This design comes from an exercise in tuning for small area, a short achievable clock period and few clock cycles per item on the open sky130 flow, not from production work.
RTL that was checked went through simulation tests only; none was proved equivalent to the original.
Not every run is shown, and edits may drop behaviour that the tests do not exercise.
Only the layout flow was run in runs 2 to 7; the RTL was not checked for function there.

Figure 1. Routing congestion (run 1).
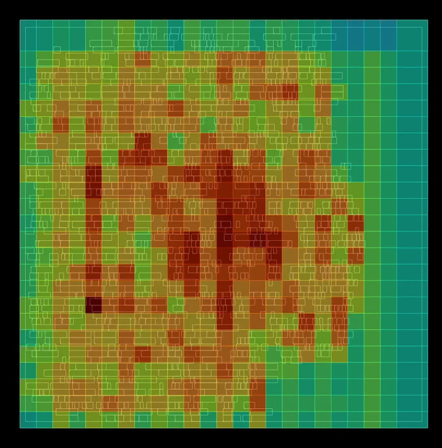
Figure 2. A small window of the routed layout (run 1).
Bar = 10 um. Region (28, 28) to (58, 58) um. Cells in grey, sequential cells in the stronger grey; small squares are vias.
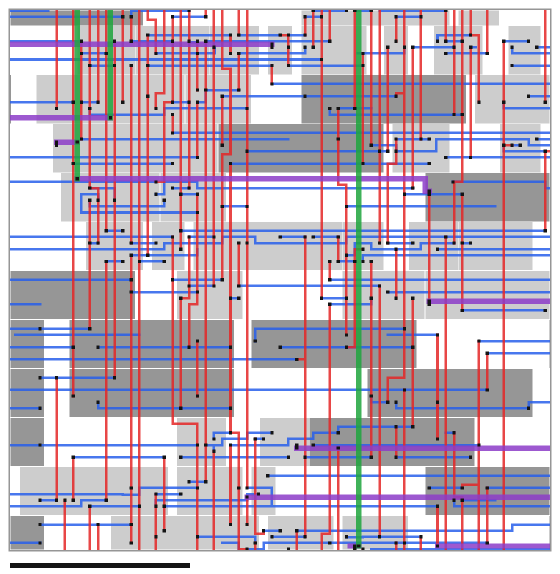
Figure 3. Met3 routing (run 1).
Bar = 50 um.
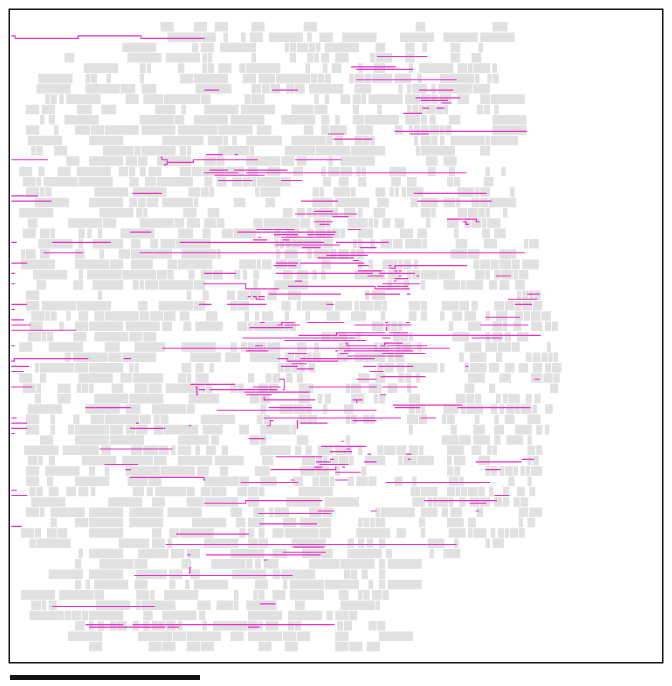
<file path="config.mk">
export PLATFORM = sky130hd
export DESIGN_NAME = simple_cpu_top
export DESIGN_NICKNAME = simple_cpu_top
export VERILOG_FILES = /design/flow/design.v
export SDC_FILE = /design/flow/constraint.sdc
export NUM_CORES = 4
export LEC_CHECK = 0
export CAP_MARGIN = 20
export CORE_MARGIN = 2
export CORE_UTILIZATION = 40
export SLEW_MARGIN = 20
</file>
<file path="design.v">
module simple_datapath #(
    parameter BIT_WIDTH = 16,
    parameter NUM_REGS = 16
)(
    input wire clk,
    input wire rst_n,
    input wire [2:0] opcode,
    input wire [3:0] reg_a_sel,
    input wire [3:0] reg_b_sel,
    input wire [3:0] dest_reg,
    input wire reg_write,
    input wire load_operands,
    input wire [BIT_WIDTH-1:0] operand_a_in,
    input wire [BIT_WIDTH-1:0] operand_b_in,
    output wire [BIT_WIDTH-1:0] reg_a_val,
    output wire [BIT_WIDTH-1:0] reg_b_val,
    output wire [BIT_WIDTH-1:0] result_out,
    output wire zero_flag,
    output wire equal_flag,
    output wire greater_flag,
    output wire [BIT_WIDTH-1:0] product_reg
);
    localparam OP_ADD = 3'd0;
    localparam OP_SUB = 3'd1;
    localparam OP_SHL = 3'd2;
    localparam OP_SHR = 3'd3;
    localparam OP_MOV = 3'd4;
    localparam OP_BGT = 3'd5;
    localparam OP_BEQ = 3'd6;
    localparam OP_HALT = 3'd7;
    reg [BIT_WIDTH-1:0] registers [0:NUM_REGS-1];
    localparam NUM_CONST_REGS = 8;
    assign reg_a_val = registers[reg_a_sel];
    assign reg_b_val = registers[reg_b_sel];
    reg [BIT_WIDTH-1:0] alu_result;
    assign zero_flag = (reg_b_val == 0);
    assign equal_flag = (reg_a_val == reg_b_val);
    assign greater_flag = (reg_a_val > reg_b_val);
    always @(*) begin
        case (opcode)
            OP_ADD: alu_result = reg_a_val + reg_b_val;
            OP_SUB: alu_result = reg_a_val - reg_b_val;
            OP_SHL: alu_result = reg_a_val << (reg_b_val[3:0]);
            OP_SHR: alu_result = reg_a_val >> (reg_b_val[3:0]);
            OP_MOV: alu_result = reg_a_val;
            default: alu_result = 0;
        endcase
    end
    assign result_out = alu_result;
    assign product_reg = registers[10];
    integer i;
    always @(posedge clk or negedge rst_n) begin
        if (!rst_n) begin
            registers[0] <= 0;    
            registers[1] <= 1;    
            registers[2] <= 2;    
            registers[3] <= 4;    
            registers[4] <= 8;    
            registers[5] <= 16;   
            registers[6] <= 32;   
            registers[7] <= 64;   
            for (i = NUM_CONST_REGS; i < NUM_REGS; i = i + 1) begin
                registers[i] <= 0;
            end
        end else begin
            if (load_operands) begin
                registers[8] <= operand_a_in;    
                registers[9] <= operand_b_in;    
                registers[10] <= 0;              
            end
            else if (reg_write && dest_reg >= NUM_CONST_REGS) begin
                registers[dest_reg] <= alu_result;
            end
        end
    end
endmodule
module simple_control #(
    parameter PROGRAM_SIZE = 16,
    parameter PROGRAM_FILE = "program.mem"
)(
    input wire clk,
    input wire rst_n,
    input wire start,
    input wire zero_flag,
    input wire equal_flag,
    input wire greater_flag,
    output reg [2:0] opcode,
    output reg [3:0] reg_a_sel,
    output reg [3:0] reg_b_sel,
    output reg [3:0] dest_reg,
    output reg reg_write,
    output reg load_operands,
    output reg [3:0] pc,
    output reg done
);
    localparam OP_ADD = 3'd0;
    localparam OP_SUB = 3'd1;
    localparam OP_SHL = 3'd2;
    localparam OP_SHR = 3'd3;
    localparam OP_MOV = 3'd4;
    localparam OP_BGT = 3'd5;
    localparam OP_BEQ = 3'd6;
    localparam OP_HALT = 3'd7;
    reg [18:0] program_rom [0:PROGRAM_SIZE-1];
    wire [18:0] instruction;
    wire [2:0] instr_opcode;
    wire [3:0] instr_reg_a;
    wire [3:0] instr_reg_b;
    wire [3:0] instr_dest1;
    wire [3:0] instr_dest2;
    assign instruction = program_rom[pc];
    assign instr_opcode = instruction[18:16];
    assign instr_reg_a = instruction[15:12];
    assign instr_reg_b = instruction[11:8];
    assign instr_dest1 = instruction[7:4];
    assign instr_dest2 = instruction[3:0];
    reg [2:0] saved_opcode;
    reg [3:0] saved_dest1;
    reg [3:0] saved_dest2;
    localparam S_IDLE   = 3'd0;
    localparam S_LOAD   = 3'd1;
    localparam S_FETCH  = 3'd2;   
    localparam S_EXEC   = 3'd3;   
    localparam S_DONE   = 3'd4;
    reg [2:0] state;
    initial begin
        $readmemh("program.mem", program_rom);
    end
    always @(posedge clk or negedge rst_n) begin
        if (!rst_n) begin
            state <= S_IDLE;
            pc <= 0;
            done <= 0;
            opcode <= 0;
            reg_a_sel <= 0;
            reg_b_sel <= 0;
            dest_reg <= 0;
            reg_write <= 0;
            load_operands <= 0;
            saved_opcode <= 0;
            saved_dest1 <= 0;
            saved_dest2 <= 0;
        end else begin
            case (state)
                S_IDLE: begin
                    done <= 0;
                    load_operands <= 0;
                    reg_write <= 0;
                    if (start) begin
                        state <= S_LOAD;
                        load_operands <= 1;
                    end
                end
                S_LOAD: begin
                    load_operands <= 0;
                    pc <= 0;
                    state <= S_FETCH;
                end
                S_FETCH: begin
                    reg_a_sel <= instr_reg_a;
                    reg_b_sel <= instr_reg_b;
                    dest_reg <= instr_dest1;
                    opcode <= instr_opcode;
                    saved_opcode <= instr_opcode;
                    saved_dest1 <= instr_dest1;
                    saved_dest2 <= instr_dest2;
                    reg_write <= 0;   
                    state <= S_EXEC;
                end
                S_EXEC: begin
                    case (saved_opcode)
                        OP_ADD, OP_SUB, OP_SHL, OP_SHR, OP_MOV: begin
                            reg_write <= 1;
                            pc <= saved_dest2;
                            state <= S_FETCH;
                        end
                        OP_BGT: begin
                            reg_write <= 0;
                            if (greater_flag)
                                pc <= saved_dest1;
                            else
                                pc <= saved_dest2;
                            state <= S_FETCH;
                        end
                        OP_BEQ: begin
                            reg_write <= 0;
                            if (equal_flag)
                                pc <= saved_dest1;
                            else
                                pc <= saved_dest2;
                            state <= S_FETCH;
                        end
                        OP_HALT: begin
                            reg_write <= 0;
                            state <= S_DONE;
                        end
                        default: begin
                            reg_write <= 0;
                            state <= S_DONE;
                        end
                    endcase
                end
                S_DONE: begin
                    done <= 1;
                    reg_write <= 0;
                    if (start) begin
                        state <= S_LOAD;
                        load_operands <= 1;
                        done <= 0;
                    end
                end
            endcase
        end
    end
endmodule
module simple_cpu_top #(
    parameter BIT_WIDTH = 16,
    parameter PROGRAM_FILE = "program.mem"
)(
    input wire clk,
    input wire rst_n,
    input wire start,
    input wire [BIT_WIDTH-1:0] operand_a,
    input wire [BIT_WIDTH-1:0] operand_b,
    output wire [BIT_WIDTH-1:0] result,
    output wire done
);
    wire [2:0] opcode;
    wire [3:0] reg_a_sel;
    wire [3:0] reg_b_sel;
    wire [3:0] dest_reg;
    wire reg_write;
    wire load_operands;
    wire [BIT_WIDTH-1:0] reg_a_val;
    wire [BIT_WIDTH-1:0] reg_b_val;
    wire [BIT_WIDTH-1:0] alu_result;
    wire zero_flag;
    wire equal_flag;
    wire greater_flag;
    wire [3:0] pc;
    wire [BIT_WIDTH-1:0] product_reg;
    simple_control #(
        .PROGRAM_FILE(PROGRAM_FILE)
    ) control (
        .clk(clk),
        .rst_n(rst_n),
        .start(start),
        .zero_flag(zero_flag),
        .equal_flag(equal_flag),
        .greater_flag(greater_flag),
        .opcode(opcode),
        .reg_a_sel(reg_a_sel),
        .reg_b_sel(reg_b_sel),
        .dest_reg(dest_reg),
        .reg_write(reg_write),
        .load_operands(load_operands),
        .pc(pc),
        .done(done)
    );
    simple_datapath #(
        .BIT_WIDTH(BIT_WIDTH)
    ) datapath (
        .clk(clk),
        .rst_n(rst_n),
        .opcode(opcode),
        .reg_a_sel(reg_a_sel),
        .reg_b_sel(reg_b_sel),
        .dest_reg(dest_reg),
        .reg_write(reg_write),
        .load_operands(load_operands),
        .operand_a_in(operand_a),
        .operand_b_in(operand_b),
        .reg_a_val(reg_a_val),
        .reg_b_val(reg_b_val),
        .result_out(alu_result),
        .zero_flag(zero_flag),
        .equal_flag(equal_flag),
        .greater_flag(greater_flag),
        .product_reg(product_reg)
    );
    assign result = product_reg;
endmodule
</file>
<file path="program.mem">
69081
490B2
3B1B3
2B1B4
6B965
0A8A6
28187
39190
70000
70000
70000
70000
70000
70000
70000
70000
</file>
<file path="constraint.sdc">
create_clock -name core_clock -period 5.0 [get_ports {clk}]
set_input_delay 1.0000 -clock core_clock [delete_from_list [all_inputs] [get_ports {clk}]]
set_output_delay 1.0000 -clock core_clock [all_outputs]
set_load 0.01 [all_outputs]
</file>
<file path="run.sh">
#!/bin/bash
# synth_recipe.tcl (not shown) runs the flow's synth.tcl, then flattens the netlist and writes it again
# the make line also repeats each setting of config.mk as NAME=value (left out here)
make -C /OpenROAD-flow-scripts/flow DESIGN_CONFIG=/design/flow/config.mk WORK_HOME=/design/flow/orfs CLKGATE_MAP_FILE= SYNTH_SCRIPT=/design/flow/synth_recipe.tcl finish
</file>
==> run notes, run 1 <==
Along the worst hold path, the cell count comes to 0. The data arrival time of the critical path is 4.90 ns, and the area growth from synthesis to final layout is 10.6%. The start of the worst register-to-register path is control.reg_a_sel[0]$_DFFE_PN0P_. The run finished with no timing, DRC or antenna violations. Simple logic cell fraction of the synthesized area: 0.160. Multiplexer share of the synthesized area: 0.140.

Counting instances in the post-synthesis netlist gives the leading cell types as sky130_fd_sc_hd__dfrtp_1 (150), sky130_fd_sc_hd__nor2_1 (109), sky130_fd_sc_hd__clkbuf_1 (101), sky130_fd_sc_hd__nand2_1 (97), sky130_fd_sc_hd__a21oi_1 (77). For the worst flop-to-flop path, the logic depth is 16. The tree is rooted in a sky130_fd_sc_hd__clkbuf_16.

By startpoint and endpoint, the worst setup path is classified as register to register. Synthesis handed over a netlist of 1235 instances. The met2 routing resource usage after global routing is 0.399. The biggest slice of the area belongs to multi-input combinational cells. The placed instance area is 0.0118 mm^2. The most critical setup path has its startpoint at control.reg_a_sel[0]$_DFFE_PN0P_.

For this run, the slowest stage of the critical path takes 0.58 ns. The most common cell after layout, fill and taps aside is sky130_fd_sc_hd__dfrtp_1. The critical path buffer and inverter count works out to 2.

The most common cell in the synthesized netlist is sky130_fd_sc_hd__dfrtp_1. The largest area contributor in the netlist was sky130_fd_sc_hd__dfrtp_1. Via count of the first global-routing pass: 9306. The design has 153 sequential cells. The number of nets handed over by synthesis was 1310. The xor and xnor fraction of the mapped netlist area is 0.00778. The tools report the count of nets left with antenna violations after detail routing as 0. The met1 wire length is 16300 um.

The clock reaches the later pin of the worst-skew pair after 0.44 ns.
Testbench counts for the RTL of run 1, summed over its fixed seeds: cycles 44,068, items 384.
About Figure 1:
global router's overall resource usage: 0.255
Routed wire per std cell: 23.0 um
final core utilization: 0.449

About Figure 2:
metal 4: shown in green. metal 1: shown in blue. metal 2: shown in red. metal 3: shown in purple.
Sequential cells in the window: 10. 43 logic cells have their middle in the window. Most frequent: dfrtp_1 (10), mux2i_1 (7), mux4_2 (4). Netlist names of flops here include datapath.registers (10).

About Figure 3:
169 nets have wire on it. The longest straight run is 101 um. The wires run mostly horizontal. The layer carries 2460 um of wire. The layer holds 6.7% of the routed length.
count of vias placed by the detailed router: 9689
wirelength, routed: 36600 um
met3 Track Usage GR: 0.0458

==> inputs of run 2 (changes only) <==
==> design.v (replaced) <==
module simple_datapath #(
    parameter BIT_WIDTH = 16
)(
    input wire [BIT_WIDTH-1:0] a,
    input wire [BIT_WIDTH-1:0] b,
    output wire [BIT_WIDTH-1:0] p
);
    assign p = a * b;
endmodule
module simple_control (
    input wire clk,
    input wire rst_n,
    input wire start,
    output reg done
);
    always @(posedge clk or negedge rst_n) begin
        if (!rst_n)
            done <= 1'b0;
        else if (start)
            done <= 1'b1;
    end
endmodule
module simple_cpu_top #(
    parameter BIT_WIDTH = 16,
    parameter PROGRAM_FILE = "program.mem"
)(
    input wire clk,
    input wire rst_n,
    input wire start,
    input wire [BIT_WIDTH-1:0] operand_a,
    input wire [BIT_WIDTH-1:0] operand_b,
    output wire [BIT_WIDTH-1:0] result,
    output wire done
);
    wire [BIT_WIDTH-1:0] product;
    simple_datapath #(.BIT_WIDTH(BIT_WIDTH)) datapath (
        .a(operand_a), .b(operand_b), .p(product)
    );
    simple_control control (
        .clk(clk), .rst_n(rst_n), .start(start), .done(done)
    );
    reg [BIT_WIDTH-1:0] result_r;
    always @(posedge clk)
        if (start) result_r <= product;
    assign result = result_r;
endmodule
removed: program.mem
Figure 4. Met3 routing (run 2).
Bar = 20 um.
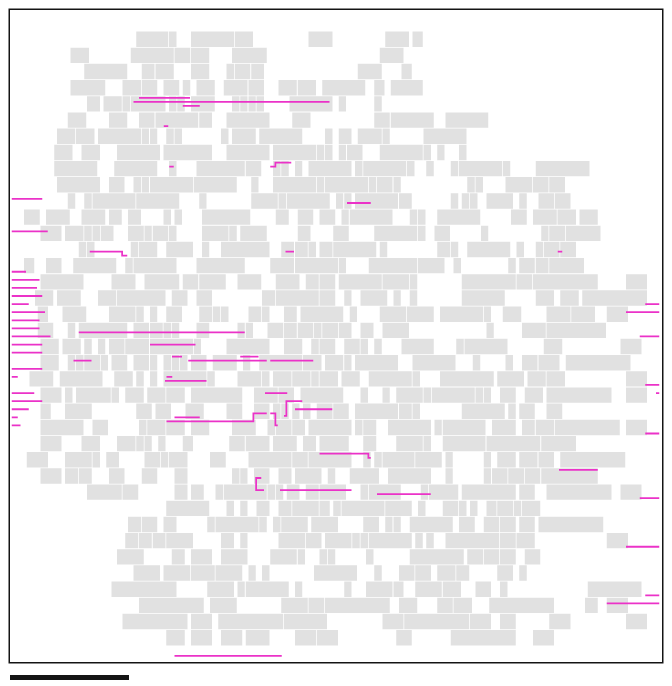
The wires run mostly horizontal. 53 nets have wire on it. The layer holds 3.0% of the routed length. The layer carries 335 um of wire.
count of vias placed by the detailed router: 3584
met3 Track Usage GR: 0.0136
wirelength, routed: 11200 um

Figure 5. Clock wires, drivers and flops (run 2).
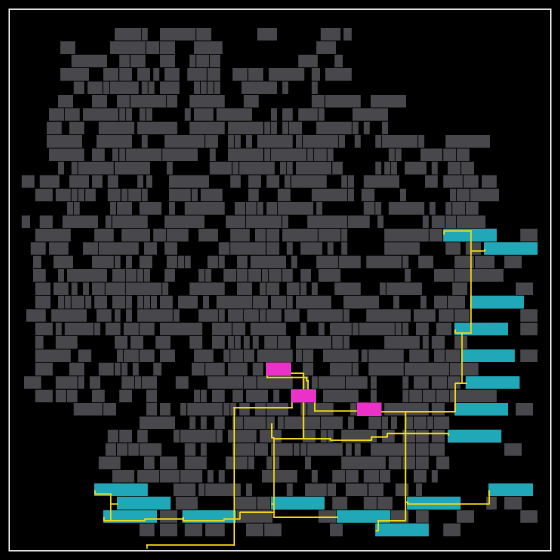
flip-flops: shown in cyan, count 17. clock wires: shown in yellow, length 341 um. clock drivers: shown in magenta, count 3.
There are 4 routed clock nets.
insertion delay to the later sink of the worst-skew pair: 0.25 ns
final clock skew: 0 ns

==> run 2 against run 1 <==
  * Sequential share of layout area is 23 points lower
  * Cell count shrank 52%
  * Critical path type is now input pin to register
  * Highest routed layer unchanged
  * Non-clock buffer count up 58
  * Worst hold slack better by 0.10 ns
  * Global-route usage fell by 5.7 points
  * First-iteration DRC count down 90%
  * Now fails the layout checks on negative setup slack
  * Clock skew is 0.029 ns lower
==> run notes, run 2 <==
The most critical setup path has its startpoint at operand_b[9]. The largest area contributor in the netlist is sky130_fd_sc_hd__fa_1. The tools report the net count after synthesis as 647 (-51%). The post-detailed-route wirelength per cell is 14.6 um (-36%).

The critical path buffer and inverter count was 3 (+1). The length in cells of the worst reg-to-reg path is 1 (-15), and the data arrival time of the critical path is 5.61 ns (+0.71 ns). Ranked by total area, the top cell class in this layout is multi-input combinational cells. The worst register-to-register path begins at control.done$_DFFE_PN0P_. The peak per-stage delay on the critical path was 0.57 ns (about the same); the via count of the first global-routing pass was 3801 (-59%).

Setup violations remaining at the end of the flow were counted as 6. The type of the worst setup path was input pin to register. Leaving out fill and tap cells, the most frequent cell in the layout is sky130_fd_sc_hd__inv_1.

The logs give -0.593 ns for the setup slack after layout and 17 (-89%) for the sequential cell count. The area growth from synthesis to final layout is 40.9%, and the count of nets left with antenna violations after detail routing is 0 (unchanged). The tools report the worst setup path endpoint as result_r[15]$_DFFE_PP_. The number of cells on the worst hold path was 1 (+1). The fraction of standard cell area in multi-input logic works out to 0.602. The flow ran to the end, but the layout failed its checks. The number of pins with negative max-slew slack in the final report came out at 0.

Standard-cell row count: 38. The simple logic cell fraction of the synthesized area came out at 0.167 (+0.00756). The post-synthesis instance total is 483 (-61%). The xor and xnor fraction of the mapped netlist area came out at 0.0810 (+0.0732). Multiplexer share of the synthesized area: 0 (-0.140). In the synthesized netlist, the cells that appear most often are sky130_fd_sc_hd__inv_1 (113), sky130_fd_sc_hd__fa_1 (80), sky130_fd_sc_hd__nand2_1 (73), sky130_fd_sc_hd__and2_1 (56), sky130_fd_sc_hd__ha_1 (49). Yosys instantiated no cell more often than sky130_fd_sc_hd__inv_1. The tools report the placed instance area as 0.00568 mm^2 (-52%). The reasons given for failing layout checks are negative setup slack.
Figure 6. A small window of the routed layout (run 2).
Bar = 10 um. Region (12, 12) to (42, 42) um. Cells in grey, sequential cells in the stronger grey; small squares are vias.
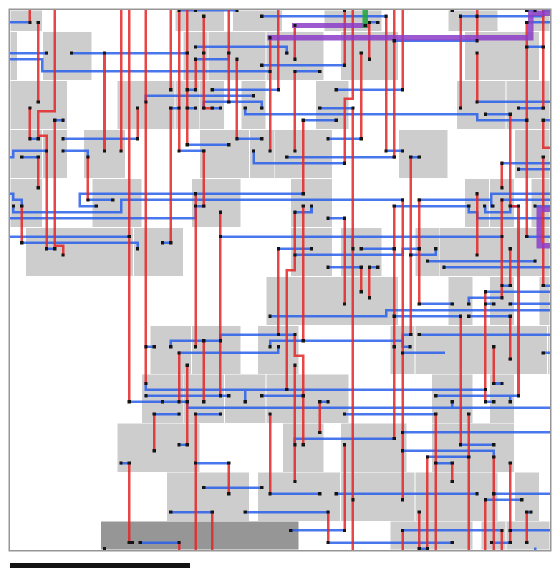
metal 1: shown in blue. metal 4: shown in green. metal 2: shown in red. metal 3: shown in purple.
Netlist names of flops here include result_r (1). Most frequent: nand2_1 (13), and2_1 (12), buf_4 (8). Sequential cells in the window: 1. 58 logic cells have their middle in the window.

Figure 7. Routing congestion (run 2).
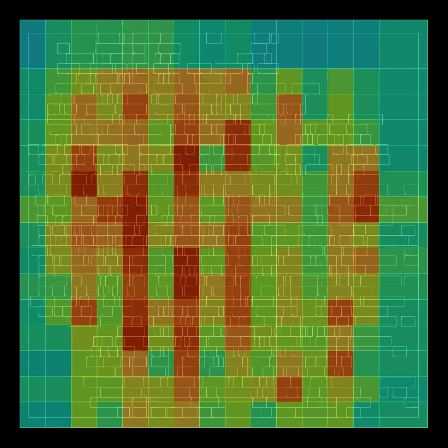
final core utilization: 0.580
met2 usage in global routing: 0.366
layer with the highest usage after global routing: met2
global router's overall resource usage: 0.198

==> inputs of run 3 (changes only) <==
--- a/config.mk
+++ b/config.mk
@@ -7,2 +7,3 @@
 export LEC_CHECK = 0
+export ABC_AREA = 1
 export CAP_MARGIN = 20
Figure 8. A small window of the routed layout (run 3).
Bar = 10 um. Region (13, 13) to (43, 43) um. Cells in grey, sequential cells in the stronger grey; small squares are vias.
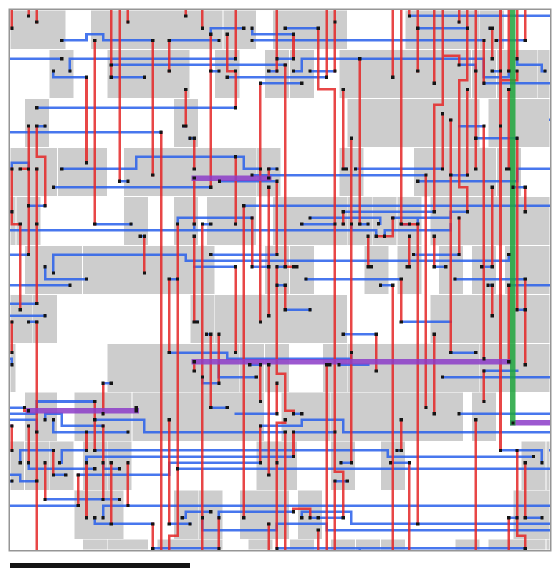
metal 2: shown in red. metal 4: shown in green. metal 3: shown in purple. metal 1: shown in blue.
Sequential cells in the window: 0. 72 logic cells have their middle in the window. Most frequent: nand2_1 (19), inv_1 (17), fa_1 (12).

Figure 9. Cell classes on the final placement (run 3).
Fill, decap, tap and diode cells in grey.
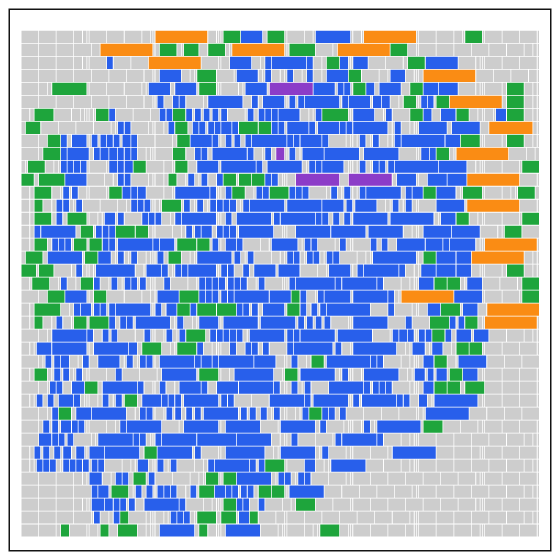
clock drivers and dummy loads: shown in purple, cells 4, share of their area 1.3%. flops: shown in orange, cells 17, share of their area 7.9%. other buffers and delay cells: shown in green, cells 138, share of their area 19%. combinational and other logic: shown in blue, cells 595, share of their area 71%.
number of core rows: 39
Seq/total area: 0.0771
final core utilization: 0.569
area of all placed cells without fillers: 0.00656 mm^2

==> run 3 against run 2 <==
  * The layout still fails its checks (negative setup slack)
  * Via count is 15% higher
  * Clock skew did not move
  * Maximum frequency is 4.2% higher
  * Register-to-register slack about the same
  * Global-route usage decreased by 0.19 points
  * Worst hold slack lost 0.011 ns
==> run notes, run 3 <==
Number of cells on the worst hold path: 1 (unchanged). The tools report the worst setup path startpoint as operand_a[5]. For the total routing resource utilization after global routing, the log shows 0.196 (-0.00194). In this run the critical register-to-register path is captured at control.done$_DFFE_PN0P_. The run gives 3 as the total CTS buffers. Cell kind with the greatest summed area: multi-input combinational cells.

Walking the worst path, the cells encountered are buf_8, buf_6, nand2_4, inv_2, fa_1, inv_2, fa_2, inv_2, fa_1, inv_1, fa_1, inv_1, fa_1, inv_1, fa_1, inv_2, ha_4, buf_6, a21oi_4, o2111ai_2, xor2_1. The tools report the placed instance area as 0.00606 mm^2 (+6.6%). The tools report the worst setup path endpoint as result_r[14]$_DFFE_PP_.

The sequential cell count was 17 (unchanged). The critical path in this run is classified as input pin to register. The count of cells in the finished layout, fillers not included, comes to 897. The clock insertion delay at the later pin of the skew report is 0.25 ns (about the same), and the setup slack after layout is -0.369 ns (+0.225 ns).

The net count after synthesis came out at 798 (+23%). After detailed routing, the met2 layer carries 6310 um of wire. The clock tree skew after final layout is 0 ns (unchanged).

The library cell used most frequently in the layout, excluding fill and tap cells, is sky130_fd_sc_hd__nand2_1. The inserted tap cell count is 143. The dominant cell by count in the synthesized netlist is sky130_fd_sc_hd__nand2_1. The data arrival time of the critical path was 5.37 ns (-0.24 ns). Counting every sink on the clock net gives 17. Entering global routing, the biggest net connects 18 pins.

Counting instances in the post-synthesis netlist gives the leading cell types as sky130_fd_sc_hd__nand2_1 (196), sky130_fd_sc_hd__inv_1 (195), sky130_fd_sc_hd__fa_1 (80), sky130_fd_sc_hd__ha_1 (49). Multiplexer share of the synthesized area: 0 (unchanged). The run did not pass the layout checks because of negative setup slack. The length in cells of the worst reg-to-reg path is 1 (unchanged). The global routing stage identified its most utilized layer as met2. Summing all multi-input logic gate instances after layout gives 0.00381 mm^2. Compared with the post-synthesis result, the final layout area differs by 37.8%.

The class of the tightest hold or removal check is register to register. For the via count of the first global-routing pass, the log shows 4401 (+16%). The HPWL after detailed placement is 9910 um. The post-detailed-route wirelength per cell is 13.3 um (-9.2%), and the detailed-routed wire length on met3 is 491 um. The tools report the number of failing hold endpoints at the final stage as 0. In this run, synthesis produced a sequential element count of 17. The number of pins with negative max-slew slack in the final report was 0 (unchanged). Post-synthesis instance total: 634 (+31%).

The met2 routing resource usage after global routing is 0.359 (-0.00752), and the count of nets left with antenna violations after detail routing is 0 (unchanged). The kind of cell with the highest combined delay along the critical path is adder cells. The number of failing setup endpoints in the final timing report is 6 (unchanged).

The fraction of standard cell area in multi-input logic was 0.582 (-0.0201). The critical path buffer and inverter count works out to 10 (+7). The simple logic cell fraction of the synthesized area was 0.191 (+0.0235); the tightest hold margin was 0.462 ns. The count of routing violations after the opening detailed-route iteration came out at 264. The xor and xnor fraction of the mapped netlist area came out at 0.0331 (-0.0479).

The worst register-to-register path begins at control.done$_DFFE_PN0P_. The run finished, with violations left. The peak per-stage delay on the critical path is 0.54 ns (-0.03 ns). The biggest area contributor in the post-synthesis netlist is sky130_fd_sc_hd__fa_1.
Figure 10. Clock wires, drivers and flops (run 3).
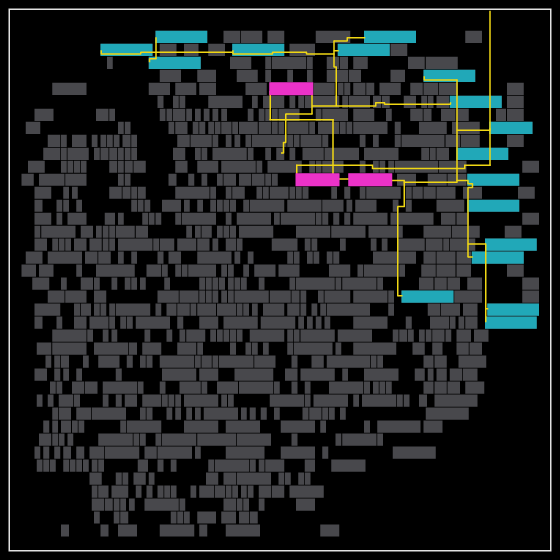
flip-flops: shown in cyan, count 17. clock drivers: shown in magenta, count 3. clock wires: shown in yellow, length 360 um.
There are 4 routed clock nets.

Figure 11. Met3 routing (run 3).
Bar = 20 um.
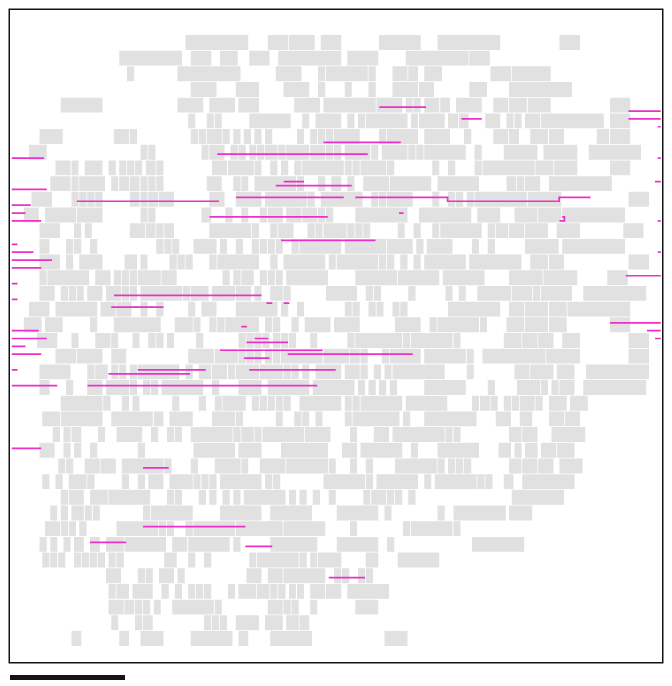
The wires run mostly horizontal. The layer carries 492 um of wire. 54 nets have wire on it. The longest straight run is 39.6 um.
met3 Track Usage GR: 0.0182
count of vias placed by the detailed router: 4124
wirelength, routed: 11900 um

==> inputs of run 4 (changes only) <==
--- a/config.mk
+++ b/config.mk
@@ -7,6 +7,6 @@
 export LEC_CHECK = 0
-export ABC_AREA = 1
 export CAP_MARGIN = 20
 export CORE_MARGIN = 2
-export CORE_UTILIZATION = 40
+export CORE_UTILIZATION = 65
+export PLACE_DENSITY = 0.75
 export SLEW_MARGIN = 20
Figure 12. Routing congestion (run 4).
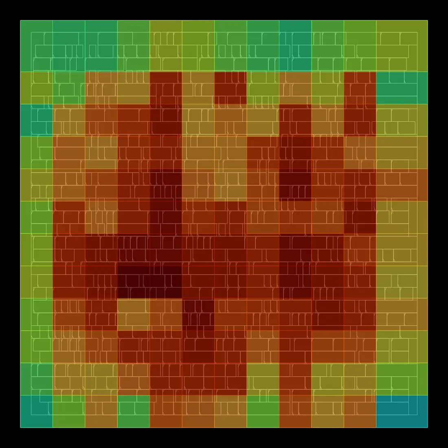
met2 usage in global routing: 0.659
Routed wire per std cell: 21.3 um

Figure 13. Cell classes on the final placement (run 4).
Fill, decap, tap and diode cells in grey.
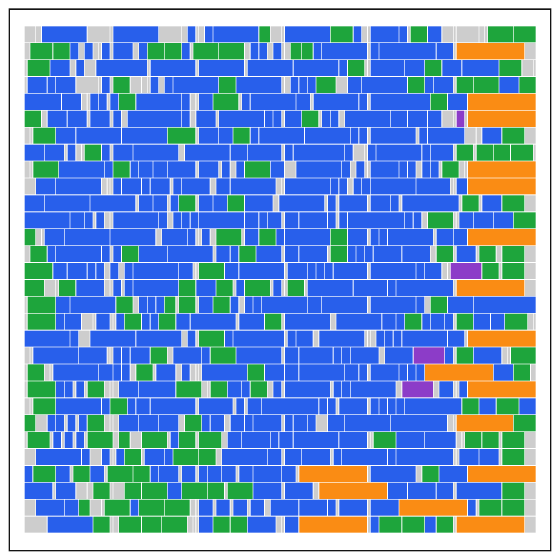
combinational and other logic: shown in blue, cells 453, share of their area 70%. other buffers and delay cells: shown in green, cells 145, share of their area 21%. flops: shown in orange, cells 17, share of their area 8.4%. clock drivers and dummy loads: shown in purple, cells 4, share of their area 0.75%.
number of core rows: 30
area of all placed cells without fillers: 0.00612 mm^2

==> run 4 against run 3 <==
  * The layout still fails its checks (negative setup slack)
  * Maximum frequency is 6.1% lower
  * Routed wire length is 25% higher
  * Count of clock-buffer cells in the layout is 1 higher
  * Worst hold slack better by 0.090 ns
  * Critical path type unchanged
==> run notes, run 4 <==
The tightest hold margin is 0.552 ns (+0.0900 ns). The xor and xnor fraction of the mapped netlist area works out to 0.0810 (+0.0479). The cell family contributing the most delay on the critical path is adder cells.

The tools report the detailed route wirelength on metal2 as 7610 um (+21%). The detailed placer's ending HPWL came out at 9090 um (-8.3%). Number of failing setup endpoints in the final timing report: 7 (+1).

After synthesis, the most frequently instantiated cells are sky130_fd_sc_hd__inv_1 (113), sky130_fd_sc_hd__fa_1 (80), sky130_fd_sc_hd__nand2_1 (73), sky130_fd_sc_hd__and2_1 (56), sky130_fd_sc_hd__ha_1 (49). Tracing the worst setup path back leads to its startpoint at operand_a[5]. Dominant cell by count in the synthesized netlist: sky130_fd_sc_hd__inv_1. The length in cells of the worst reg-to-reg path was 1 (unchanged).

The critical path is of the input pin to register type. For the multi-input logic area, the log shows 0.00378 mm^2 (-0.89%). The sequential cell count is 17 (unchanged). The run did not pass the layout checks because of negative setup slack. The flow ran to the end, but the layout failed its checks.

The start of the worst register-to-register path was control.done$_DFFE_PN0P_. The final standard cell utilization of the core is 0.911 (+0.341), and the total CTS buffers is 3 (unchanged). The number of failing hold endpoints at the final stage came out at 0 (unchanged). The count of routing violations after the opening detailed-route iteration is 231 (-13%).

The logs give 0.00557 mm^2 (-8.1%) for the placed instance area and 942 um (+92%) for the detailed-routed wire length on met3. The number of cells on the worst hold path is 1 (unchanged), and the inserted tap cell count is 80 (-44%). The peak per-stage delay on the critical path is 0.55 ns (about the same).

The setup slack after layout was -0.715 ns (-0.346 ns). The clock tree skew after final layout is 0 ns (unchanged), and the simple logic cell fraction of the synthesized area is 0.167 (-0.0235).

The endpoint identified for the worst register-to-register timing path is control.done$_DFFE_PN0P_. Count of nets left with antenna violations after detail routing: 0 (unchanged). Clock insertion delay at the later pin of the skew report: 0.25 ns (about the same). The number of non-filler instances in the completed layout is 699 (-22%). The area growth from synthesis to final layout was 37.1%.
Figure 14. A small window of the routed layout (run 4).
Bar = 10 um. Region (7, 7) to (37, 37) um. Cells in grey, sequential cells in the stronger grey; small squares are vias.
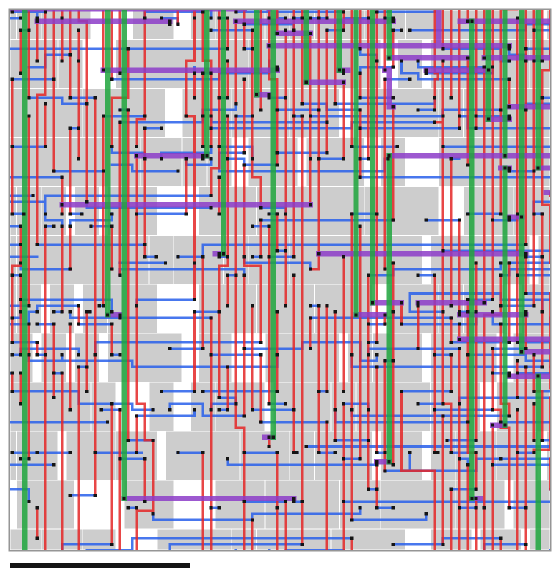
metal 4: shown in green. metal 1: shown in blue. metal 3: shown in purple. metal 2: shown in red.
Sequential cells in the window: 0. Most frequent: nand2_1 (24), buf_4 (17), and2_1 (10). 97 logic cells have their middle in the window.

Figure 15. Met3 routing (run 4).
Bar = 20 um.
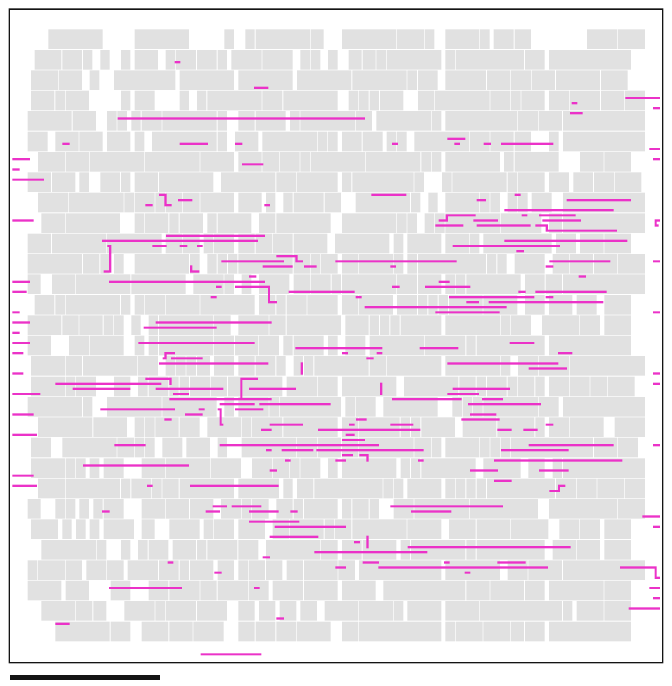
The layer holds 6.3% of the routed length. The wires run mostly horizontal. The layer carries 942 um of wire. The longest straight run is 32.7 um.
met3 Track Usage GR: 0.0256
count of vias placed by the detailed router: 4067
wirelength, routed: 14900 um

==> inputs of run 5 (changes only) <==
==> design.v (replaced) <==
module simple_datapath #(
    parameter BIT_WIDTH = 16,
    parameter K = 2
)(
    input wire clk,
    input wire [BIT_WIDTH-1:0] a,
    input wire [K-1:0] digit,
    input wire first,
    input wire load,
    output reg [BIT_WIDTH-1:0] acc
);
    wire [BIT_WIDTH-1:0] base = first ? {BIT_WIDTH{1'b0}} : (acc << K);
    wire [BIT_WIDTH-1:0] next = base + a * digit;
    always @(posedge clk)
        if (load) acc <= next;
endmodule
module simple_control #(
    parameter BIT_WIDTH = 16,
    parameter K  = 2,
    parameter ND = 8,
    parameter SW = 3
)(
    input wire clk,
    input wire rst_n,
    input wire start,
    input wire [BIT_WIDTH-1:0] operand_b,
    output wire [K-1:0] digit,
    output wire first,
    output reg done
);
    wire [ND*K-1:0] b = {{(ND*K-BIT_WIDTH){1'b0}}, operand_b};
    reg [K-1:0]  top;
    reg [SW-1:0] top_idx;
    integer j;
    always @(*) begin
        top = {K{1'b0}};
        top_idx = {SW{1'b0}};
        for (j = 0; j < ND; j = j + 1)
            if (|b[j*K +: K]) begin
                top = b[j*K +: K];
                top_idx = j;
            end
    end
    reg          busy;
    reg [SW-1:0] idx;    
    assign first = start;
    assign digit = start ? top : b[idx*K +: K];
    always @(posedge clk or negedge rst_n) begin
        if (!rst_n) begin
            done <= 1'b0;
            busy <= 1'b0;
        end else if (start) begin
            done <= (top_idx == 0);
            busy <= (top_idx != 0);
        end else if (busy && idx == 0) begin
            done <= 1'b1;
            busy <= 1'b0;
        end
    end
    always @(posedge clk) begin
        if (start)
            idx <= top_idx - 1'b1;
        else if (busy)
            idx <= idx - 1'b1;
    end
endmodule
module simple_cpu_top #(
    parameter BIT_WIDTH = 16,
    parameter PROGRAM_FILE = "program.mem"
)(
    input wire clk,
    input wire rst_n,
    input wire start,
    input wire [BIT_WIDTH-1:0] operand_a,
    input wire [BIT_WIDTH-1:0] operand_b,
    output wire [BIT_WIDTH-1:0] result,
    output wire done
);
    localparam K  = 2;
    localparam ND = (BIT_WIDTH + K - 1) / K;
    localparam SW = (ND > 1) ? $clog2(ND) : 1;
    wire [K-1:0]  digit;
    wire [SW-1:0] sel;
    wire          first;
    simple_control #(.BIT_WIDTH(BIT_WIDTH), .K(K), .ND(ND), .SW(SW)) control (
        .clk(clk), .rst_n(rst_n), .start(start), .operand_b(operand_b),
        .digit(digit), .first(first), .done(done)
    );
    simple_datapath #(.BIT_WIDTH(BIT_WIDTH), .K(K)) datapath (
        .clk(clk), .a(operand_a), .digit(digit), .first(first),
        .load(start | ~done), .acc(result)
    );
endmodule
--- a/config.mk
+++ b/config.mk
@@ -9,4 +9,3 @@
 export CORE_MARGIN = 2
-export CORE_UTILIZATION = 65
-export PLACE_DENSITY = 0.75
+export CORE_UTILIZATION = 40
 export SLEW_MARGIN = 20
Figure 16. Hierarchy map of the flops (run 5).
Bar = 20 um.
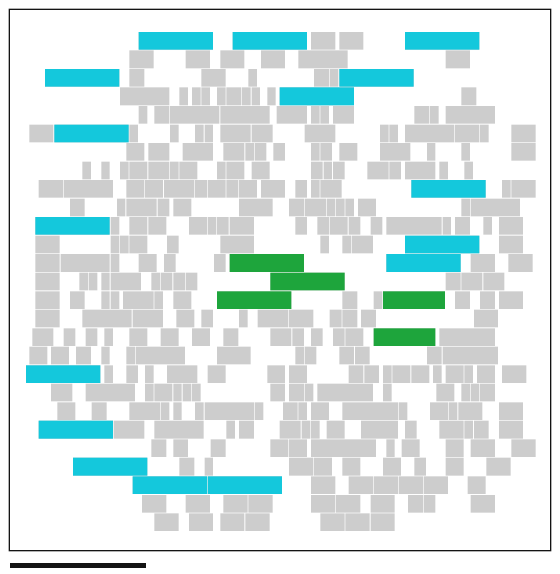
control: shown in green, flops 5, where centre. datapath: shown in cyan, flops 16, where spread over the die.
final core utilization: 0.571
Final Non-Filler Cells: 407

Figure 17. Cell classes on the final placement (run 5).
Fill, decap, tap and diode cells in grey.
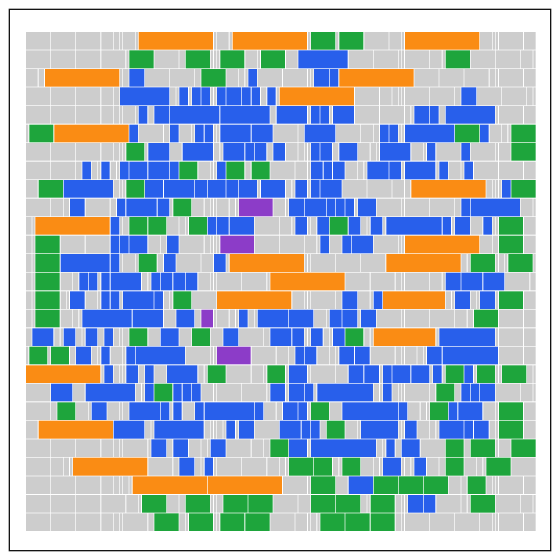
clock drivers and dummy loads: shown in purple, cells 4, share of their area 1.5%. other buffers and delay cells: shown in green, cells 84, share of their area 25%. combinational and other logic: shown in blue, cells 226, share of their area 53%. flops: shown in orange, cells 21, share of their area 20%.
Seq/total area: 0.197
area of the core: 0.00551 mm^2
number of core rows: 27
area of all placed cells without fillers: 0.00315 mm^2

==> run 5 against run 4 <==
  * The run now finishes clean
  * Cell count is 42% lower
  * Worst hold slack worse by 0.016 ns
  * Highest routed layer unchanged
  * Maximum frequency is 19% higher
  * Largest cell class unchanged
==> run notes, run 5 <==
The length in cells of the worst reg-to-reg path came out at 16 (+15). The count of routing violations after the opening detailed-route iteration was 82 (-65%). The library cell used most frequently in the layout, excluding fill and tap cells, is sky130_fd_sc_hd__clkdlybuf4s50_1.

The dominant cell by count in the synthesized netlist is sky130_fd_sc_hd__inv_1. By startpoint and endpoint, the worst setup path is classified as input pin to register. The tightest hold margin was 0.536 ns (-0.0156 ns). The run finished with no timing, DRC or antenna violations. Detailed-routed wire length on met3: 141 um (-85%). Grouping stages by cell kind, the critical path spends the most delay in compound AO/OA/AOI/OAI gates. The area growth from synthesis to layout is 38.6%.

The count of nets left with antenna violations after detail routing was 0 (unchanged). The number of cells on the worst hold path was 2 (+1); the detailed placer's ending HPWL was 4360 um (-52%). For the total CTS buffers, the log shows 3 (unchanged). In this run the critical register-to-register path is launched from control.idx[0]$_DFFE_PP_.

Inserted tap cell count: 72 (-10%). The endpoint identified for the worst register-to-register timing path is datapath.acc[12]$_DFFE_PP_. The clock insertion delay at the later pin of the skew report is 0.27 ns (+0.02 ns). After synthesis, the most frequently instantiated cells are sky130_fd_sc_hd__inv_1 (35), sky130_fd_sc_hd__nand2_1 (34), sky130_fd_sc_hd__edfxtp_1 (19), sky130_fd_sc_hd__nand2b_1 (19), sky130_fd_sc_hd__nor2_1 (18). STA classifies the critical path endpoint as a register.

The post-detailed-route wirelength per cell is 13.2 um (-38%). The number of failing hold endpoints at the final stage was 0 (unchanged); the xor and xnor fraction of the mapped netlist area was 0.0562 (-0.0248). The logs give 2570 um (-66%) for the detailed route wirelength on metal2 and 21 (+4) for the sequential cell count.

The multi-input logic area was 0.00150 mm^2 (-60%). In this run the clock root is driven by a sky130_fd_sc_hd__clkbuf_8. The number of failing setup endpoints in the final timing report came out at 0 (-7).

The setup slack after layout is 0.190 ns (+0.905 ns). 190 cells are multi-input combinational gates. The placed instance area was 0.00308 mm^2 (-45%); the met2 routing resource usage after global routing was 0.308 (-0.352).
Figure 18. A small window of the routed layout (run 5).
Bar = 10 um. Region (5, 5) to (35, 35) um. Cells in grey, sequential cells in the stronger grey; small squares are vias.
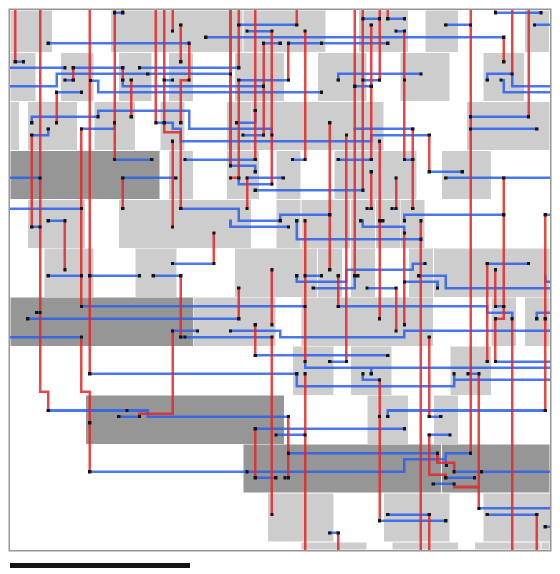
metal 2: shown in red. metal 1: shown in blue.
Netlist names of flops here include datapath.acc (5). 55 logic cells have their middle in the window. Sequential cells in the window: 5. Most frequent: inv_1 (9), nand2_1 (6), buf_4 (6).

Figure 19. Met3 routing (run 5).
Bar = 20 um.
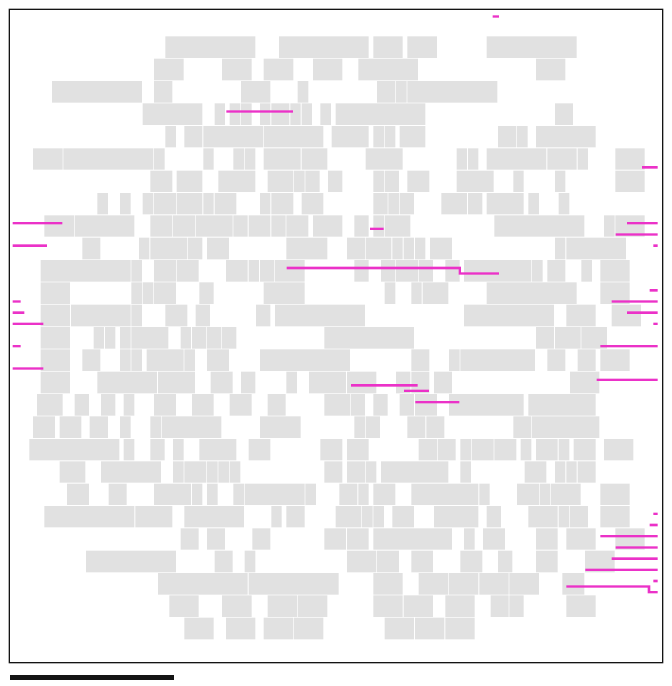
The wires run mostly horizontal. 31 nets have wire on it. The longest straight run is 20.9 um.
met3 Track Usage GR: 0.0182
wirelength, routed: 5380 um
count of vias placed by the detailed router: 2004

--- run 6 (changed files replaced; the others as in run 5) ---
==> design.v <==
module simple_datapath #(
    parameter BIT_WIDTH = 16
)(
    input wire [BIT_WIDTH-1:0] a,
    input wire [BIT_WIDTH-1:0] b,
    output wire [BIT_WIDTH-1:0] p
);
    wire one0 = b[0] ^ 1'b0;
    wire two0 = (b[1] & ~b[0] & ~1'b0) | (~b[1] & b[0] & 1'b0);
    wire neg0 = b[1];
    wire w1 = ((one0 & a[0]) | (two0 & 1'b0)) ^ neg0;
    wire w2 = ((one0 & a[1]) | (two0 & a[0])) ^ neg0;
    wire w3 = ((one0 & a[2]) | (two0 & a[1])) ^ neg0;
    wire w4 = ((one0 & a[3]) | (two0 & a[2])) ^ neg0;
    wire w5 = ((one0 & a[4]) | (two0 & a[3])) ^ neg0;
    wire w6 = ((one0 & a[5]) | (two0 & a[4])) ^ neg0;
    wire w7 = ((one0 & a[6]) | (two0 & a[5])) ^ neg0;
    wire w8 = ((one0 & a[7]) | (two0 & a[6])) ^ neg0;
    wire w9 = ((one0 & a[8]) | (two0 & a[7])) ^ neg0;
    wire w10 = ((one0 & a[9]) | (two0 & a[8])) ^ neg0;
    wire w11 = ((one0 & a[10]) | (two0 & a[9])) ^ neg0;
    wire w12 = ((one0 & a[11]) | (two0 & a[10])) ^ neg0;
    wire w13 = ((one0 & a[12]) | (two0 & a[11])) ^ neg0;
    wire w14 = ((one0 & a[13]) | (two0 & a[12])) ^ neg0;
    wire w15 = ((one0 & a[14]) | (two0 & a[13])) ^ neg0;
    wire w16 = ((one0 & a[15]) | (two0 & a[14])) ^ neg0;
    wire one1 = b[2] ^ b[1];
    wire two1 = (b[3] & ~b[2] & ~b[1]) | (~b[3] & b[2] & b[1]);
    wire neg1 = b[3];
    wire w17 = ((one1 & a[0]) | (two1 & 1'b0)) ^ neg1;
    wire w18 = ((one1 & a[1]) | (two1 & a[0])) ^ neg1;
    wire w19 = ((one1 & a[2]) | (two1 & a[1])) ^ neg1;
    wire w20 = ((one1 & a[3]) | (two1 & a[2])) ^ neg1;
    wire w21 = ((one1 & a[4]) | (two1 & a[3])) ^ neg1;
    wire w22 = ((one1 & a[5]) | (two1 & a[4])) ^ neg1;
    wire w23 = ((one1 & a[6]) | (two1 & a[5])) ^ neg1;
    wire w24 = ((one1 & a[7]) | (two1 & a[6])) ^ neg1;
    wire w25 = ((one1 & a[8]) | (two1 & a[7])) ^ neg1;
    wire w26 = ((one1 & a[9]) | (two1 & a[8])) ^ neg1;
    wire w27 = ((one1 & a[10]) | (two1 & a[9])) ^ neg1;
    wire w28 = ((one1 & a[11]) | (two1 & a[10])) ^ neg1;
    wire w29 = ((one1 & a[12]) | (two1 & a[11])) ^ neg1;
    wire w30 = ((one1 & a[13]) | (two1 & a[12])) ^ neg1;
    wire one2 = b[4] ^ b[3];
    wire two2 = (b[5] & ~b[4] & ~b[3]) | (~b[5] & b[4] & b[3]);
    wire neg2 = b[5];
    wire w31 = ((one2 & a[0]) | (two2 & 1'b0)) ^ neg2;
    wire w32 = ((one2 & a[1]) | (two2 & a[0])) ^ neg2;
    wire w33 = ((one2 & a[2]) | (two2 & a[1])) ^ neg2;
    wire w34 = ((one2 & a[3]) | (two2 & a[2])) ^ neg2;
    wire w35 = ((one2 & a[4]) | (two2 & a[3])) ^ neg2;
    wire w36 = ((one2 & a[5]) | (two2 & a[4])) ^ neg2;
    wire w37 = ((one2 & a[6]) | (two2 & a[5])) ^ neg2;
    wire w38 = ((one2 & a[7]) | (two2 & a[6])) ^ neg2;
    wire w39 = ((one2 & a[8]) | (two2 & a[7])) ^ neg2;
    wire w40 = ((one2 & a[9]) | (two2 & a[8])) ^ neg2;
    wire w41 = ((one2 & a[10]) | (two2 & a[9])) ^ neg2;
    wire w42 = ((one2 & a[11]) | (two2 & a[10])) ^ neg2;
    wire one3 = b[6] ^ b[5];
    wire two3 = (b[7] & ~b[6] & ~b[5]) | (~b[7] & b[6] & b[5]);
    wire neg3 = b[7];
    wire w43 = ((one3 & a[0]) | (two3 & 1'b0)) ^ neg3;
    wire w44 = ((one3 & a[1]) | (two3 & a[0])) ^ neg3;
    wire w45 = ((one3 & a[2]) | (two3 & a[1])) ^ neg3;
    wire w46 = ((one3 & a[3]) | (two3 & a[2])) ^ neg3;
    wire w47 = ((one3 & a[4]) | (two3 & a[3])) ^ neg3;
    wire w48 = ((one3 & a[5]) | (two3 & a[4])) ^ neg3;
    wire w49 = ((one3 & a[6]) | (two3 & a[5])) ^ neg3;
    wire w50 = ((one3 & a[7]) | (two3 & a[6])) ^ neg3;
    wire w51 = ((one3 & a[8]) | (two3 & a[7])) ^ neg3;
    wire w52 = ((one3 & a[9]) | (two3 & a[8])) ^ neg3;
    wire one4 = b[8] ^ b[7];
    wire two4 = (b[9] & ~b[8] & ~b[7]) | (~b[9] & b[8] & b[7]);
    wire neg4 = b[9];
    wire w53 = ((one4 & a[0]) | (two4 & 1'b0)) ^ neg4;
    wire w54 = ((one4 & a[1]) | (two4 & a[0])) ^ neg4;
    wire w55 = ((one4 & a[2]) | (two4 & a[1])) ^ neg4;
    wire w56 = ((one4 & a[3]) | (two4 & a[2])) ^ neg4;
    wire w57 = ((one4 & a[4]) | (two4 & a[3])) ^ neg4;
    wire w58 = ((one4 & a[5]) | (two4 & a[4])) ^ neg4;
    wire w59 = ((one4 & a[6]) | (two4 & a[5])) ^ neg4;
    wire w60 = ((one4 & a[7]) | (two4 & a[6])) ^ neg4;
    wire one5 = b[10] ^ b[9];
    wire two5 = (b[11] & ~b[10] & ~b[9]) | (~b[11] & b[10] & b[9]);
    wire neg5 = b[11];
    wire w61 = ((one5 & a[0]) | (two5 & 1'b0)) ^ neg5;
    wire w62 = ((one5 & a[1]) | (two5 & a[0])) ^ neg5;
    wire w63 = ((one5 & a[2]) | (two5 & a[1])) ^ neg5;
    wire w64 = ((one5 & a[3]) | (two5 & a[2])) ^ neg5;
    wire w65 = ((one5 & a[4]) | (two5 & a[3])) ^ neg5;
    wire w66 = ((one5 & a[5]) | (two5 & a[4])) ^ neg5;
    wire one6 = b[12] ^ b[11];
    wire two6 = (b[13] & ~b[12] & ~b[11]) | (~b[13] & b[12] & b[11]);
    wire neg6 = b[13];
    wire w67 = ((one6 & a[0]) | (two6 & 1'b0)) ^ neg6;
    wire w68 = ((one6 & a[1]) | (two6 & a[0])) ^ neg6;
    wire w69 = ((one6 & a[2]) | (two6 & a[1])) ^ neg6;
    wire w70 = ((one6 & a[3]) | (two6 & a[2])) ^ neg6;
    wire one7 = b[14] ^ b[13];
    wire two7 = (b[15] & ~b[14] & ~b[13]) | (~b[15] & b[14] & b[13]);
    wire neg7 = b[15];
    wire w71 = ((one7 & a[0]) | (two7 & 1'b0)) ^ neg7;
    wire w72 = ((one7 & a[1]) | (two7 & a[0])) ^ neg7;
    wire w73, w74;
    mul_ha u1 (.x(neg1), .y(w17), .s(w73), .c(w74));
    wire w75, w76;
    mul_ha u2 (.x(w18), .y(w4), .s(w75), .c(w76));
    wire w77, w78;
    mul_fa u3 (.x(neg2), .y(w19), .z(w31), .s(w77), .c(w78));
    wire w79, w80;
    mul_ha u4 (.x(w5), .y(w76), .s(w79), .c(w80));
    wire w81, w82;
    mul_fa u5 (.x(w20), .y(w32), .z(w6), .s(w81), .c(w82));
    wire w83, w84;
    mul_ha u6 (.x(w78), .y(w80), .s(w83), .c(w84));
    wire w85, w86;
    mul_fa u7 (.x(neg3), .y(w21), .z(w33), .s(w85), .c(w86));
    wire w87, w88;
    mul_fa u8 (.x(w43), .y(w7), .z(w82), .s(w87), .c(w88));
    wire w89, w90;
    mul_ha u9 (.x(w85), .y(w84), .s(w89), .c(w90));
    wire w91, w92;
    mul_fa u10 (.x(w22), .y(w34), .z(w44), .s(w91), .c(w92));
    wire w93, w94;
    mul_fa u11 (.x(w8), .y(w86), .z(w91), .s(w93), .c(w94));
    wire w95, w96;
    mul_ha u12 (.x(w88), .y(w90), .s(w95), .c(w96));
    wire w97, w98;
    mul_fa u13 (.x(neg4), .y(w23), .z(w35), .s(w97), .c(w98));
    wire w99, w100;
    mul_fa u14 (.x(w45), .y(w53), .z(w9), .s(w99), .c(w100));
    wire w101, w102;
    mul_fa u15 (.x(w92), .y(w97), .z(w99), .s(w101), .c(w102));
    wire w103, w104;
    mul_ha u16 (.x(w94), .y(w101), .s(w103), .c(w104));
    wire w105, w106;
    mul_fa u17 (.x(w10), .y(w24), .z(w36), .s(w105), .c(w106));
    wire w107, w108;
    mul_fa u18 (.x(w46), .y(w54), .z(w100), .s(w107), .c(w108));
    wire w109, w110;
    mul_fa u19 (.x(w98), .y(w105), .z(w102), .s(w109), .c(w110));
    wire w111, w112;
    mul_ha u20 (.x(w107), .y(w104), .s(w111), .c(w112));
    wire w113, w114;
    mul_fa u21 (.x(neg5), .y(w11), .z(w25), .s(w113), .c(w114));
    wire w115, w116;
    mul_fa u22 (.x(w37), .y(w47), .z(w55), .s(w115), .c(w116));
    wire w117, w118;
    mul_fa u23 (.x(w61), .y(w106), .z(w113), .s(w117), .c(w118));
    wire w119, w120;
    mul_fa u24 (.x(w115), .y(w108), .z(w117), .s(w119), .c(w120));
    wire w121, w122;
    mul_ha u25 (.x(w110), .y(w112), .s(w121), .c(w122));
    wire w123, w124;
    mul_fa u26 (.x(w12), .y(w26), .z(w38), .s(w123), .c(w124));
    wire w125, w126;
    mul_fa u27 (.x(w48), .y(w56), .z(w62), .s(w125), .c(w126));
    wire w127, w128;
    mul_fa u28 (.x(w114), .y(w116), .z(w123), .s(w127), .c(w128));
    wire w129, w130;
    mul_fa u29 (.x(w125), .y(w118), .z(w127), .s(w129), .c(w130));
    wire w131, w132;
    mul_ha u30 (.x(w120), .y(w129), .s(w131), .c(w132));
    wire w133, w134;
    mul_fa u31 (.x(neg6), .y(w13), .z(w27), .s(w133), .c(w134));
    wire w135, w136;
    mul_fa u32 (.x(w39), .y(w49), .z(w57), .s(w135), .c(w136));
    wire w137, w138;
    mul_fa u33 (.x(w63), .y(w67), .z(w124), .s(w137), .c(w138));
    wire w139, w140;
    mul_fa u34 (.x(w126), .y(w133), .z(w135), .s(w139), .c(w140));
    wire w141, w142;
    mul_fa u35 (.x(w128), .y(w137), .z(w139), .s(w141), .c(w142));
    wire w143, w144;
    mul_ha u36 (.x(w130), .y(w141), .s(w143), .c(w144));
    wire w145, w146;
    mul_fa u37 (.x(w14), .y(w28), .z(w40), .s(w145), .c(w146));
    wire w147, w148;
    mul_fa u38 (.x(w50), .y(w58), .z(w64), .s(w147), .c(w148));
    wire w149, w150;
    mul_fa u39 (.x(w68), .y(w134), .z(w136), .s(w149), .c(w150));
    wire w151, w152;
    mul_fa u40 (.x(w145), .y(w147), .z(w138), .s(w151), .c(w152));
    wire w153, w154;
    mul_fa u41 (.x(w140), .y(w149), .z(w151), .s(w153), .c(w154));
    wire w155, w156;
    mul_ha u42 (.x(w142), .y(w144), .s(w155), .c(w156));
    wire w157, w158;
    mul_fa u43 (.x(neg7), .y(w15), .z(w29), .s(w157), .c(w158));
    wire w159, w160;
    mul_fa u44 (.x(w41), .y(w51), .z(w59), .s(w159), .c(w160));
    wire w161, w162;
    mul_fa u45 (.x(w65), .y(w69), .z(w71), .s(w161), .c(w162));
    wire w163, w164;
    mul_fa u46 (.x(w146), .y(w148), .z(w157), .s(w163), .c(w164));
    wire w165, w166;
    mul_fa u47 (.x(w159), .y(w161), .z(w150), .s(w165), .c(w166));
    wire w167, w168;
    mul_fa u48 (.x(w163), .y(w152), .z(w165), .s(w167), .c(w168));
    wire w169, w170;
    mul_ha u49 (.x(w154), .y(w167), .s(w169), .c(w170));
    wire w171 = w16 ^ w30;
    wire w172 = w42 ^ w52;
    wire w173 = w60 ^ w66;
    wire w174 = w70 ^ w72;
    wire w175 = w171 ^ w172;
    wire w176 = w173 ^ w174;
    wire w177 = w158 ^ w160;
    wire w178 = w162 ^ w175;
    wire w179 = w176 ^ w177;
    wire w180 = w178 ^ w179;
    wire w181 = w164 ^ w180;
    wire w182 = w181 ^ w166;
    wire w183 = w182 ^ w168;
    wire w184 = w183 ^ w170;
    wire [BIT_WIDTH-1:0] ra = {w184, w156, w153, w132, w122, w119, w109, w96, w93, w87, w81, w77, w74, w3, w2, w1};
    wire [BIT_WIDTH-1:0] rb = {1'b0, w169, w155, w143, w131, w121, w111, w103, w95, w89, w83, w79, w75, w73, 1'b0, neg0};
    assign p = ra + rb;
endmodule
module mul_fa (
    input wire x, y, z,
    output wire s, c
);
    assign s = x ^ y ^ z;
    assign c = (x & y) | (x & z) | (y & z);
endmodule
module mul_ha (
    input wire x, y,
    output wire s, c
);
    assign s = x ^ y;
    assign c = x & y;
endmodule
module mul_han (
    input wire x, y,
    output wire s, c
);
    assign s = ~(x ^ y);
    assign c = x | y;
endmodule
module simple_control (
    input wire clk,
    input wire rst_n,
    input wire start,
    output reg done
);
    always @(posedge clk or negedge rst_n) begin
        if (!rst_n)
            done <= 1'b0;
        else if (start)
            done <= 1'b1;
    end
endmodule
module simple_cpu_top #(
    parameter BIT_WIDTH = 16,
    parameter PROGRAM_FILE = "program.mem"
)(
    input wire clk,
    input wire rst_n,
    input wire start,
    input wire [BIT_WIDTH-1:0] operand_a,
    input wire [BIT_WIDTH-1:0] operand_b,
    output wire [BIT_WIDTH-1:0] result,
    output wire done
);
    wire [BIT_WIDTH-1:0] product;
    simple_datapath #(.BIT_WIDTH(BIT_WIDTH)) datapath (
        .a(operand_a), .b(operand_b), .p(product)
    );
    simple_control control (
        .clk(clk), .rst_n(rst_n), .start(start), .done(done)
    );
    reg [BIT_WIDTH-1:0] result_r;
    always @(posedge clk)
        if (start) result_r <= product;
    assign result = result_r;
endmodule
==> config.mk <==
export PLATFORM = sky130hd
export DESIGN_NAME = simple_cpu_top
export DESIGN_NICKNAME = simple_cpu_top
export VERILOG_FILES = /design/flow/design.v
export SDC_FILE = /design/flow/constraint.sdc
export NUM_CORES = 4
export LEC_CHECK = 0
export CAP_MARGIN = 20
export CORE_MARGIN = 2
export CORE_UTILIZATION = 40
export SLEW_MARGIN = 20
export SYNTH_HIERARCHICAL = 1
export SYNTH_MINIMUM_KEEP_SIZE = 0
Figure 20. Cell classes on the final placement (run 6).
Fill, decap, tap and diode cells in grey.
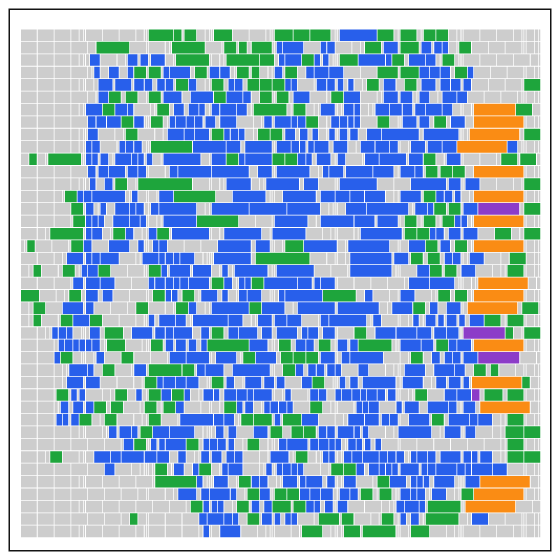
flops: shown in orange, cells 17, share of their area 6.8%. combinational and other logic: shown in blue, cells 618, share of their area 64%. clock drivers and dummy loads: shown in purple, cells 4, share of their area 1.1%. other buffers and delay cells: shown in green, cells 227, share of their area 29%.
area of the core: 0.0127 mm^2
final core utilization: 0.604

Figure 21. Met3 routing (run 6).
Bar = 20 um.
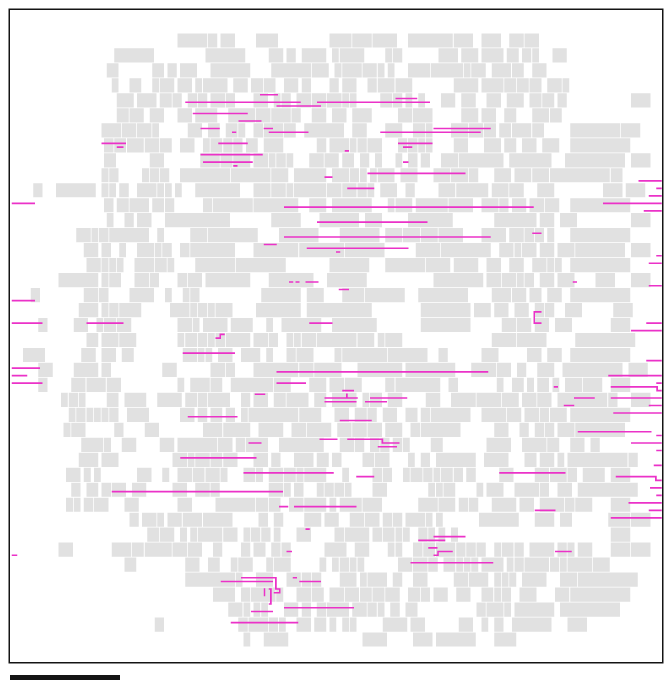
The longest straight run is 45.1 um. The layer carries 762 um of wire. 97 nets have wire on it. The wires run mostly horizontal.
met3 Track Usage GR: 0.0183
wirelength, routed: 17300 um
count of vias placed by the detailed router: 5734

==> run 6 against run 5 <==
  * Still clean
  * Global-route usage up 4.6 points
  * Synthesized cell count grew to 2.8 times the previous value
  * First-iteration DRC count grew to 5.8 times the previous value
  * Register-to-register slack improved by 3.3 ns
  * Die area rose by 120%
  * Utilization increased by 3.3 points
  * Non-clock buffer count up 143
==> run notes, run 6 <==
The number of failing hold endpoints at the final stage came out at 0 (unchanged). The detailed route wirelength on metal2 was 8370 um (+230%). The run gives 0.491 ns (-0.0449 ns) as the tightest hold margin.

The worst register-to-register path ends at control.done$_DFFE_PN0P_. The detailed-routed wire length on met3 came out at 761 um (+440%). The sequential share of cell area was 0.0657 (-0.131); the post-route cell area was 0.00769 mm^2 (+140%).

The tree is rooted in a sky130_fd_sc_hd__clkbuf_16. The multi-input combinational cell count came out at 613 (+220%). The flow ran to the end and the layout has no timing, DRC or antenna violations.

The length in cells of the worst reg-to-reg path came out at 1 (-15). For the detailed placer's ending HPWL, the log shows 12800 um (+190%). The count of nets left with antenna violations after detail routing was 0 (unchanged). The number of cells on the worst hold path is 1 (-1). The total CTS buffers came out at 3 (unchanged).

Element type at the critical path end: a register. Count of routing violations after the opening detailed-route iteration: 479 (+480%). The sequential cell count was 17 (-19%). The post-detailed-route wirelength per cell was 16.6 um (+26%); the placed instance area was 0.00695 mm^2 (+130%). The number of failing setup endpoints in the final timing report is 0 (unchanged). Grouping stages by cell kind, the critical path spends the most delay in adder cells. The standard-cell row count came out at 41 (+52%). The commonest cells after synthesis are sky130_fd_sc_hd__nand2_1 (116), sky130_fd_sc_hd__o21ai_0 (72), sky130_fd_sc_hd__a21oi_1 (67), sky130_fd_sc_hd__clkbuf_1 (45), sky130_fd_sc_hd__maj3_1 (42). The most common cell after layout, fill and taps aside is sky130_fd_sc_hd__buf_4.

Relative to the synthesized area, the layout overhead comes to 46.8%. The inserted tap cell count came out at 172 (+140%). The most common cell in the synthesized netlist is sky130_fd_sc_hd__nand2_1. The number of non-filler instances in the completed layout was 1038 (+160%).

Figure 22. Routing congestion (run 6).
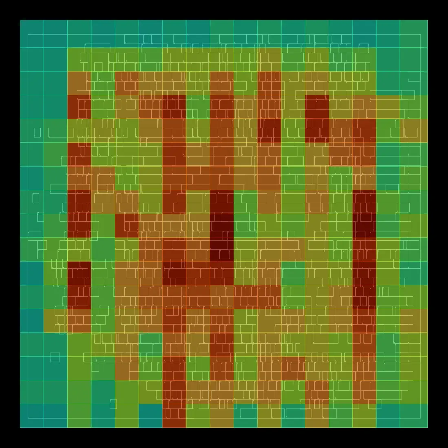
global router's overall resource usage: 0.229
met2 usage in global routing: 0.387

Figure 23. Clock wires, drivers and flops (run 6).
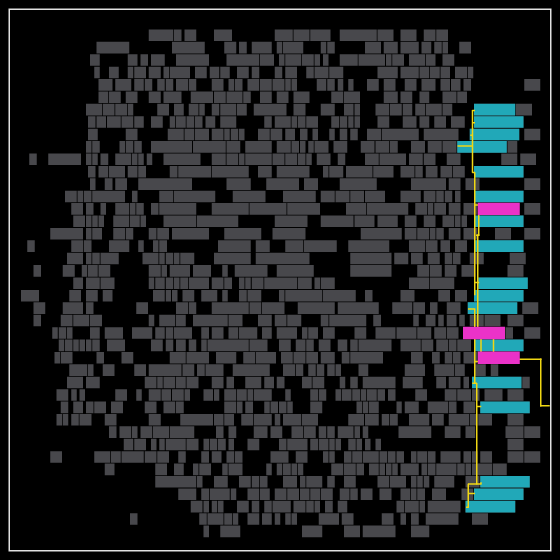
clock wires: shown in yellow, length 186 um. flip-flops: shown in cyan, count 17. clock drivers: shown in magenta, count 3.
There are 4 routed clock nets.
insertion delay to the later sink of the worst-skew pair: 0.24 ns

--- run 7 (changed files replaced; the others as in run 6) ---
==> design.v <==
module simple_datapath #(
    parameter BIT_WIDTH = 16
)(
    input wire [BIT_WIDTH-1:0] a,
    input wire [BIT_WIDTH-1:0] b,
    output wire [BIT_WIDTH-1:0] p
);
    wire w1 = a[0] & b[0];
    wire w2 = a[1] & b[0];
    wire w3 = a[2] & b[0];
    wire w4 = a[3] & b[0];
    wire w5 = a[4] & b[0];
    wire w6 = a[5] & b[0];
    wire w7 = a[6] & b[0];
    wire w8 = a[7] & b[0];
    wire w9 = a[8] & b[0];
    wire w10 = a[9] & b[0];
    wire w11 = a[10] & b[0];
    wire w12 = a[11] & b[0];
    wire w13 = a[12] & b[0];
    wire w14 = a[13] & b[0];
    wire w15 = a[14] & b[0];
    wire w16 = a[15] & b[0];
    wire w17 = a[0] & b[1];
    wire w18 = a[1] & b[1];
    wire w19 = a[2] & b[1];
    wire w20 = a[3] & b[1];
    wire w21 = a[4] & b[1];
    wire w22 = a[5] & b[1];
    wire w23 = a[6] & b[1];
    wire w24 = a[7] & b[1];
    wire w25 = a[8] & b[1];
    wire w26 = a[9] & b[1];
    wire w27 = a[10] & b[1];
    wire w28 = a[11] & b[1];
    wire w29 = a[12] & b[1];
    wire w30 = a[13] & b[1];
    wire w31 = a[14] & b[1];
    wire w32 = a[0] & b[2];
    wire w33 = a[1] & b[2];
    wire w34 = a[2] & b[2];
    wire w35 = a[3] & b[2];
    wire w36 = a[4] & b[2];
    wire w37 = a[5] & b[2];
    wire w38 = a[6] & b[2];
    wire w39 = a[7] & b[2];
    wire w40 = a[8] & b[2];
    wire w41 = a[9] & b[2];
    wire w42 = a[10] & b[2];
    wire w43 = a[11] & b[2];
    wire w44 = a[12] & b[2];
    wire w45 = a[13] & b[2];
    wire w46 = a[0] & b[3];
    wire w47 = a[1] & b[3];
    wire w48 = a[2] & b[3];
    wire w49 = a[3] & b[3];
    wire w50 = a[4] & b[3];
    wire w51 = a[5] & b[3];
    wire w52 = a[6] & b[3];
    wire w53 = a[7] & b[3];
    wire w54 = a[8] & b[3];
    wire w55 = a[9] & b[3];
    wire w56 = a[10] & b[3];
    wire w57 = a[11] & b[3];
    wire w58 = a[12] & b[3];
    wire w59 = a[0] & b[4];
    wire w60 = a[1] & b[4];
    wire w61 = a[2] & b[4];
    wire w62 = a[3] & b[4];
    wire w63 = a[4] & b[4];
    wire w64 = a[5] & b[4];
    wire w65 = a[6] & b[4];
    wire w66 = a[7] & b[4];
    wire w67 = a[8] & b[4];
    wire w68 = a[9] & b[4];
    wire w69 = a[10] & b[4];
    wire w70 = a[11] & b[4];
    wire w71 = a[0] & b[5];
    wire w72 = a[1] & b[5];
    wire w73 = a[2] & b[5];
    wire w74 = a[3] & b[5];
    wire w75 = a[4] & b[5];
    wire w76 = a[5] & b[5];
    wire w77 = a[6] & b[5];
    wire w78 = a[7] & b[5];
    wire w79 = a[8] & b[5];
    wire w80 = a[9] & b[5];
    wire w81 = a[10] & b[5];
    wire w82 = a[0] & b[6];
    wire w83 = a[1] & b[6];
    wire w84 = a[2] & b[6];
    wire w85 = a[3] & b[6];
    wire w86 = a[4] & b[6];
    wire w87 = a[5] & b[6];
    wire w88 = a[6] & b[6];
    wire w89 = a[7] & b[6];
    wire w90 = a[8] & b[6];
    wire w91 = a[9] & b[6];
    wire w92 = a[0] & b[7];
    wire w93 = a[1] & b[7];
    wire w94 = a[2] & b[7];
    wire w95 = a[3] & b[7];
    wire w96 = a[4] & b[7];
    wire w97 = a[5] & b[7];
    wire w98 = a[6] & b[7];
    wire w99 = a[7] & b[7];
    wire w100 = a[8] & b[7];
    wire w101 = a[0] & b[8];
    wire w102 = a[1] & b[8];
    wire w103 = a[2] & b[8];
    wire w104 = a[3] & b[8];
    wire w105 = a[4] & b[8];
    wire w106 = a[5] & b[8];
    wire w107 = a[6] & b[8];
    wire w108 = a[7] & b[8];
    wire w109 = a[0] & b[9];
    wire w110 = a[1] & b[9];
    wire w111 = a[2] & b[9];
    wire w112 = a[3] & b[9];
    wire w113 = a[4] & b[9];
    wire w114 = a[5] & b[9];
    wire w115 = a[6] & b[9];
    wire w116 = a[0] & b[10];
    wire w117 = a[1] & b[10];
    wire w118 = a[2] & b[10];
    wire w119 = a[3] & b[10];
    wire w120 = a[4] & b[10];
    wire w121 = a[5] & b[10];
    wire w122 = a[0] & b[11];
    wire w123 = a[1] & b[11];
    wire w124 = a[2] & b[11];
    wire w125 = a[3] & b[11];
    wire w126 = a[4] & b[11];
    wire w127 = a[0] & b[12];
    wire w128 = a[1] & b[12];
    wire w129 = a[2] & b[12];
    wire w130 = a[3] & b[12];
    wire w131 = a[0] & b[13];
    wire w132 = a[1] & b[13];
    wire w133 = a[2] & b[13];
    wire w134 = a[0] & b[14];
    wire w135 = a[1] & b[14];
    wire w136 = a[0] & b[15];
    wire w137 = w18 ^ w3;
    wire w138 = w18 & w3;
    wire w139 = w19 ^ w33 ^ w4;
    wire w140 = (w19 & w33) | (w19 & w4) | (w33 & w4);
    wire w141 = w46 ^ w138;
    wire w142 = w46 & w138;
    wire w143 = w20 ^ w34 ^ w47;
    wire w144 = (w20 & w34) | (w20 & w47) | (w34 & w47);
    wire w145 = w5 ^ w59 ^ w140;
    wire w146 = (w5 & w59) | (w5 & w140) | (w59 & w140);
    wire w147 = w142 ^ w143;
    wire w148 = w142 & w143;
    wire w149 = w21 ^ w35 ^ w48;
    wire w150 = (w21 & w35) | (w21 & w48) | (w35 & w48);
    wire w151 = w6 ^ w60 ^ w71;
    wire w152 = (w6 & w60) | (w6 & w71) | (w60 & w71);
    wire w153 = w144 ^ w149 ^ w151;
    wire w154 = (w144 & w149) | (w144 & w151) | (w149 & w151);
    wire w155 = w148 ^ w146;
    wire w156 = w148 & w146;
    wire w157 = w22 ^ w36 ^ w49;
    wire w158 = (w22 & w36) | (w22 & w49) | (w36 & w49);
    wire w159 = w61 ^ w7 ^ w72;
    wire w160 = (w61 & w7) | (w61 & w72) | (w7 & w72);
    wire w161 = w82 ^ w150 ^ w152;
    wire w162 = (w82 & w150) | (w82 & w152) | (w150 & w152);
    wire w163 = w157 ^ w159 ^ w154;
    wire w164 = (w157 & w159) | (w157 & w154) | (w159 & w154);
    wire w165 = w161 ^ w156;
    wire w166 = w161 & w156;
    wire w167 = w23 ^ w37 ^ w50;
    wire w168 = (w23 & w37) | (w23 & w50) | (w37 & w50);
    wire w169 = w62 ^ w73 ^ w8;
    wire w170 = (w62 & w73) | (w62 & w8) | (w73 & w8);
    wire w171 = w83 ^ w92 ^ w158;
    wire w172 = (w83 & w92) | (w83 & w158) | (w92 & w158);
    wire w173 = w160 ^ w167 ^ w169;
    wire w174 = (w160 & w167) | (w160 & w169) | (w167 & w169);
    wire w175 = w162 ^ w171 ^ w173;
    wire w176 = (w162 & w171) | (w162 & w173) | (w171 & w173);
    wire w177 = w166 ^ w164;
    wire w178 = w166 & w164;
    wire w179 = w101 ^ w24 ^ w38;
    wire w180 = (w101 & w24) | (w101 & w38) | (w24 & w38);
    wire w181 = w51 ^ w63 ^ w74;
    wire w182 = (w51 & w63) | (w51 & w74) | (w63 & w74);
    wire w183 = w84 ^ w9 ^ w93;
    wire w184 = (w84 & w9) | (w84 & w93) | (w9 & w93);
    wire w185 = w168 ^ w170 ^ w179;
    wire w186 = (w168 & w170) | (w168 & w179) | (w170 & w179);
    wire w187 = w181 ^ w183 ^ w172;
    wire w188 = (w181 & w183) | (w181 & w172) | (w183 & w172);
    wire w189 = w174 ^ w185 ^ w187;
    wire w190 = (w174 & w185) | (w174 & w187) | (w185 & w187);
    wire w191 = w176 ^ w178;
    wire w192 = w176 & w178;
    wire w193 = w10 ^ w102 ^ w109;
    wire w194 = (w10 & w102) | (w10 & w109) | (w102 & w109);
    wire w195 = w25 ^ w39 ^ w52;
    wire w196 = (w25 & w39) | (w25 & w52) | (w39 & w52);
    wire w197 = w64 ^ w75 ^ w85;
    wire w198 = (w64 & w75) | (w64 & w85) | (w75 & w85);
    wire w199 = w94 ^ w180 ^ w182;
    wire w200 = (w94 & w180) | (w94 & w182) | (w180 & w182);
    wire w201 = w184 ^ w193 ^ w195;
    wire w202 = (w184 & w193) | (w184 & w195) | (w193 & w195);
    wire w203 = w197 ^ w186 ^ w199;
    wire w204 = (w197 & w186) | (w197 & w199) | (w186 & w199);
    wire w205 = w201 ^ w188 ^ w203;
    wire w206 = (w201 & w188) | (w201 & w203) | (w188 & w203);
    wire w207 = w192 ^ w190;
    wire w208 = w192 & w190;
    wire w209 = w103 ^ w11 ^ w110;
    wire w210 = (w103 & w11) | (w103 & w110) | (w11 & w110);
    wire w211 = w116 ^ w26 ^ w40;
    wire w212 = (w116 & w26) | (w116 & w40) | (w26 & w40);
    wire w213 = w53 ^ w65 ^ w76;
    wire w214 = (w53 & w65) | (w53 & w76) | (w65 & w76);
    wire w215 = w86 ^ w95 ^ w194;
    wire w216 = (w86 & w95) | (w86 & w194) | (w95 & w194);
    wire w217 = w196 ^ w198 ^ w209;
    wire w218 = (w196 & w198) | (w196 & w209) | (w198 & w209);
    wire w219 = w211 ^ w213 ^ w200;
    wire w220 = (w211 & w213) | (w211 & w200) | (w213 & w200);
    wire w221 = w202 ^ w215 ^ w217;
    wire w222 = (w202 & w215) | (w202 & w217) | (w215 & w217);
    wire w223 = w204 ^ w219 ^ w221;
    wire w224 = (w204 & w219) | (w204 & w221) | (w219 & w221);
    wire w225 = w206 ^ w208;
    wire w226 = w206 & w208;
    wire w227 = w104 ^ w111 ^ w117;
    wire w228 = (w104 & w111) | (w104 & w117) | (w111 & w117);
    wire w229 = w12 ^ w122 ^ w27;
    wire w230 = (w12 & w122) | (w12 & w27) | (w122 & w27);
    wire w231 = w41 ^ w54 ^ w66;
    wire w232 = (w41 & w54) | (w41 & w66) | (w54 & w66);
    wire w233 = w77 ^ w87 ^ w96;
    wire w234 = (w77 & w87) | (w77 & w96) | (w87 & w96);
    wire w235 = w210 ^ w212 ^ w214;
    wire w236 = (w210 & w212) | (w210 & w214) | (w212 & w214);
    wire w237 = w227 ^ w229 ^ w231;
    wire w238 = (w227 & w229) | (w227 & w231) | (w229 & w231);
    wire w239 = w233 ^ w216 ^ w218;
    wire w240 = (w233 & w216) | (w233 & w218) | (w216 & w218);
    wire w241 = w235 ^ w237 ^ w220;
    wire w242 = (w235 & w237) | (w235 & w220) | (w237 & w220);
    wire w243 = w222 ^ w239 ^ w241;
    wire w244 = (w222 & w239) | (w222 & w241) | (w239 & w241);
    wire w245 = w224 ^ w226;
    wire w246 = w224 & w226;
    wire w247 = w105 ^ w112 ^ w118;
    wire w248 = (w105 & w112) | (w105 & w118) | (w112 & w118);
    wire w249 = w123 ^ w127 ^ w13;
    wire w250 = (w123 & w127) | (w123 & w13) | (w127 & w13);
    wire w251 = w28 ^ w42 ^ w55;
    wire w252 = (w28 & w42) | (w28 & w55) | (w42 & w55);
    wire w253 = w67 ^ w78 ^ w88;
    wire w254 = (w67 & w78) | (w67 & w88) | (w78 & w88);
    wire w255 = w97 ^ w228 ^ w230;
    wire w256 = (w97 & w228) | (w97 & w230) | (w228 & w230);
    wire w257 = w232 ^ w234 ^ w247;
    wire w258 = (w232 & w234) | (w232 & w247) | (w234 & w247);
    wire w259 = w249 ^ w251 ^ w253;
    wire w260 = (w249 & w251) | (w249 & w253) | (w251 & w253);
    wire w261 = w236 ^ w238 ^ w255;
    wire w262 = (w236 & w238) | (w236 & w255) | (w238 & w255);
    wire w263 = w257 ^ w259 ^ w240;
    wire w264 = (w257 & w259) | (w257 & w240) | (w259 & w240);
    wire w265 = w261 ^ w242 ^ w263;
    wire w266 = (w261 & w242) | (w261 & w263) | (w242 & w263);
    wire w267 = w244 ^ w265;
    wire w268 = w244 & w265;
    wire w269 = w106 ^ w113 ^ w119;
    wire w270 = (w106 & w113) | (w106 & w119) | (w113 & w119);
    wire w271 = w124 ^ w128 ^ w131;
    wire w272 = (w124 & w128) | (w124 & w131) | (w128 & w131);
    wire w273 = w14 ^ w29 ^ w43;
    wire w274 = (w14 & w29) | (w14 & w43) | (w29 & w43);
    wire w275 = w56 ^ w68 ^ w79;
    wire w276 = (w56 & w68) | (w56 & w79) | (w68 & w79);
    wire w277 = w89 ^ w98 ^ w248;
    wire w278 = (w89 & w98) | (w89 & w248) | (w98 & w248);
    wire w279 = w250 ^ w252 ^ w254;
    wire w280 = (w250 & w252) | (w250 & w254) | (w252 & w254);
    wire w281 = w269 ^ w271 ^ w273;
    wire w282 = (w269 & w271) | (w269 & w273) | (w271 & w273);
    wire w283 = w275 ^ w256 ^ w258;
    wire w284 = (w275 & w256) | (w275 & w258) | (w256 & w258);
    wire w285 = w260 ^ w277 ^ w279;
    wire w286 = (w260 & w277) | (w260 & w279) | (w277 & w279);
    wire w287 = w281 ^ w262 ^ w283;
    wire w288 = (w281 & w262) | (w281 & w283) | (w262 & w283);
    wire w289 = w285 ^ w264 ^ w287;
    wire w290 = (w285 & w264) | (w285 & w287) | (w264 & w287);
    wire w291 = w266 ^ w289;
    wire w292 = w266 & w289;
    wire w293 = w107 ^ w114 ^ w120;
    wire w294 = (w107 & w114) | (w107 & w120) | (w114 & w120);
    wire w295 = w125 ^ w129 ^ w132;
    wire w296 = (w125 & w129) | (w125 & w132) | (w129 & w132);
    wire w297 = w134 ^ w15 ^ w30;
    wire w298 = (w134 & w15) | (w134 & w30) | (w15 & w30);
    wire w299 = w44 ^ w57 ^ w69;
    wire w300 = (w44 & w57) | (w44 & w69) | (w57 & w69);
    wire w301 = w80 ^ w90 ^ w99;
    wire w302 = (w80 & w90) | (w80 & w99) | (w90 & w99);
    wire w303 = w270 ^ w272 ^ w274;
    wire w304 = (w270 & w272) | (w270 & w274) | (w272 & w274);
    wire w305 = w276 ^ w293 ^ w295;
    wire w306 = (w276 & w293) | (w276 & w295) | (w293 & w295);
    wire w307 = w297 ^ w299 ^ w301;
    wire w308 = (w297 & w299) | (w297 & w301) | (w299 & w301);
    wire w309 = w278 ^ w280 ^ w282;
    wire w310 = (w278 & w280) | (w278 & w282) | (w280 & w282);
    wire w311 = w303 ^ w305 ^ w307;
    wire w312 = (w303 & w305) | (w303 & w307) | (w305 & w307);
    wire w313 = w284 ^ w286 ^ w309;
    wire w314 = (w284 & w286) | (w284 & w309) | (w286 & w309);
    wire w315 = w311 ^ w288 ^ w313;
    wire w316 = (w311 & w288) | (w311 & w313) | (w288 & w313);
    wire w317 = w290 ^ w315;
    wire w318 = w290 & w315;
    wire w319 = w100 ^ w108;
    wire w320 = w115 ^ w121;
    wire w321 = w126 ^ w130;
    wire w322 = w133 ^ w135;
    wire w323 = w136 ^ w16;
    wire w324 = w31 ^ w45;
    wire w325 = w58 ^ w70;
    wire w326 = w81 ^ w91;
    wire w327 = w319 ^ w320;
    wire w328 = w321 ^ w322;
    wire w329 = w323 ^ w324;
    wire w330 = w325 ^ w326;
    wire w331 = w294 ^ w296;
    wire w332 = w298 ^ w300;
    wire w333 = w302 ^ w327;
    wire w334 = w328 ^ w329;
    wire w335 = w330 ^ w331;
    wire w336 = w332 ^ w333;
    wire w337 = w334 ^ w304;
    wire w338 = w335 ^ w336;
    wire w339 = w306 ^ w308;
    wire w340 = w337 ^ w338;
    wire w341 = w339 ^ w340;
    wire w342 = w310 ^ w312;
    wire w343 = w341 ^ w342;
    wire w344 = w314 ^ w343;
    wire w345 = w344 ^ w316;
    wire w346 = w345 ^ w318;
    wire [BIT_WIDTH-1:0] ra = {w346, w292, w268, w246, w243, w223, w205, w189, w175, w163, w153, w145, w139, w32, w17, w1};
    wire [BIT_WIDTH-1:0] rb = {1'b0, w317, w291, w267, w245, w225, w207, w191, w177, w165, w155, w147, w141, w137, w2, 1'b0};
    assign p = ra + rb;
endmodule
module simple_control (
    input wire clk,
    input wire rst_n,
    input wire start,
    output reg done
);
    always @(posedge clk or negedge rst_n) begin
        if (!rst_n)
            done <= 1'b0;
        else if (start)
            done <= 1'b1;
    end
endmodule
module simple_cpu_top #(
    parameter BIT_WIDTH = 16,
    parameter PROGRAM_FILE = "program.mem"
)(
    input wire clk,
    input wire rst_n,
    input wire start,
    input wire [BIT_WIDTH-1:0] operand_a,
    input wire [BIT_WIDTH-1:0] operand_b,
    output wire [BIT_WIDTH-1:0] result,
    output wire done
);
    wire [BIT_WIDTH-1:0] product;
    simple_datapath #(.BIT_WIDTH(BIT_WIDTH)) datapath (
        .a(operand_a), .b(operand_b), .p(product)
    );
    simple_control control (
        .clk(clk), .rst_n(rst_n), .start(start), .done(done)
    );
    reg [BIT_WIDTH-1:0] result_r;
    always @(posedge clk)
        if (start) result_r <= product;
    assign result = result_r;
endmodule
==> config.mk <==
export PLATFORM = sky130hd
export DESIGN_NAME = simple_cpu_top
export DESIGN_NICKNAME = simple_cpu_top
export VERILOG_FILES = /design/flow/design.v
export SDC_FILE = /design/flow/constraint.sdc
export NUM_CORES = 4
export LEC_CHECK = 0
export CAP_MARGIN = 20
export CORE_MARGIN = 2
export CORE_UTILIZATION = 40
export SLEW_MARGIN = 20
Figure 24. Met3 routing (run 7).
Bar = 20 um.
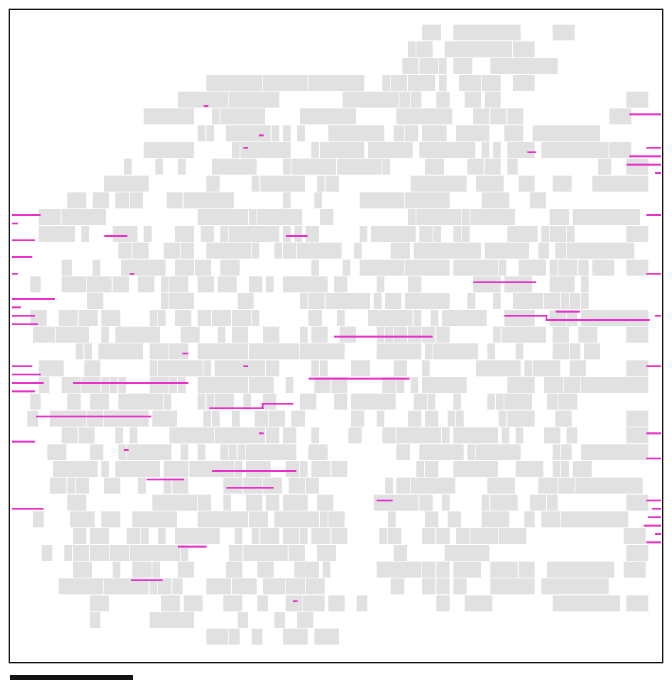
The layer holds 2.4% of the routed length. The longest straight run is 18.4 um.
count of vias placed by the detailed router: 3205
met3 Track Usage GR: 0.0124
wirelength, routed: 10600 um

Figure 25. A small window of the routed layout (run 7).
Bar = 10 um. Region (11, 11) to (41, 41) um. Cells in grey, sequential cells in the stronger grey; small squares are vias.
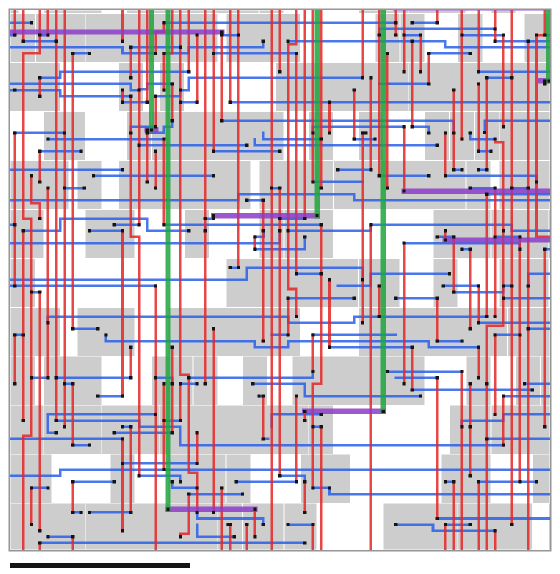
metal 4: shown in green. metal 1: shown in blue. metal 2: shown in red. metal 3: shown in purple.
69 logic cells have their middle in the window. Most frequent: nand2_1 (10), fa_1 (10). Sequential cells in the window: 0.

==> run 7 against run 6 <==
  * Now fails the layout checks on negative setup slack
  * Synthesized cell count is 39% lower
  * Setup slack got worse by 0.075 ns
  * Count of clock-buffer cells in the layout increased by 1
  * Maximum frequency down 1.5%
  * Critical endpoint unchanged
  * Highest routed layer unchanged
==> run notes, run 7 <==
The run finished, with violations left. A clean result was blocked by negative setup slack. The critical path is of the input pin to register type. The detailed-routed wire length on met3 was 258 um (-66%); the placed instance area was 0.00524 mm^2 (-25%). The number of failing setup endpoints in the final timing report was 1 (+1); the multi-input combinational cell count was 330 (-46%). In this run the register-to-register setup slack is 4.23 ns. The endpoint identified for the worst register-to-register timing path is control.done$_DFFE_PN0P_. The tightest hold margin is 0.466 ns (-0.0259 ns). For the finished layout, the period the worst path requires is 5.02 ns. Ranked by instance count, the synthesized netlist is headed by sky130_fd_sc_hd__fa_1 (79), sky130_fd_sc_hd__and2_1 (78), sky130_fd_sc_hd__inv_1 (75), sky130_fd_sc_hd__nand2_1 (61), sky130_fd_sc_hd__xnor2_1 (30).

After detailed placement, the design holds a cell count of 667. The library cell used most frequently in the layout, excluding fill and tap cells, is sky130_fd_sc_hd__fa_1. For the detailed route wirelength on metal2, the log shows 5600 um (-33%). Registers take 505 um^2. The synthesized-area fraction occupied by adder cells is 0.464. The tools report the count of nets left with antenna violations after detail routing as 0 (unchanged). The share of synthesized registers carrying an async set or reset is 0.0588, and the clock-pin transition on the worst setup and hold timing paths is 0.07 ns.

The clock insertion delay at the later pin of the skew report came out at 0.25 ns (about the same). For this run, the slowest stage of the critical path takes 0.55 ns. The detailed placer's ending HPWL is 9160 um (-29%). The element type at the critical path end was a register. For the number of non-filler instances in the completed layout, the log shows 679 (-35%). The library cell used as clock root buffer was sky130_fd_sc_hd__clkbuf_8. The number of failing hold endpoints at the final stage is 0 (unchanged), and the area growth from synthesis to final layout is 32.2%.

The tools report the fill cell total of the finished layout as 957. The tools report the number of pins with negative max-slew slack in the final report as 0. The post-detailed-route wirelength per cell is 15.6 um (-5.9%). The dominant cell by count in the synthesized netlist was sky130_fd_sc_hd__fa_1.

Walking the worst path, the cells encountered are buf_8, and2_4, fa_1, inv_2, fa_2, inv_2, fa_1, inv_1, fa_1, fa_1, inv_2, ha_4, xnor2_2, xnor2_1, xnor2_1, xnor2_1, xnor3_1, xnor2_1. The number of cells on the worst hold path is 1 (unchanged), and the maximum buffer depth of the clock tree is 2. The net count after synthesis came out at 578. Length in cells of the worst reg-to-reg path: 1 (unchanged). The clock tree skew after final layout came out at 0 ns. The setup slack after layout was -0.0234 ns. Timing would allow up to 199 MHz.

The inserted tap cell count was 136 (-21%); the clock network area share was 0.00824. TritonCTS built the clock tree. The xor and xnor fraction of the mapped netlist area came out at 0.0878. The logs give 0.390 (+0.00294) for the met2 routing resource usage after global routing and 91 (-81%) for the count of routing violations after the opening detailed-route iteration. The share of synthesized area occupied by flip-flops and latches came out at 0.122. The cell family contributing the most delay on the critical path is adder cells. The tools report the DRC violation count after routing as 0. For the total CTS buffers, the log shows 3 (unchanged). The worst register-to-register path begins at control.done$_DFFE_PN0P_. The sequential cell count is 17 (unchanged), and the final net count is 685. The length of the first detailed-routing pass in iterations was 4; the multi-input logic area was 0.00349 mm^2.
Figure 26. Routing congestion (run 7).
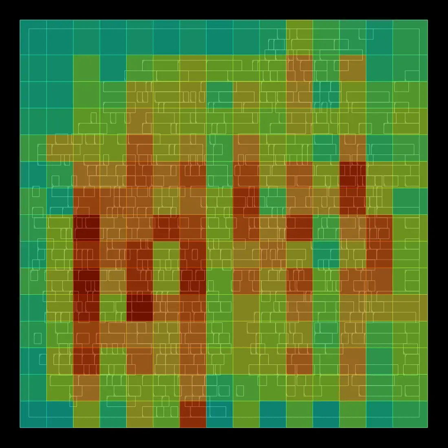
final core utilization: 0.537
global-route met1 utilization: 0.247
global router's overall resource usage: 0.206

Figure 27. Cell classes on the final placement (run 7).
Fill, decap, tap and diode cells in grey.
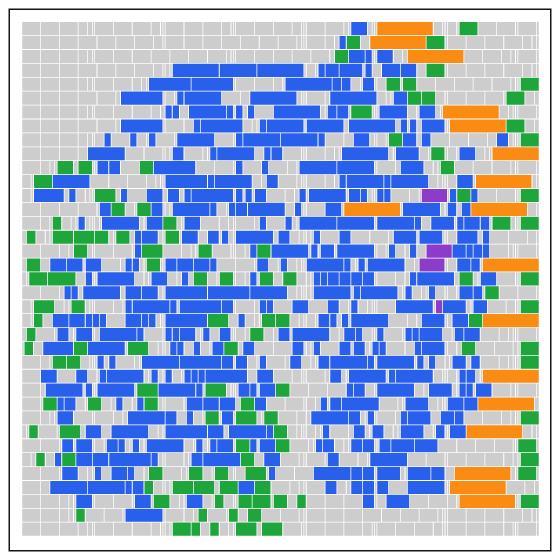
other buffers and delay cells: shown in green, cells 117, share of their area 18%. clock drivers and dummy loads: shown in purple, cells 4, share of their area 0.85%. combinational and other logic: shown in blue, cells 405, share of their area 71%. flops: shown in orange, cells 17, share of their area 9.5%.
Seq/total area: 0.0925
number of core rows: 37
area of the core: 0.0102 mm^2
area of all placed cells without fillers: 0.00547 mm^2

--- run 8: outline of the changes from run 7 ---
design.v: 394 -> 415 lines; modules unchanged: 2
  simple_datapath: edited, 357 -> 357 lines
  mul_fa: new, 7 lines
  mul_ha: new, 7 lines
  mul_han: new, 7 lines
==> module mul_ha as of run 8 <==
module mul_ha (
    input wire x, y,
    output wire s, c
);
    assign s = x ^ y;
    assign c = x & y;
endmodule
==> module mul_fa as of run 8 <==
module mul_fa (
    input wire x, y, z,
    output wire s, c
);
    assign s = x ^ y ^ z;
    assign c = (x & y) | (x & z) | (y & z);
endmodule
==> module mul_han as of run 8 <==
module mul_han (
    input wire x, y,
    output wire s, c
);
    assign s = ~(x ^ y);
    assign c = x | y;
endmodule
--- a/config.mk
+++ b/config.mk
@@ -9,3 +9,6 @@
 export CORE_MARGIN = 2
 export CORE_UTILIZATION = 40
+export SETUP_SLACK_MARGIN = 0.4
 export SLEW_MARGIN = 20
+export SYNTH_HIERARCHICAL = 1
+export SYNTH_MINIMUM_KEEP_SIZE = 0
Figure 28. Routing congestion (run 8).
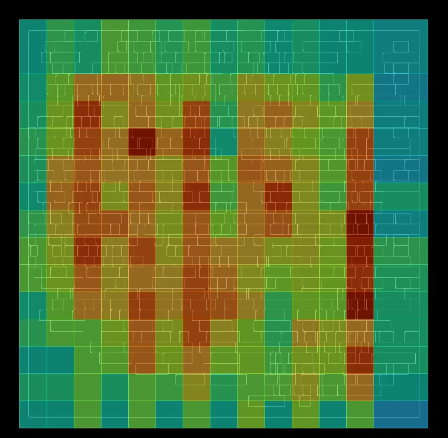
final core utilization: 0.601
global router's overall resource usage: 0.207

Figure 29. Met3 routing (run 8).
Bar = 20 um.
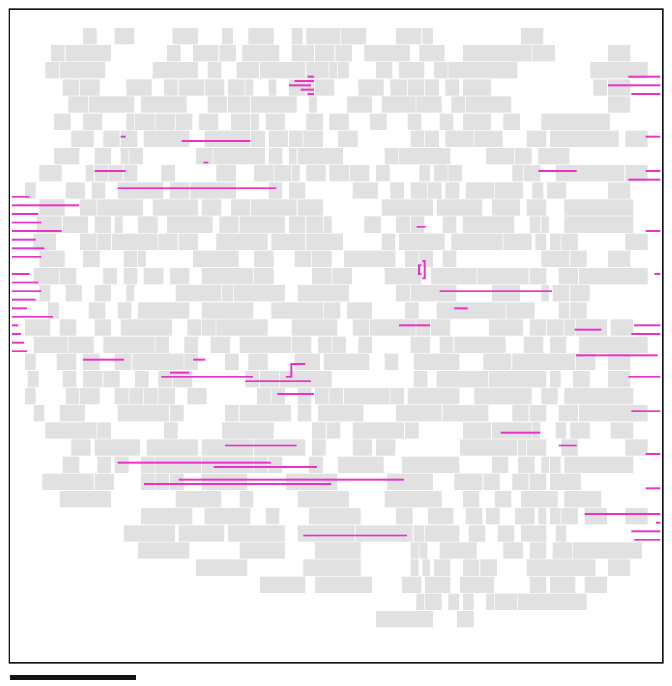
The longest straight run is 35.4 um. The layer holds 4.0% of the routed length.
met3 Track Usage GR: 0.0161
count of vias placed by the detailed router: 3067
wirelength, routed: 10700 um

==> run 8 against run 7 <==
  * Now clean on timing, DRC and antenna
  * Register-to-register slack better by 0.07 ns
  * Routed wire length grew 1.2%
  * Die area decreased by 4.2%
  * Largest cell class unchanged
  * Highest routed layer unchanged
==> run notes, run 8 <==
The tools report the count of placed standard cells including taps as 595 (-11%). The element type at the critical path end was a register. The post-detailed-route wirelength per cell came out at 17.2 um (+9.7%). The met1 track demand over resource in global routing was 0.264 (+0.0176); the highest clock rate was 202 MHz (+1.7%).

The tree is rooted in a sky130_fd_sc_hd__clkbuf_8. For the detailed route wirelength on metal2, the log shows 5630 um (+0.50%). The number of failing setup endpoints in the final timing report was 0 (-1); the share of synthesized area occupied by flip-flops and latches was 0.128 (+0.00558). The number of failing hold endpoints at the final stage was 0 (unchanged).

The run gives 8530 um (-6.9%) as the detailed placer's ending HPWL. The worst-case register-to-register setup slack came out at 4.30 ns (+0.07 ns). Worst flop-to-flop path endpoint: control.done$_DFFE_PN0P_. The cell family contributing the most delay on the critical path is adder cells. The number of cells on the worst hold path came out at 1 (unchanged). The peak per-stage delay on the critical path was 0.55 ns (about the same); the detailed-routed wire length on met3 was 427 um (+66%). The run gives 0.383 (-0.00723) as the met2 routing resource usage after global routing.

For the placed instance area, the log shows 0.00529 mm^2 (+0.86%). The maximum buffer depth of the clock tree is 2 (unchanged). After synthesis, the most frequently instantiated cells are sky130_fd_sc_hd__and2_1 (116), sky130_fd_sc_hd__fa_1 (79), sky130_fd_sc_hd__xnor2_1 (28), sky130_fd_sc_hd__ha_1 (27), sky130_fd_sc_hd__nand2_1 (21). The setup slack after layout was 0.0583 ns (+0.0817 ns); the length in cells of the worst reg-to-reg path was 1 (unchanged). The clock network area share was 0.00796 (-0.000281).

From synthesis to final layout, the design area changed by 47.1%. For the number of non-filler instances in the completed layout, the log shows 626 (-7.8%). The run finished with no timing, DRC or antenna violations.

The area used by sequential logic in the layout came out at 505 um^2 (unchanged). The tools report the fill cell total of the finished layout as 808 (-16%).
Testbench counts for the RTL of run 8, summed over its fixed seeds: cycles 384, items 384.
Figure 30. A small window of the routed layout (run 8).
Bar = 10 um. Region (11, 11) to (41, 41) um. Cells in grey, sequential cells in the stronger grey; small squares are vias.
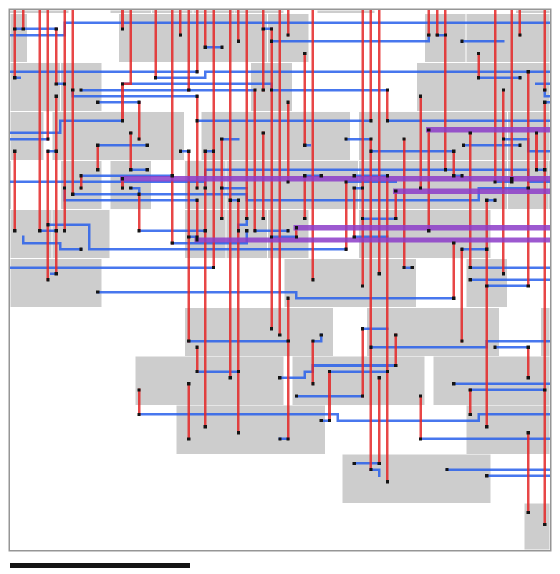
metal 1: shown in blue. metal 3: shown in purple. metal 2: shown in red.
33 logic cells have their middle in the window. Sequential cells in the window: 0. Most frequent: and2_1 (12), fa_2 (11), fa_1 (7).

Figure 31. Clock wires, drivers and flops (run 8).
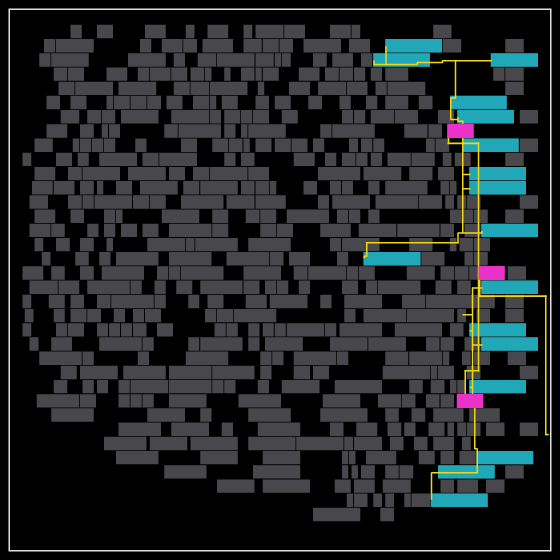
flip-flops: shown in cyan, count 17. clock wires: shown in yellow, length 260 um. clock drivers: shown in magenta, count 3.
There are 4 routed clock nets.
insertion delay to the later sink of the worst-skew pair: 0.26 ns

==> inputs of run 9 (changes only) <==
--- a/config.mk
+++ b/config.mk
@@ -10,3 +10,3 @@
 export CORE_UTILIZATION = 40
-export SETUP_SLACK_MARGIN = 0.4
+export GPL_TIMING_DRIVEN = 0
 export SLEW_MARGIN = 20
Figure 32. Routing congestion (run 9).
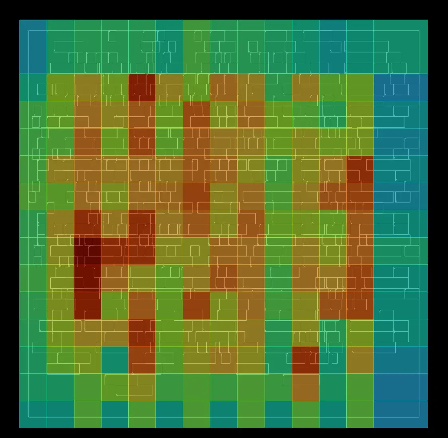
final core utilization: 0.528
global router's overall resource usage: 0.199
global-route met1 utilization: 0.260

Figure 33. A small window of the routed layout (run 9).
Bar = 10 um. Region (11, 11) to (41, 41) um. Cells in grey, sequential cells in the stronger grey; small squares are vias.
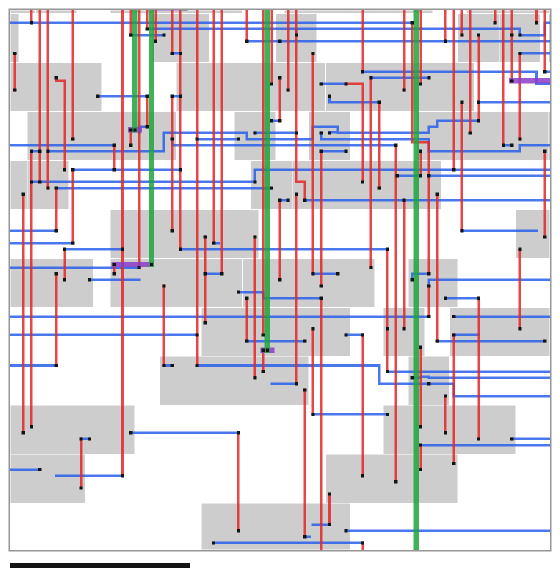
metal 1: shown in blue. metal 3: shown in purple. metal 2: shown in red. metal 4: shown in green.
29 logic cells have their middle in the window. Sequential cells in the window: 0. Most frequent: fa_2 (11), and2_1 (9), fa_1 (7).

==> run 9 against run 8 <==
  * Now fails the layout checks on negative setup slack
  * Clock skew did not move
  * Global-route usage is 0.80 points lower
  * Critical path type unchanged
==> run notes, run 9 <==
The area growth from synthesis to final layout was 29.4%; the highest clock rate was 197 MHz (-2.7%). For the number of failing hold endpoints at the final stage, the log shows 0 (unchanged). The combinational family with the most area after synthesis was adder cells.

For the number of failing setup endpoints in the final timing report, the log shows 1 (+1). The clock drives 17 sinks. STA classifies the critical path endpoint as a register.

Prior to clock tree synthesis, the placed netlist has a worst setup slack of -1.17 ns. With fillers left out, the area of the finished cells amounts to 0.00512 mm^2. The number of cells on the worst hold path is 1 (unchanged).

Worst-case register-to-register setup slack: 4.30 ns (about the same). The area used by sequential logic in the layout was 505 um^2 (unchanged). The clock network area share came out at 0.00905 (+0.00109). Number of non-filler instances in the completed layout: 564 (-9.9%).

The peak per-stage delay on the critical path came out at 0.54 ns (about the same). TritonCTS built the clock tree. Signal routing reaches up to met4. The run finished, with violations left. The met2 routing resource usage after global routing was 0.364 (-0.0189); the count of placed standard cells including taps was 546 (-8.2%).

Dividing the detail-routed via count by the number of cells gives 5.07. The checks that failed were negative setup slack. Synthesis inferred 17 register bits. The fill cell total of the finished layout was 872 (+7.9%); the length in cells of the worst reg-to-reg path was 1 (unchanged).

The tools report the placed instance area as 0.00469 mm^2 (-11%). After synthesis, the most frequently instantiated cells are sky130_fd_sc_hd__and2_1 (116), sky130_fd_sc_hd__fa_1 (79), sky130_fd_sc_hd__xnor2_1 (28), sky130_fd_sc_hd__ha_1 (27), sky130_fd_sc_hd__nand2_1 (21). In this run the critical register-to-register path is captured at control.done$_DFFE_PN0P_.

The post-detailed-route wirelength per cell is 17.7 um (+3.0%). The run gives 7650 um (-10%) as the detailed placer's ending HPWL. The detailed-routed wire length on met3 was 312 um (-27%); the maximum buffer depth of the clock tree was 2 (unchanged). The detailed route wirelength on metal2 was 5100 um (-9.3%).

In this run the clock root is driven by a sky130_fd_sc_hd__clkbuf_8. The cell type group with the largest total delay on the critical path was adder cells. Setup slack after layout: -0.0783 ns (-0.137 ns).
Figure 34. Clock wires, drivers and flops (run 9).
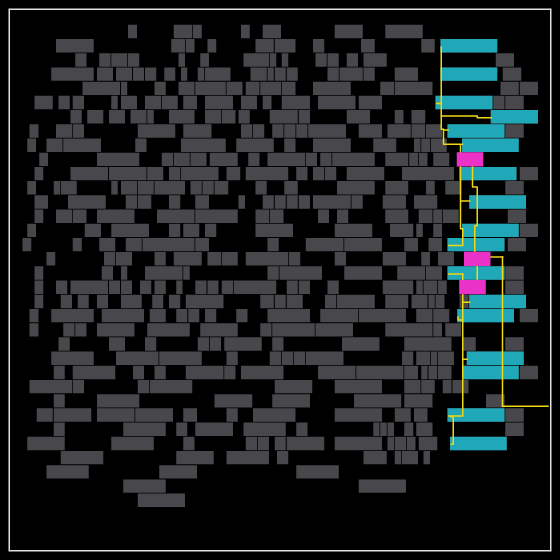
clock drivers: shown in magenta, count 3. flip-flops: shown in cyan, count 17. clock wires: shown in yellow, length 186 um.
There are 4 routed clock nets.
insertion delay to the later sink of the worst-skew pair: 0.24 ns

Figure 35. Met3 routing (run 9).
Bar = 20 um.
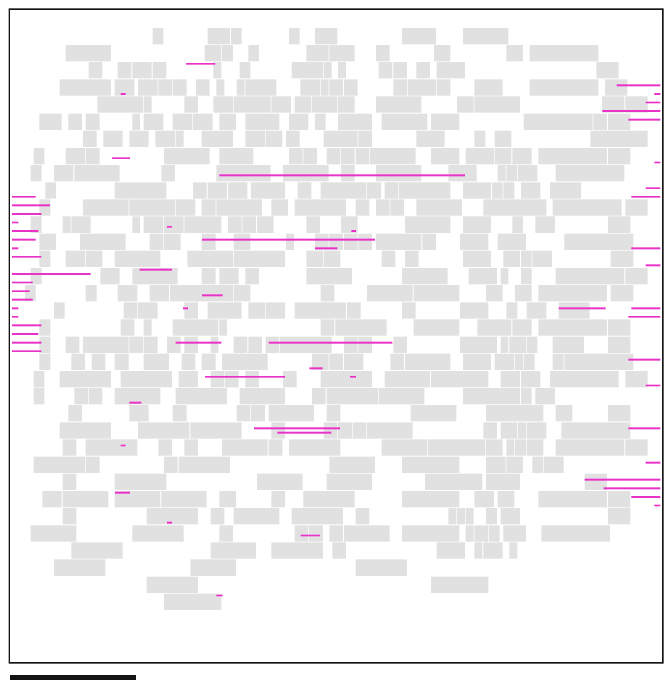
The layer carries 313 um of wire. The wires run mostly horizontal. The layer holds 3.1% of the routed length. The longest straight run is 38.6 um.
wirelength, routed: 9970 um
count of vias placed by the detailed router: 2860
met3 Track Usage GR: 0.00538

==> inputs of run 10 (changes only) <==
--- a/config.mk
+++ b/config.mk
@@ -11,2 +11,3 @@
 export GPL_TIMING_DRIVEN = 0
+export SETUP_SLACK_MARGIN = 0.1
 export SLEW_MARGIN = 20
Figure 36. Cell classes on the final placement (run 10).
Fill, decap, tap and diode cells in grey.
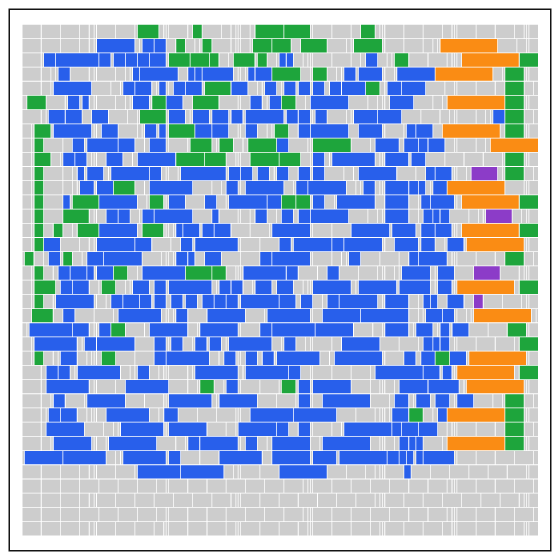
combinational and other logic: shown in blue, cells 332, share of their area 73%. flops: shown in orange, cells 17, share of their area 9.9%. clock drivers and dummy loads: shown in purple, cells 4, share of their area 0.91%. other buffers and delay cells: shown in green, cells 90, share of their area 17%.
area of all placed cells without fillers: 0.00525 mm^2
final core utilization: 0.542
Seq/total area: 0.0963

Figure 37. Clock wires, drivers and flops (run 10).
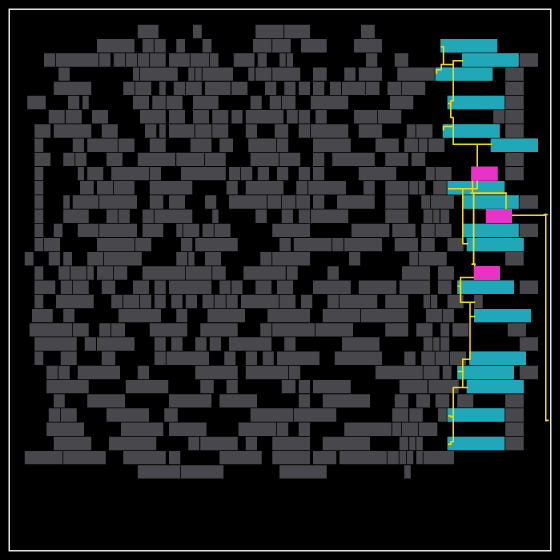
clock wires: shown in yellow, length 199 um. flip-flops: shown in cyan, count 17. clock drivers: shown in magenta, count 3.
There are 4 routed clock nets.

==> run 10 against run 9 <==
  * The layout still fails its checks (negative setup slack)
  * Via count rose by 0.56%
  * Die area unchanged
  * Design area increased by 2.6%
  * Register-to-register slack about the same
  * Synthesized area unchanged
==> run notes, run 10 <==
The tools report the detailed placer's ending HPWL as 7720 um (+0.91%). From synthesis to final layout, the design area changed by 32.9%. Fill cell total of the finished layout: 886 (+1.6%). The number of failing setup endpoints in the final timing report was 1 (unchanged); the area used by sequential logic in the layout was 505 um^2 (unchanged).

After synthesis, the largest family of logic cells by area is adder cells. The worst setup path endpoint was result_r[15]$_DFFE_PP_. The tools report the detailed-routed wire length on met3 as 279 um (-11%).

TritonCTS built the clock tree. The run gives 0.00475 mm^2 (+1.1%) as the placed instance area. The tools report the worst flop-to-flop path endpoint as control.done$_DFFE_PN0P_. Highest metal layer with signal wires: met4. The number of non-filler instances in the completed layout was 576 (+2.1%); the length in cells of the worst reg-to-reg path was 1 (unchanged). The tools report the number of failing hold endpoints at the final stage as 0 (unchanged). The detailed route wirelength on metal2 was 5080 um (-0.45%); the number of clock sinks was 17 (unchanged).

The clock network area share was 0.00882 (-0.000233). The highest clock rate is 196 MHz (-0.23%). The commonest cells after synthesis are sky130_fd_sc_hd__and2_1 (116), sky130_fd_sc_hd__fa_1 (79), sky130_fd_sc_hd__xnor2_1 (28), sky130_fd_sc_hd__ha_1 (27), sky130_fd_sc_hd__nand2_1 (21). The number of vias per cell after detailed routing was 4.99 (-1.5%).

The root buffer cell chosen for the clock tree is sky130_fd_sc_hd__clkbuf_8. Worst-case register-to-register setup slack: 4.29 ns (about the same). The logs give 546 (unchanged) for the count of placed standard cells including taps and 0.349 (-0.0149) for the met2 routing resource usage after global routing. The synthesis-stage register bit count came out at 17 (unchanged). In this design, the largest share of critical-path delay is due to adder cells. The peak per-stage delay on the critical path was 0.56 ns (+0.02 ns). The setup slack after layout was -0.0902 ns (-0.0119 ns).

The maximum buffer depth of the clock tree came out at 2 (unchanged). The run finished, with violations left. The post-synthesis instance area came out at 0.00395 mm^2. The total routing resource utilization after global routing came out at 0.198 (-0.00149).

The run did not pass the layout checks because of negative setup slack. Element type at the critical path end: a register. The critical path buffer and inverter count is 1.
Figure 38. A small window of the routed layout (run 10).
Bar = 10 um. Region (11, 11) to (41, 41) um. Cells in grey, sequential cells in the stronger grey; small squares are vias.
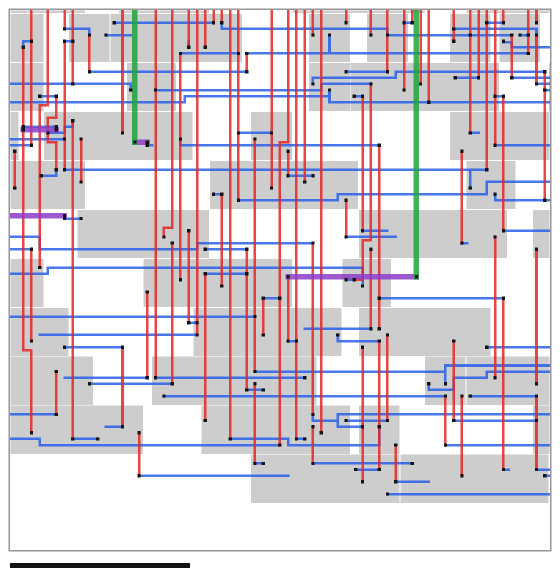
metal 3: shown in purple. metal 1: shown in blue. metal 4: shown in green. metal 2: shown in red.
Most frequent: fa_2 (12), and2_1 (9), fa_1 (5). Sequential cells in the window: 0. 32 logic cells have their middle in the window.

Figure 39. Met3 routing (run 10).
Bar = 20 um.
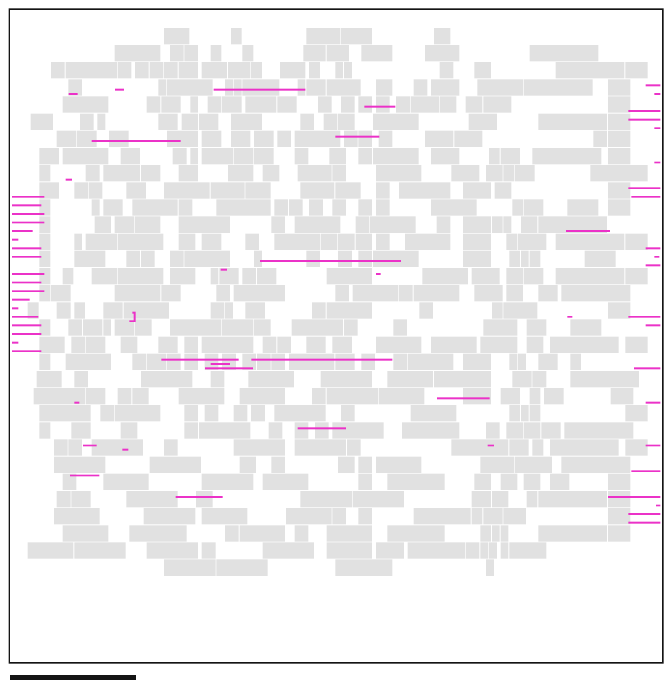
The longest straight run is 22.1 um. The wires run mostly horizontal. The layer carries 279 um of wire. The layer holds 2.8% of the routed length.
count of vias placed by the detailed router: 2876
wirelength, routed: 9900 um
met3 Track Usage GR: 0.00941


==> screenshots <==
Cell classes on the final placement.
Fill, decap, tap and diode cells in grey.
picture 1
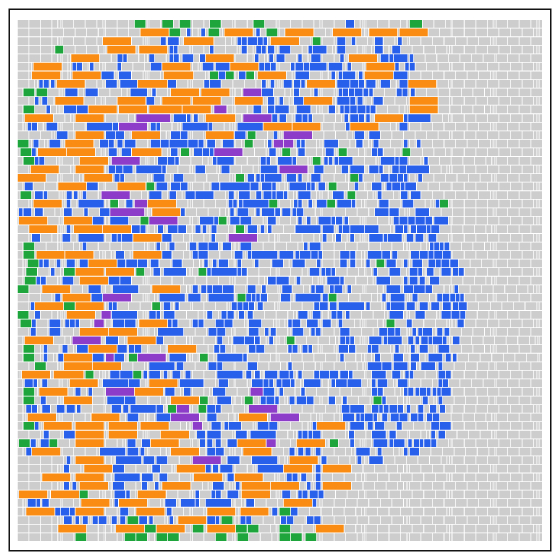
picture 2
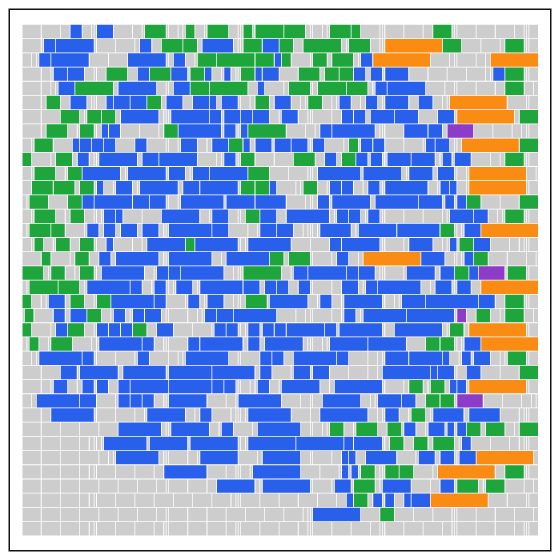
picture 3
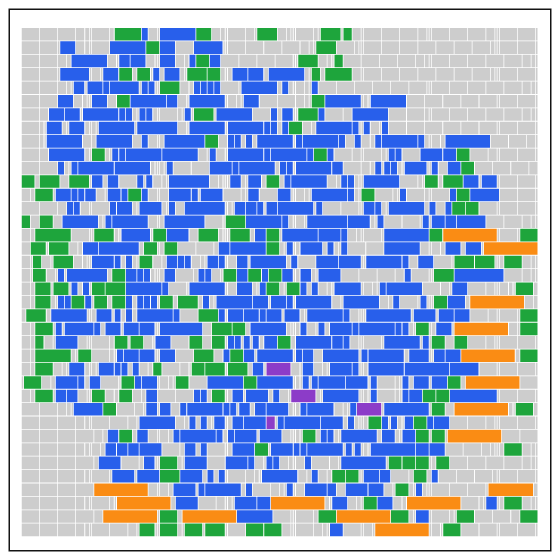
picture 4
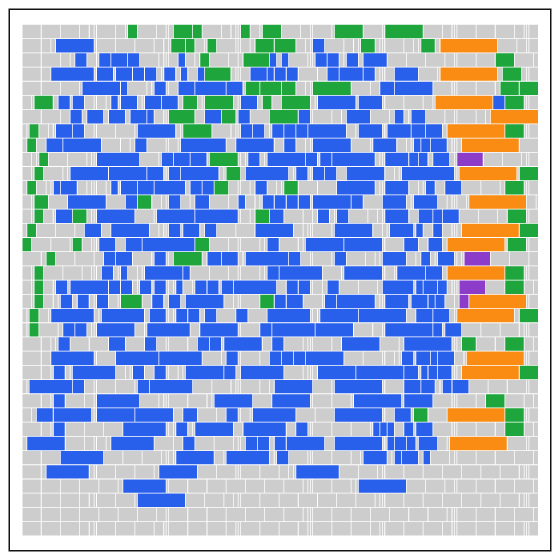
- picture 3 = run 2
- picture 4 = run 9
- picture 2 = run 8
- picture 1 = run 1
Of these, most cells: picture 1
Of these, most sequential cells: picture 1


==> gallery <==
Routing congestion.
(a)
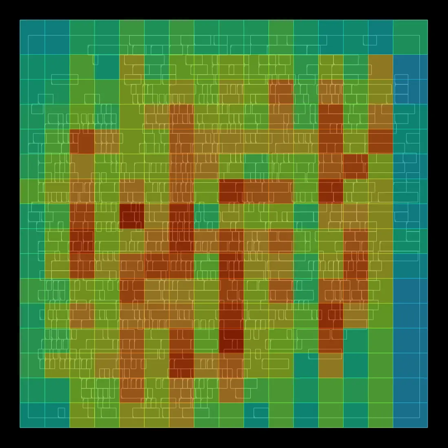
(b)
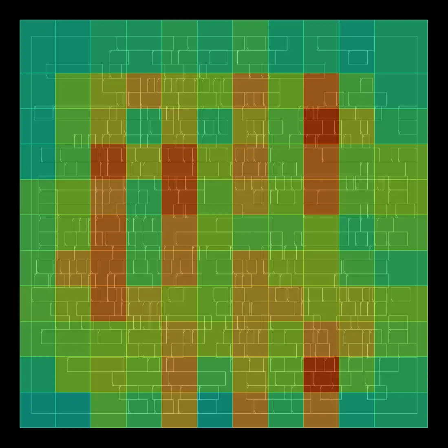
(c)
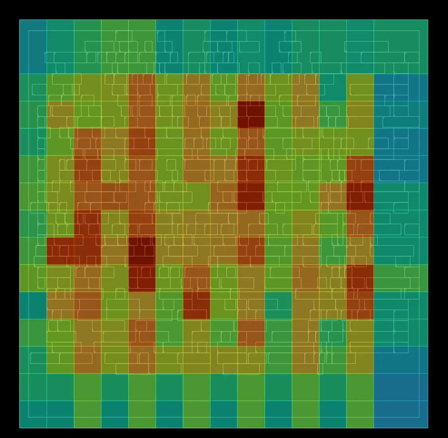
run 3: (a)
run 5: (b)
run 10: (c)
- most wire per cell: (c)

[static timing again, ports no longer ideal]
The results above use ideal ports. As a check the final layouts listed here were re-extracted and re-timed, cells and wires unchanged. Step 1, drivers: a clkbuf_16 drives clk and a buf_2 each remaining input, both assumed. Step 2 adds t to the input delays and takes it off the output delays; t is the mean of the earliest and latest rising clock arrival at the registers after step 1. Input paths then give back, and output paths get back, about the clock's delay inside the block. a / b / c = no drivers / after step 1 / after step 2; a / b = the first two.
run	shift t [ns]	slack for setup (ns)	worst setup path after step 2	latest minus earliest clock arrival (ns)
run 1	0.475	0.438 / 0.438 / 0.438	register to register	0.029 / 0.029
run 2	0.284	-0.593 / -0.620 / -0.905	input to register	0.007 / 0.007
run 3	0.284	-0.369 / -0.376 / -0.660	input to register	0.005 / 0.004
run 4	0.277	-0.715 / -0.732 / -1.009	input to register	0.004 / 0.004
run 5	0.291	0.190 / 0.194 / -0.097	input to register	0.015 / 0.014
run 6	0.271	0.051 / 0.051 / -0.220	input to register	0.001 / 0.002
run 7	0.271	-0.023 / -0.038 / -0.308	input to register	0.003 / 0.003
run 8	0.283	0.058 / 0.050 / -0.233	input to register	0.008 / 0.008
run 9	0.266	-0.078 / -0.103 / -0.369	input to register	0.002 / 0.002
run 10	0.267	-0.090 / -0.091 / -0.358	input to register	0.002 / 0.002
Met with ideal ports but missed after step 2: setup timing in run 5, run 6 and run 8. The setup slack of run 2, which loses most, moves by -0.027 ns with the drivers and by -0.312 ns with both steps.
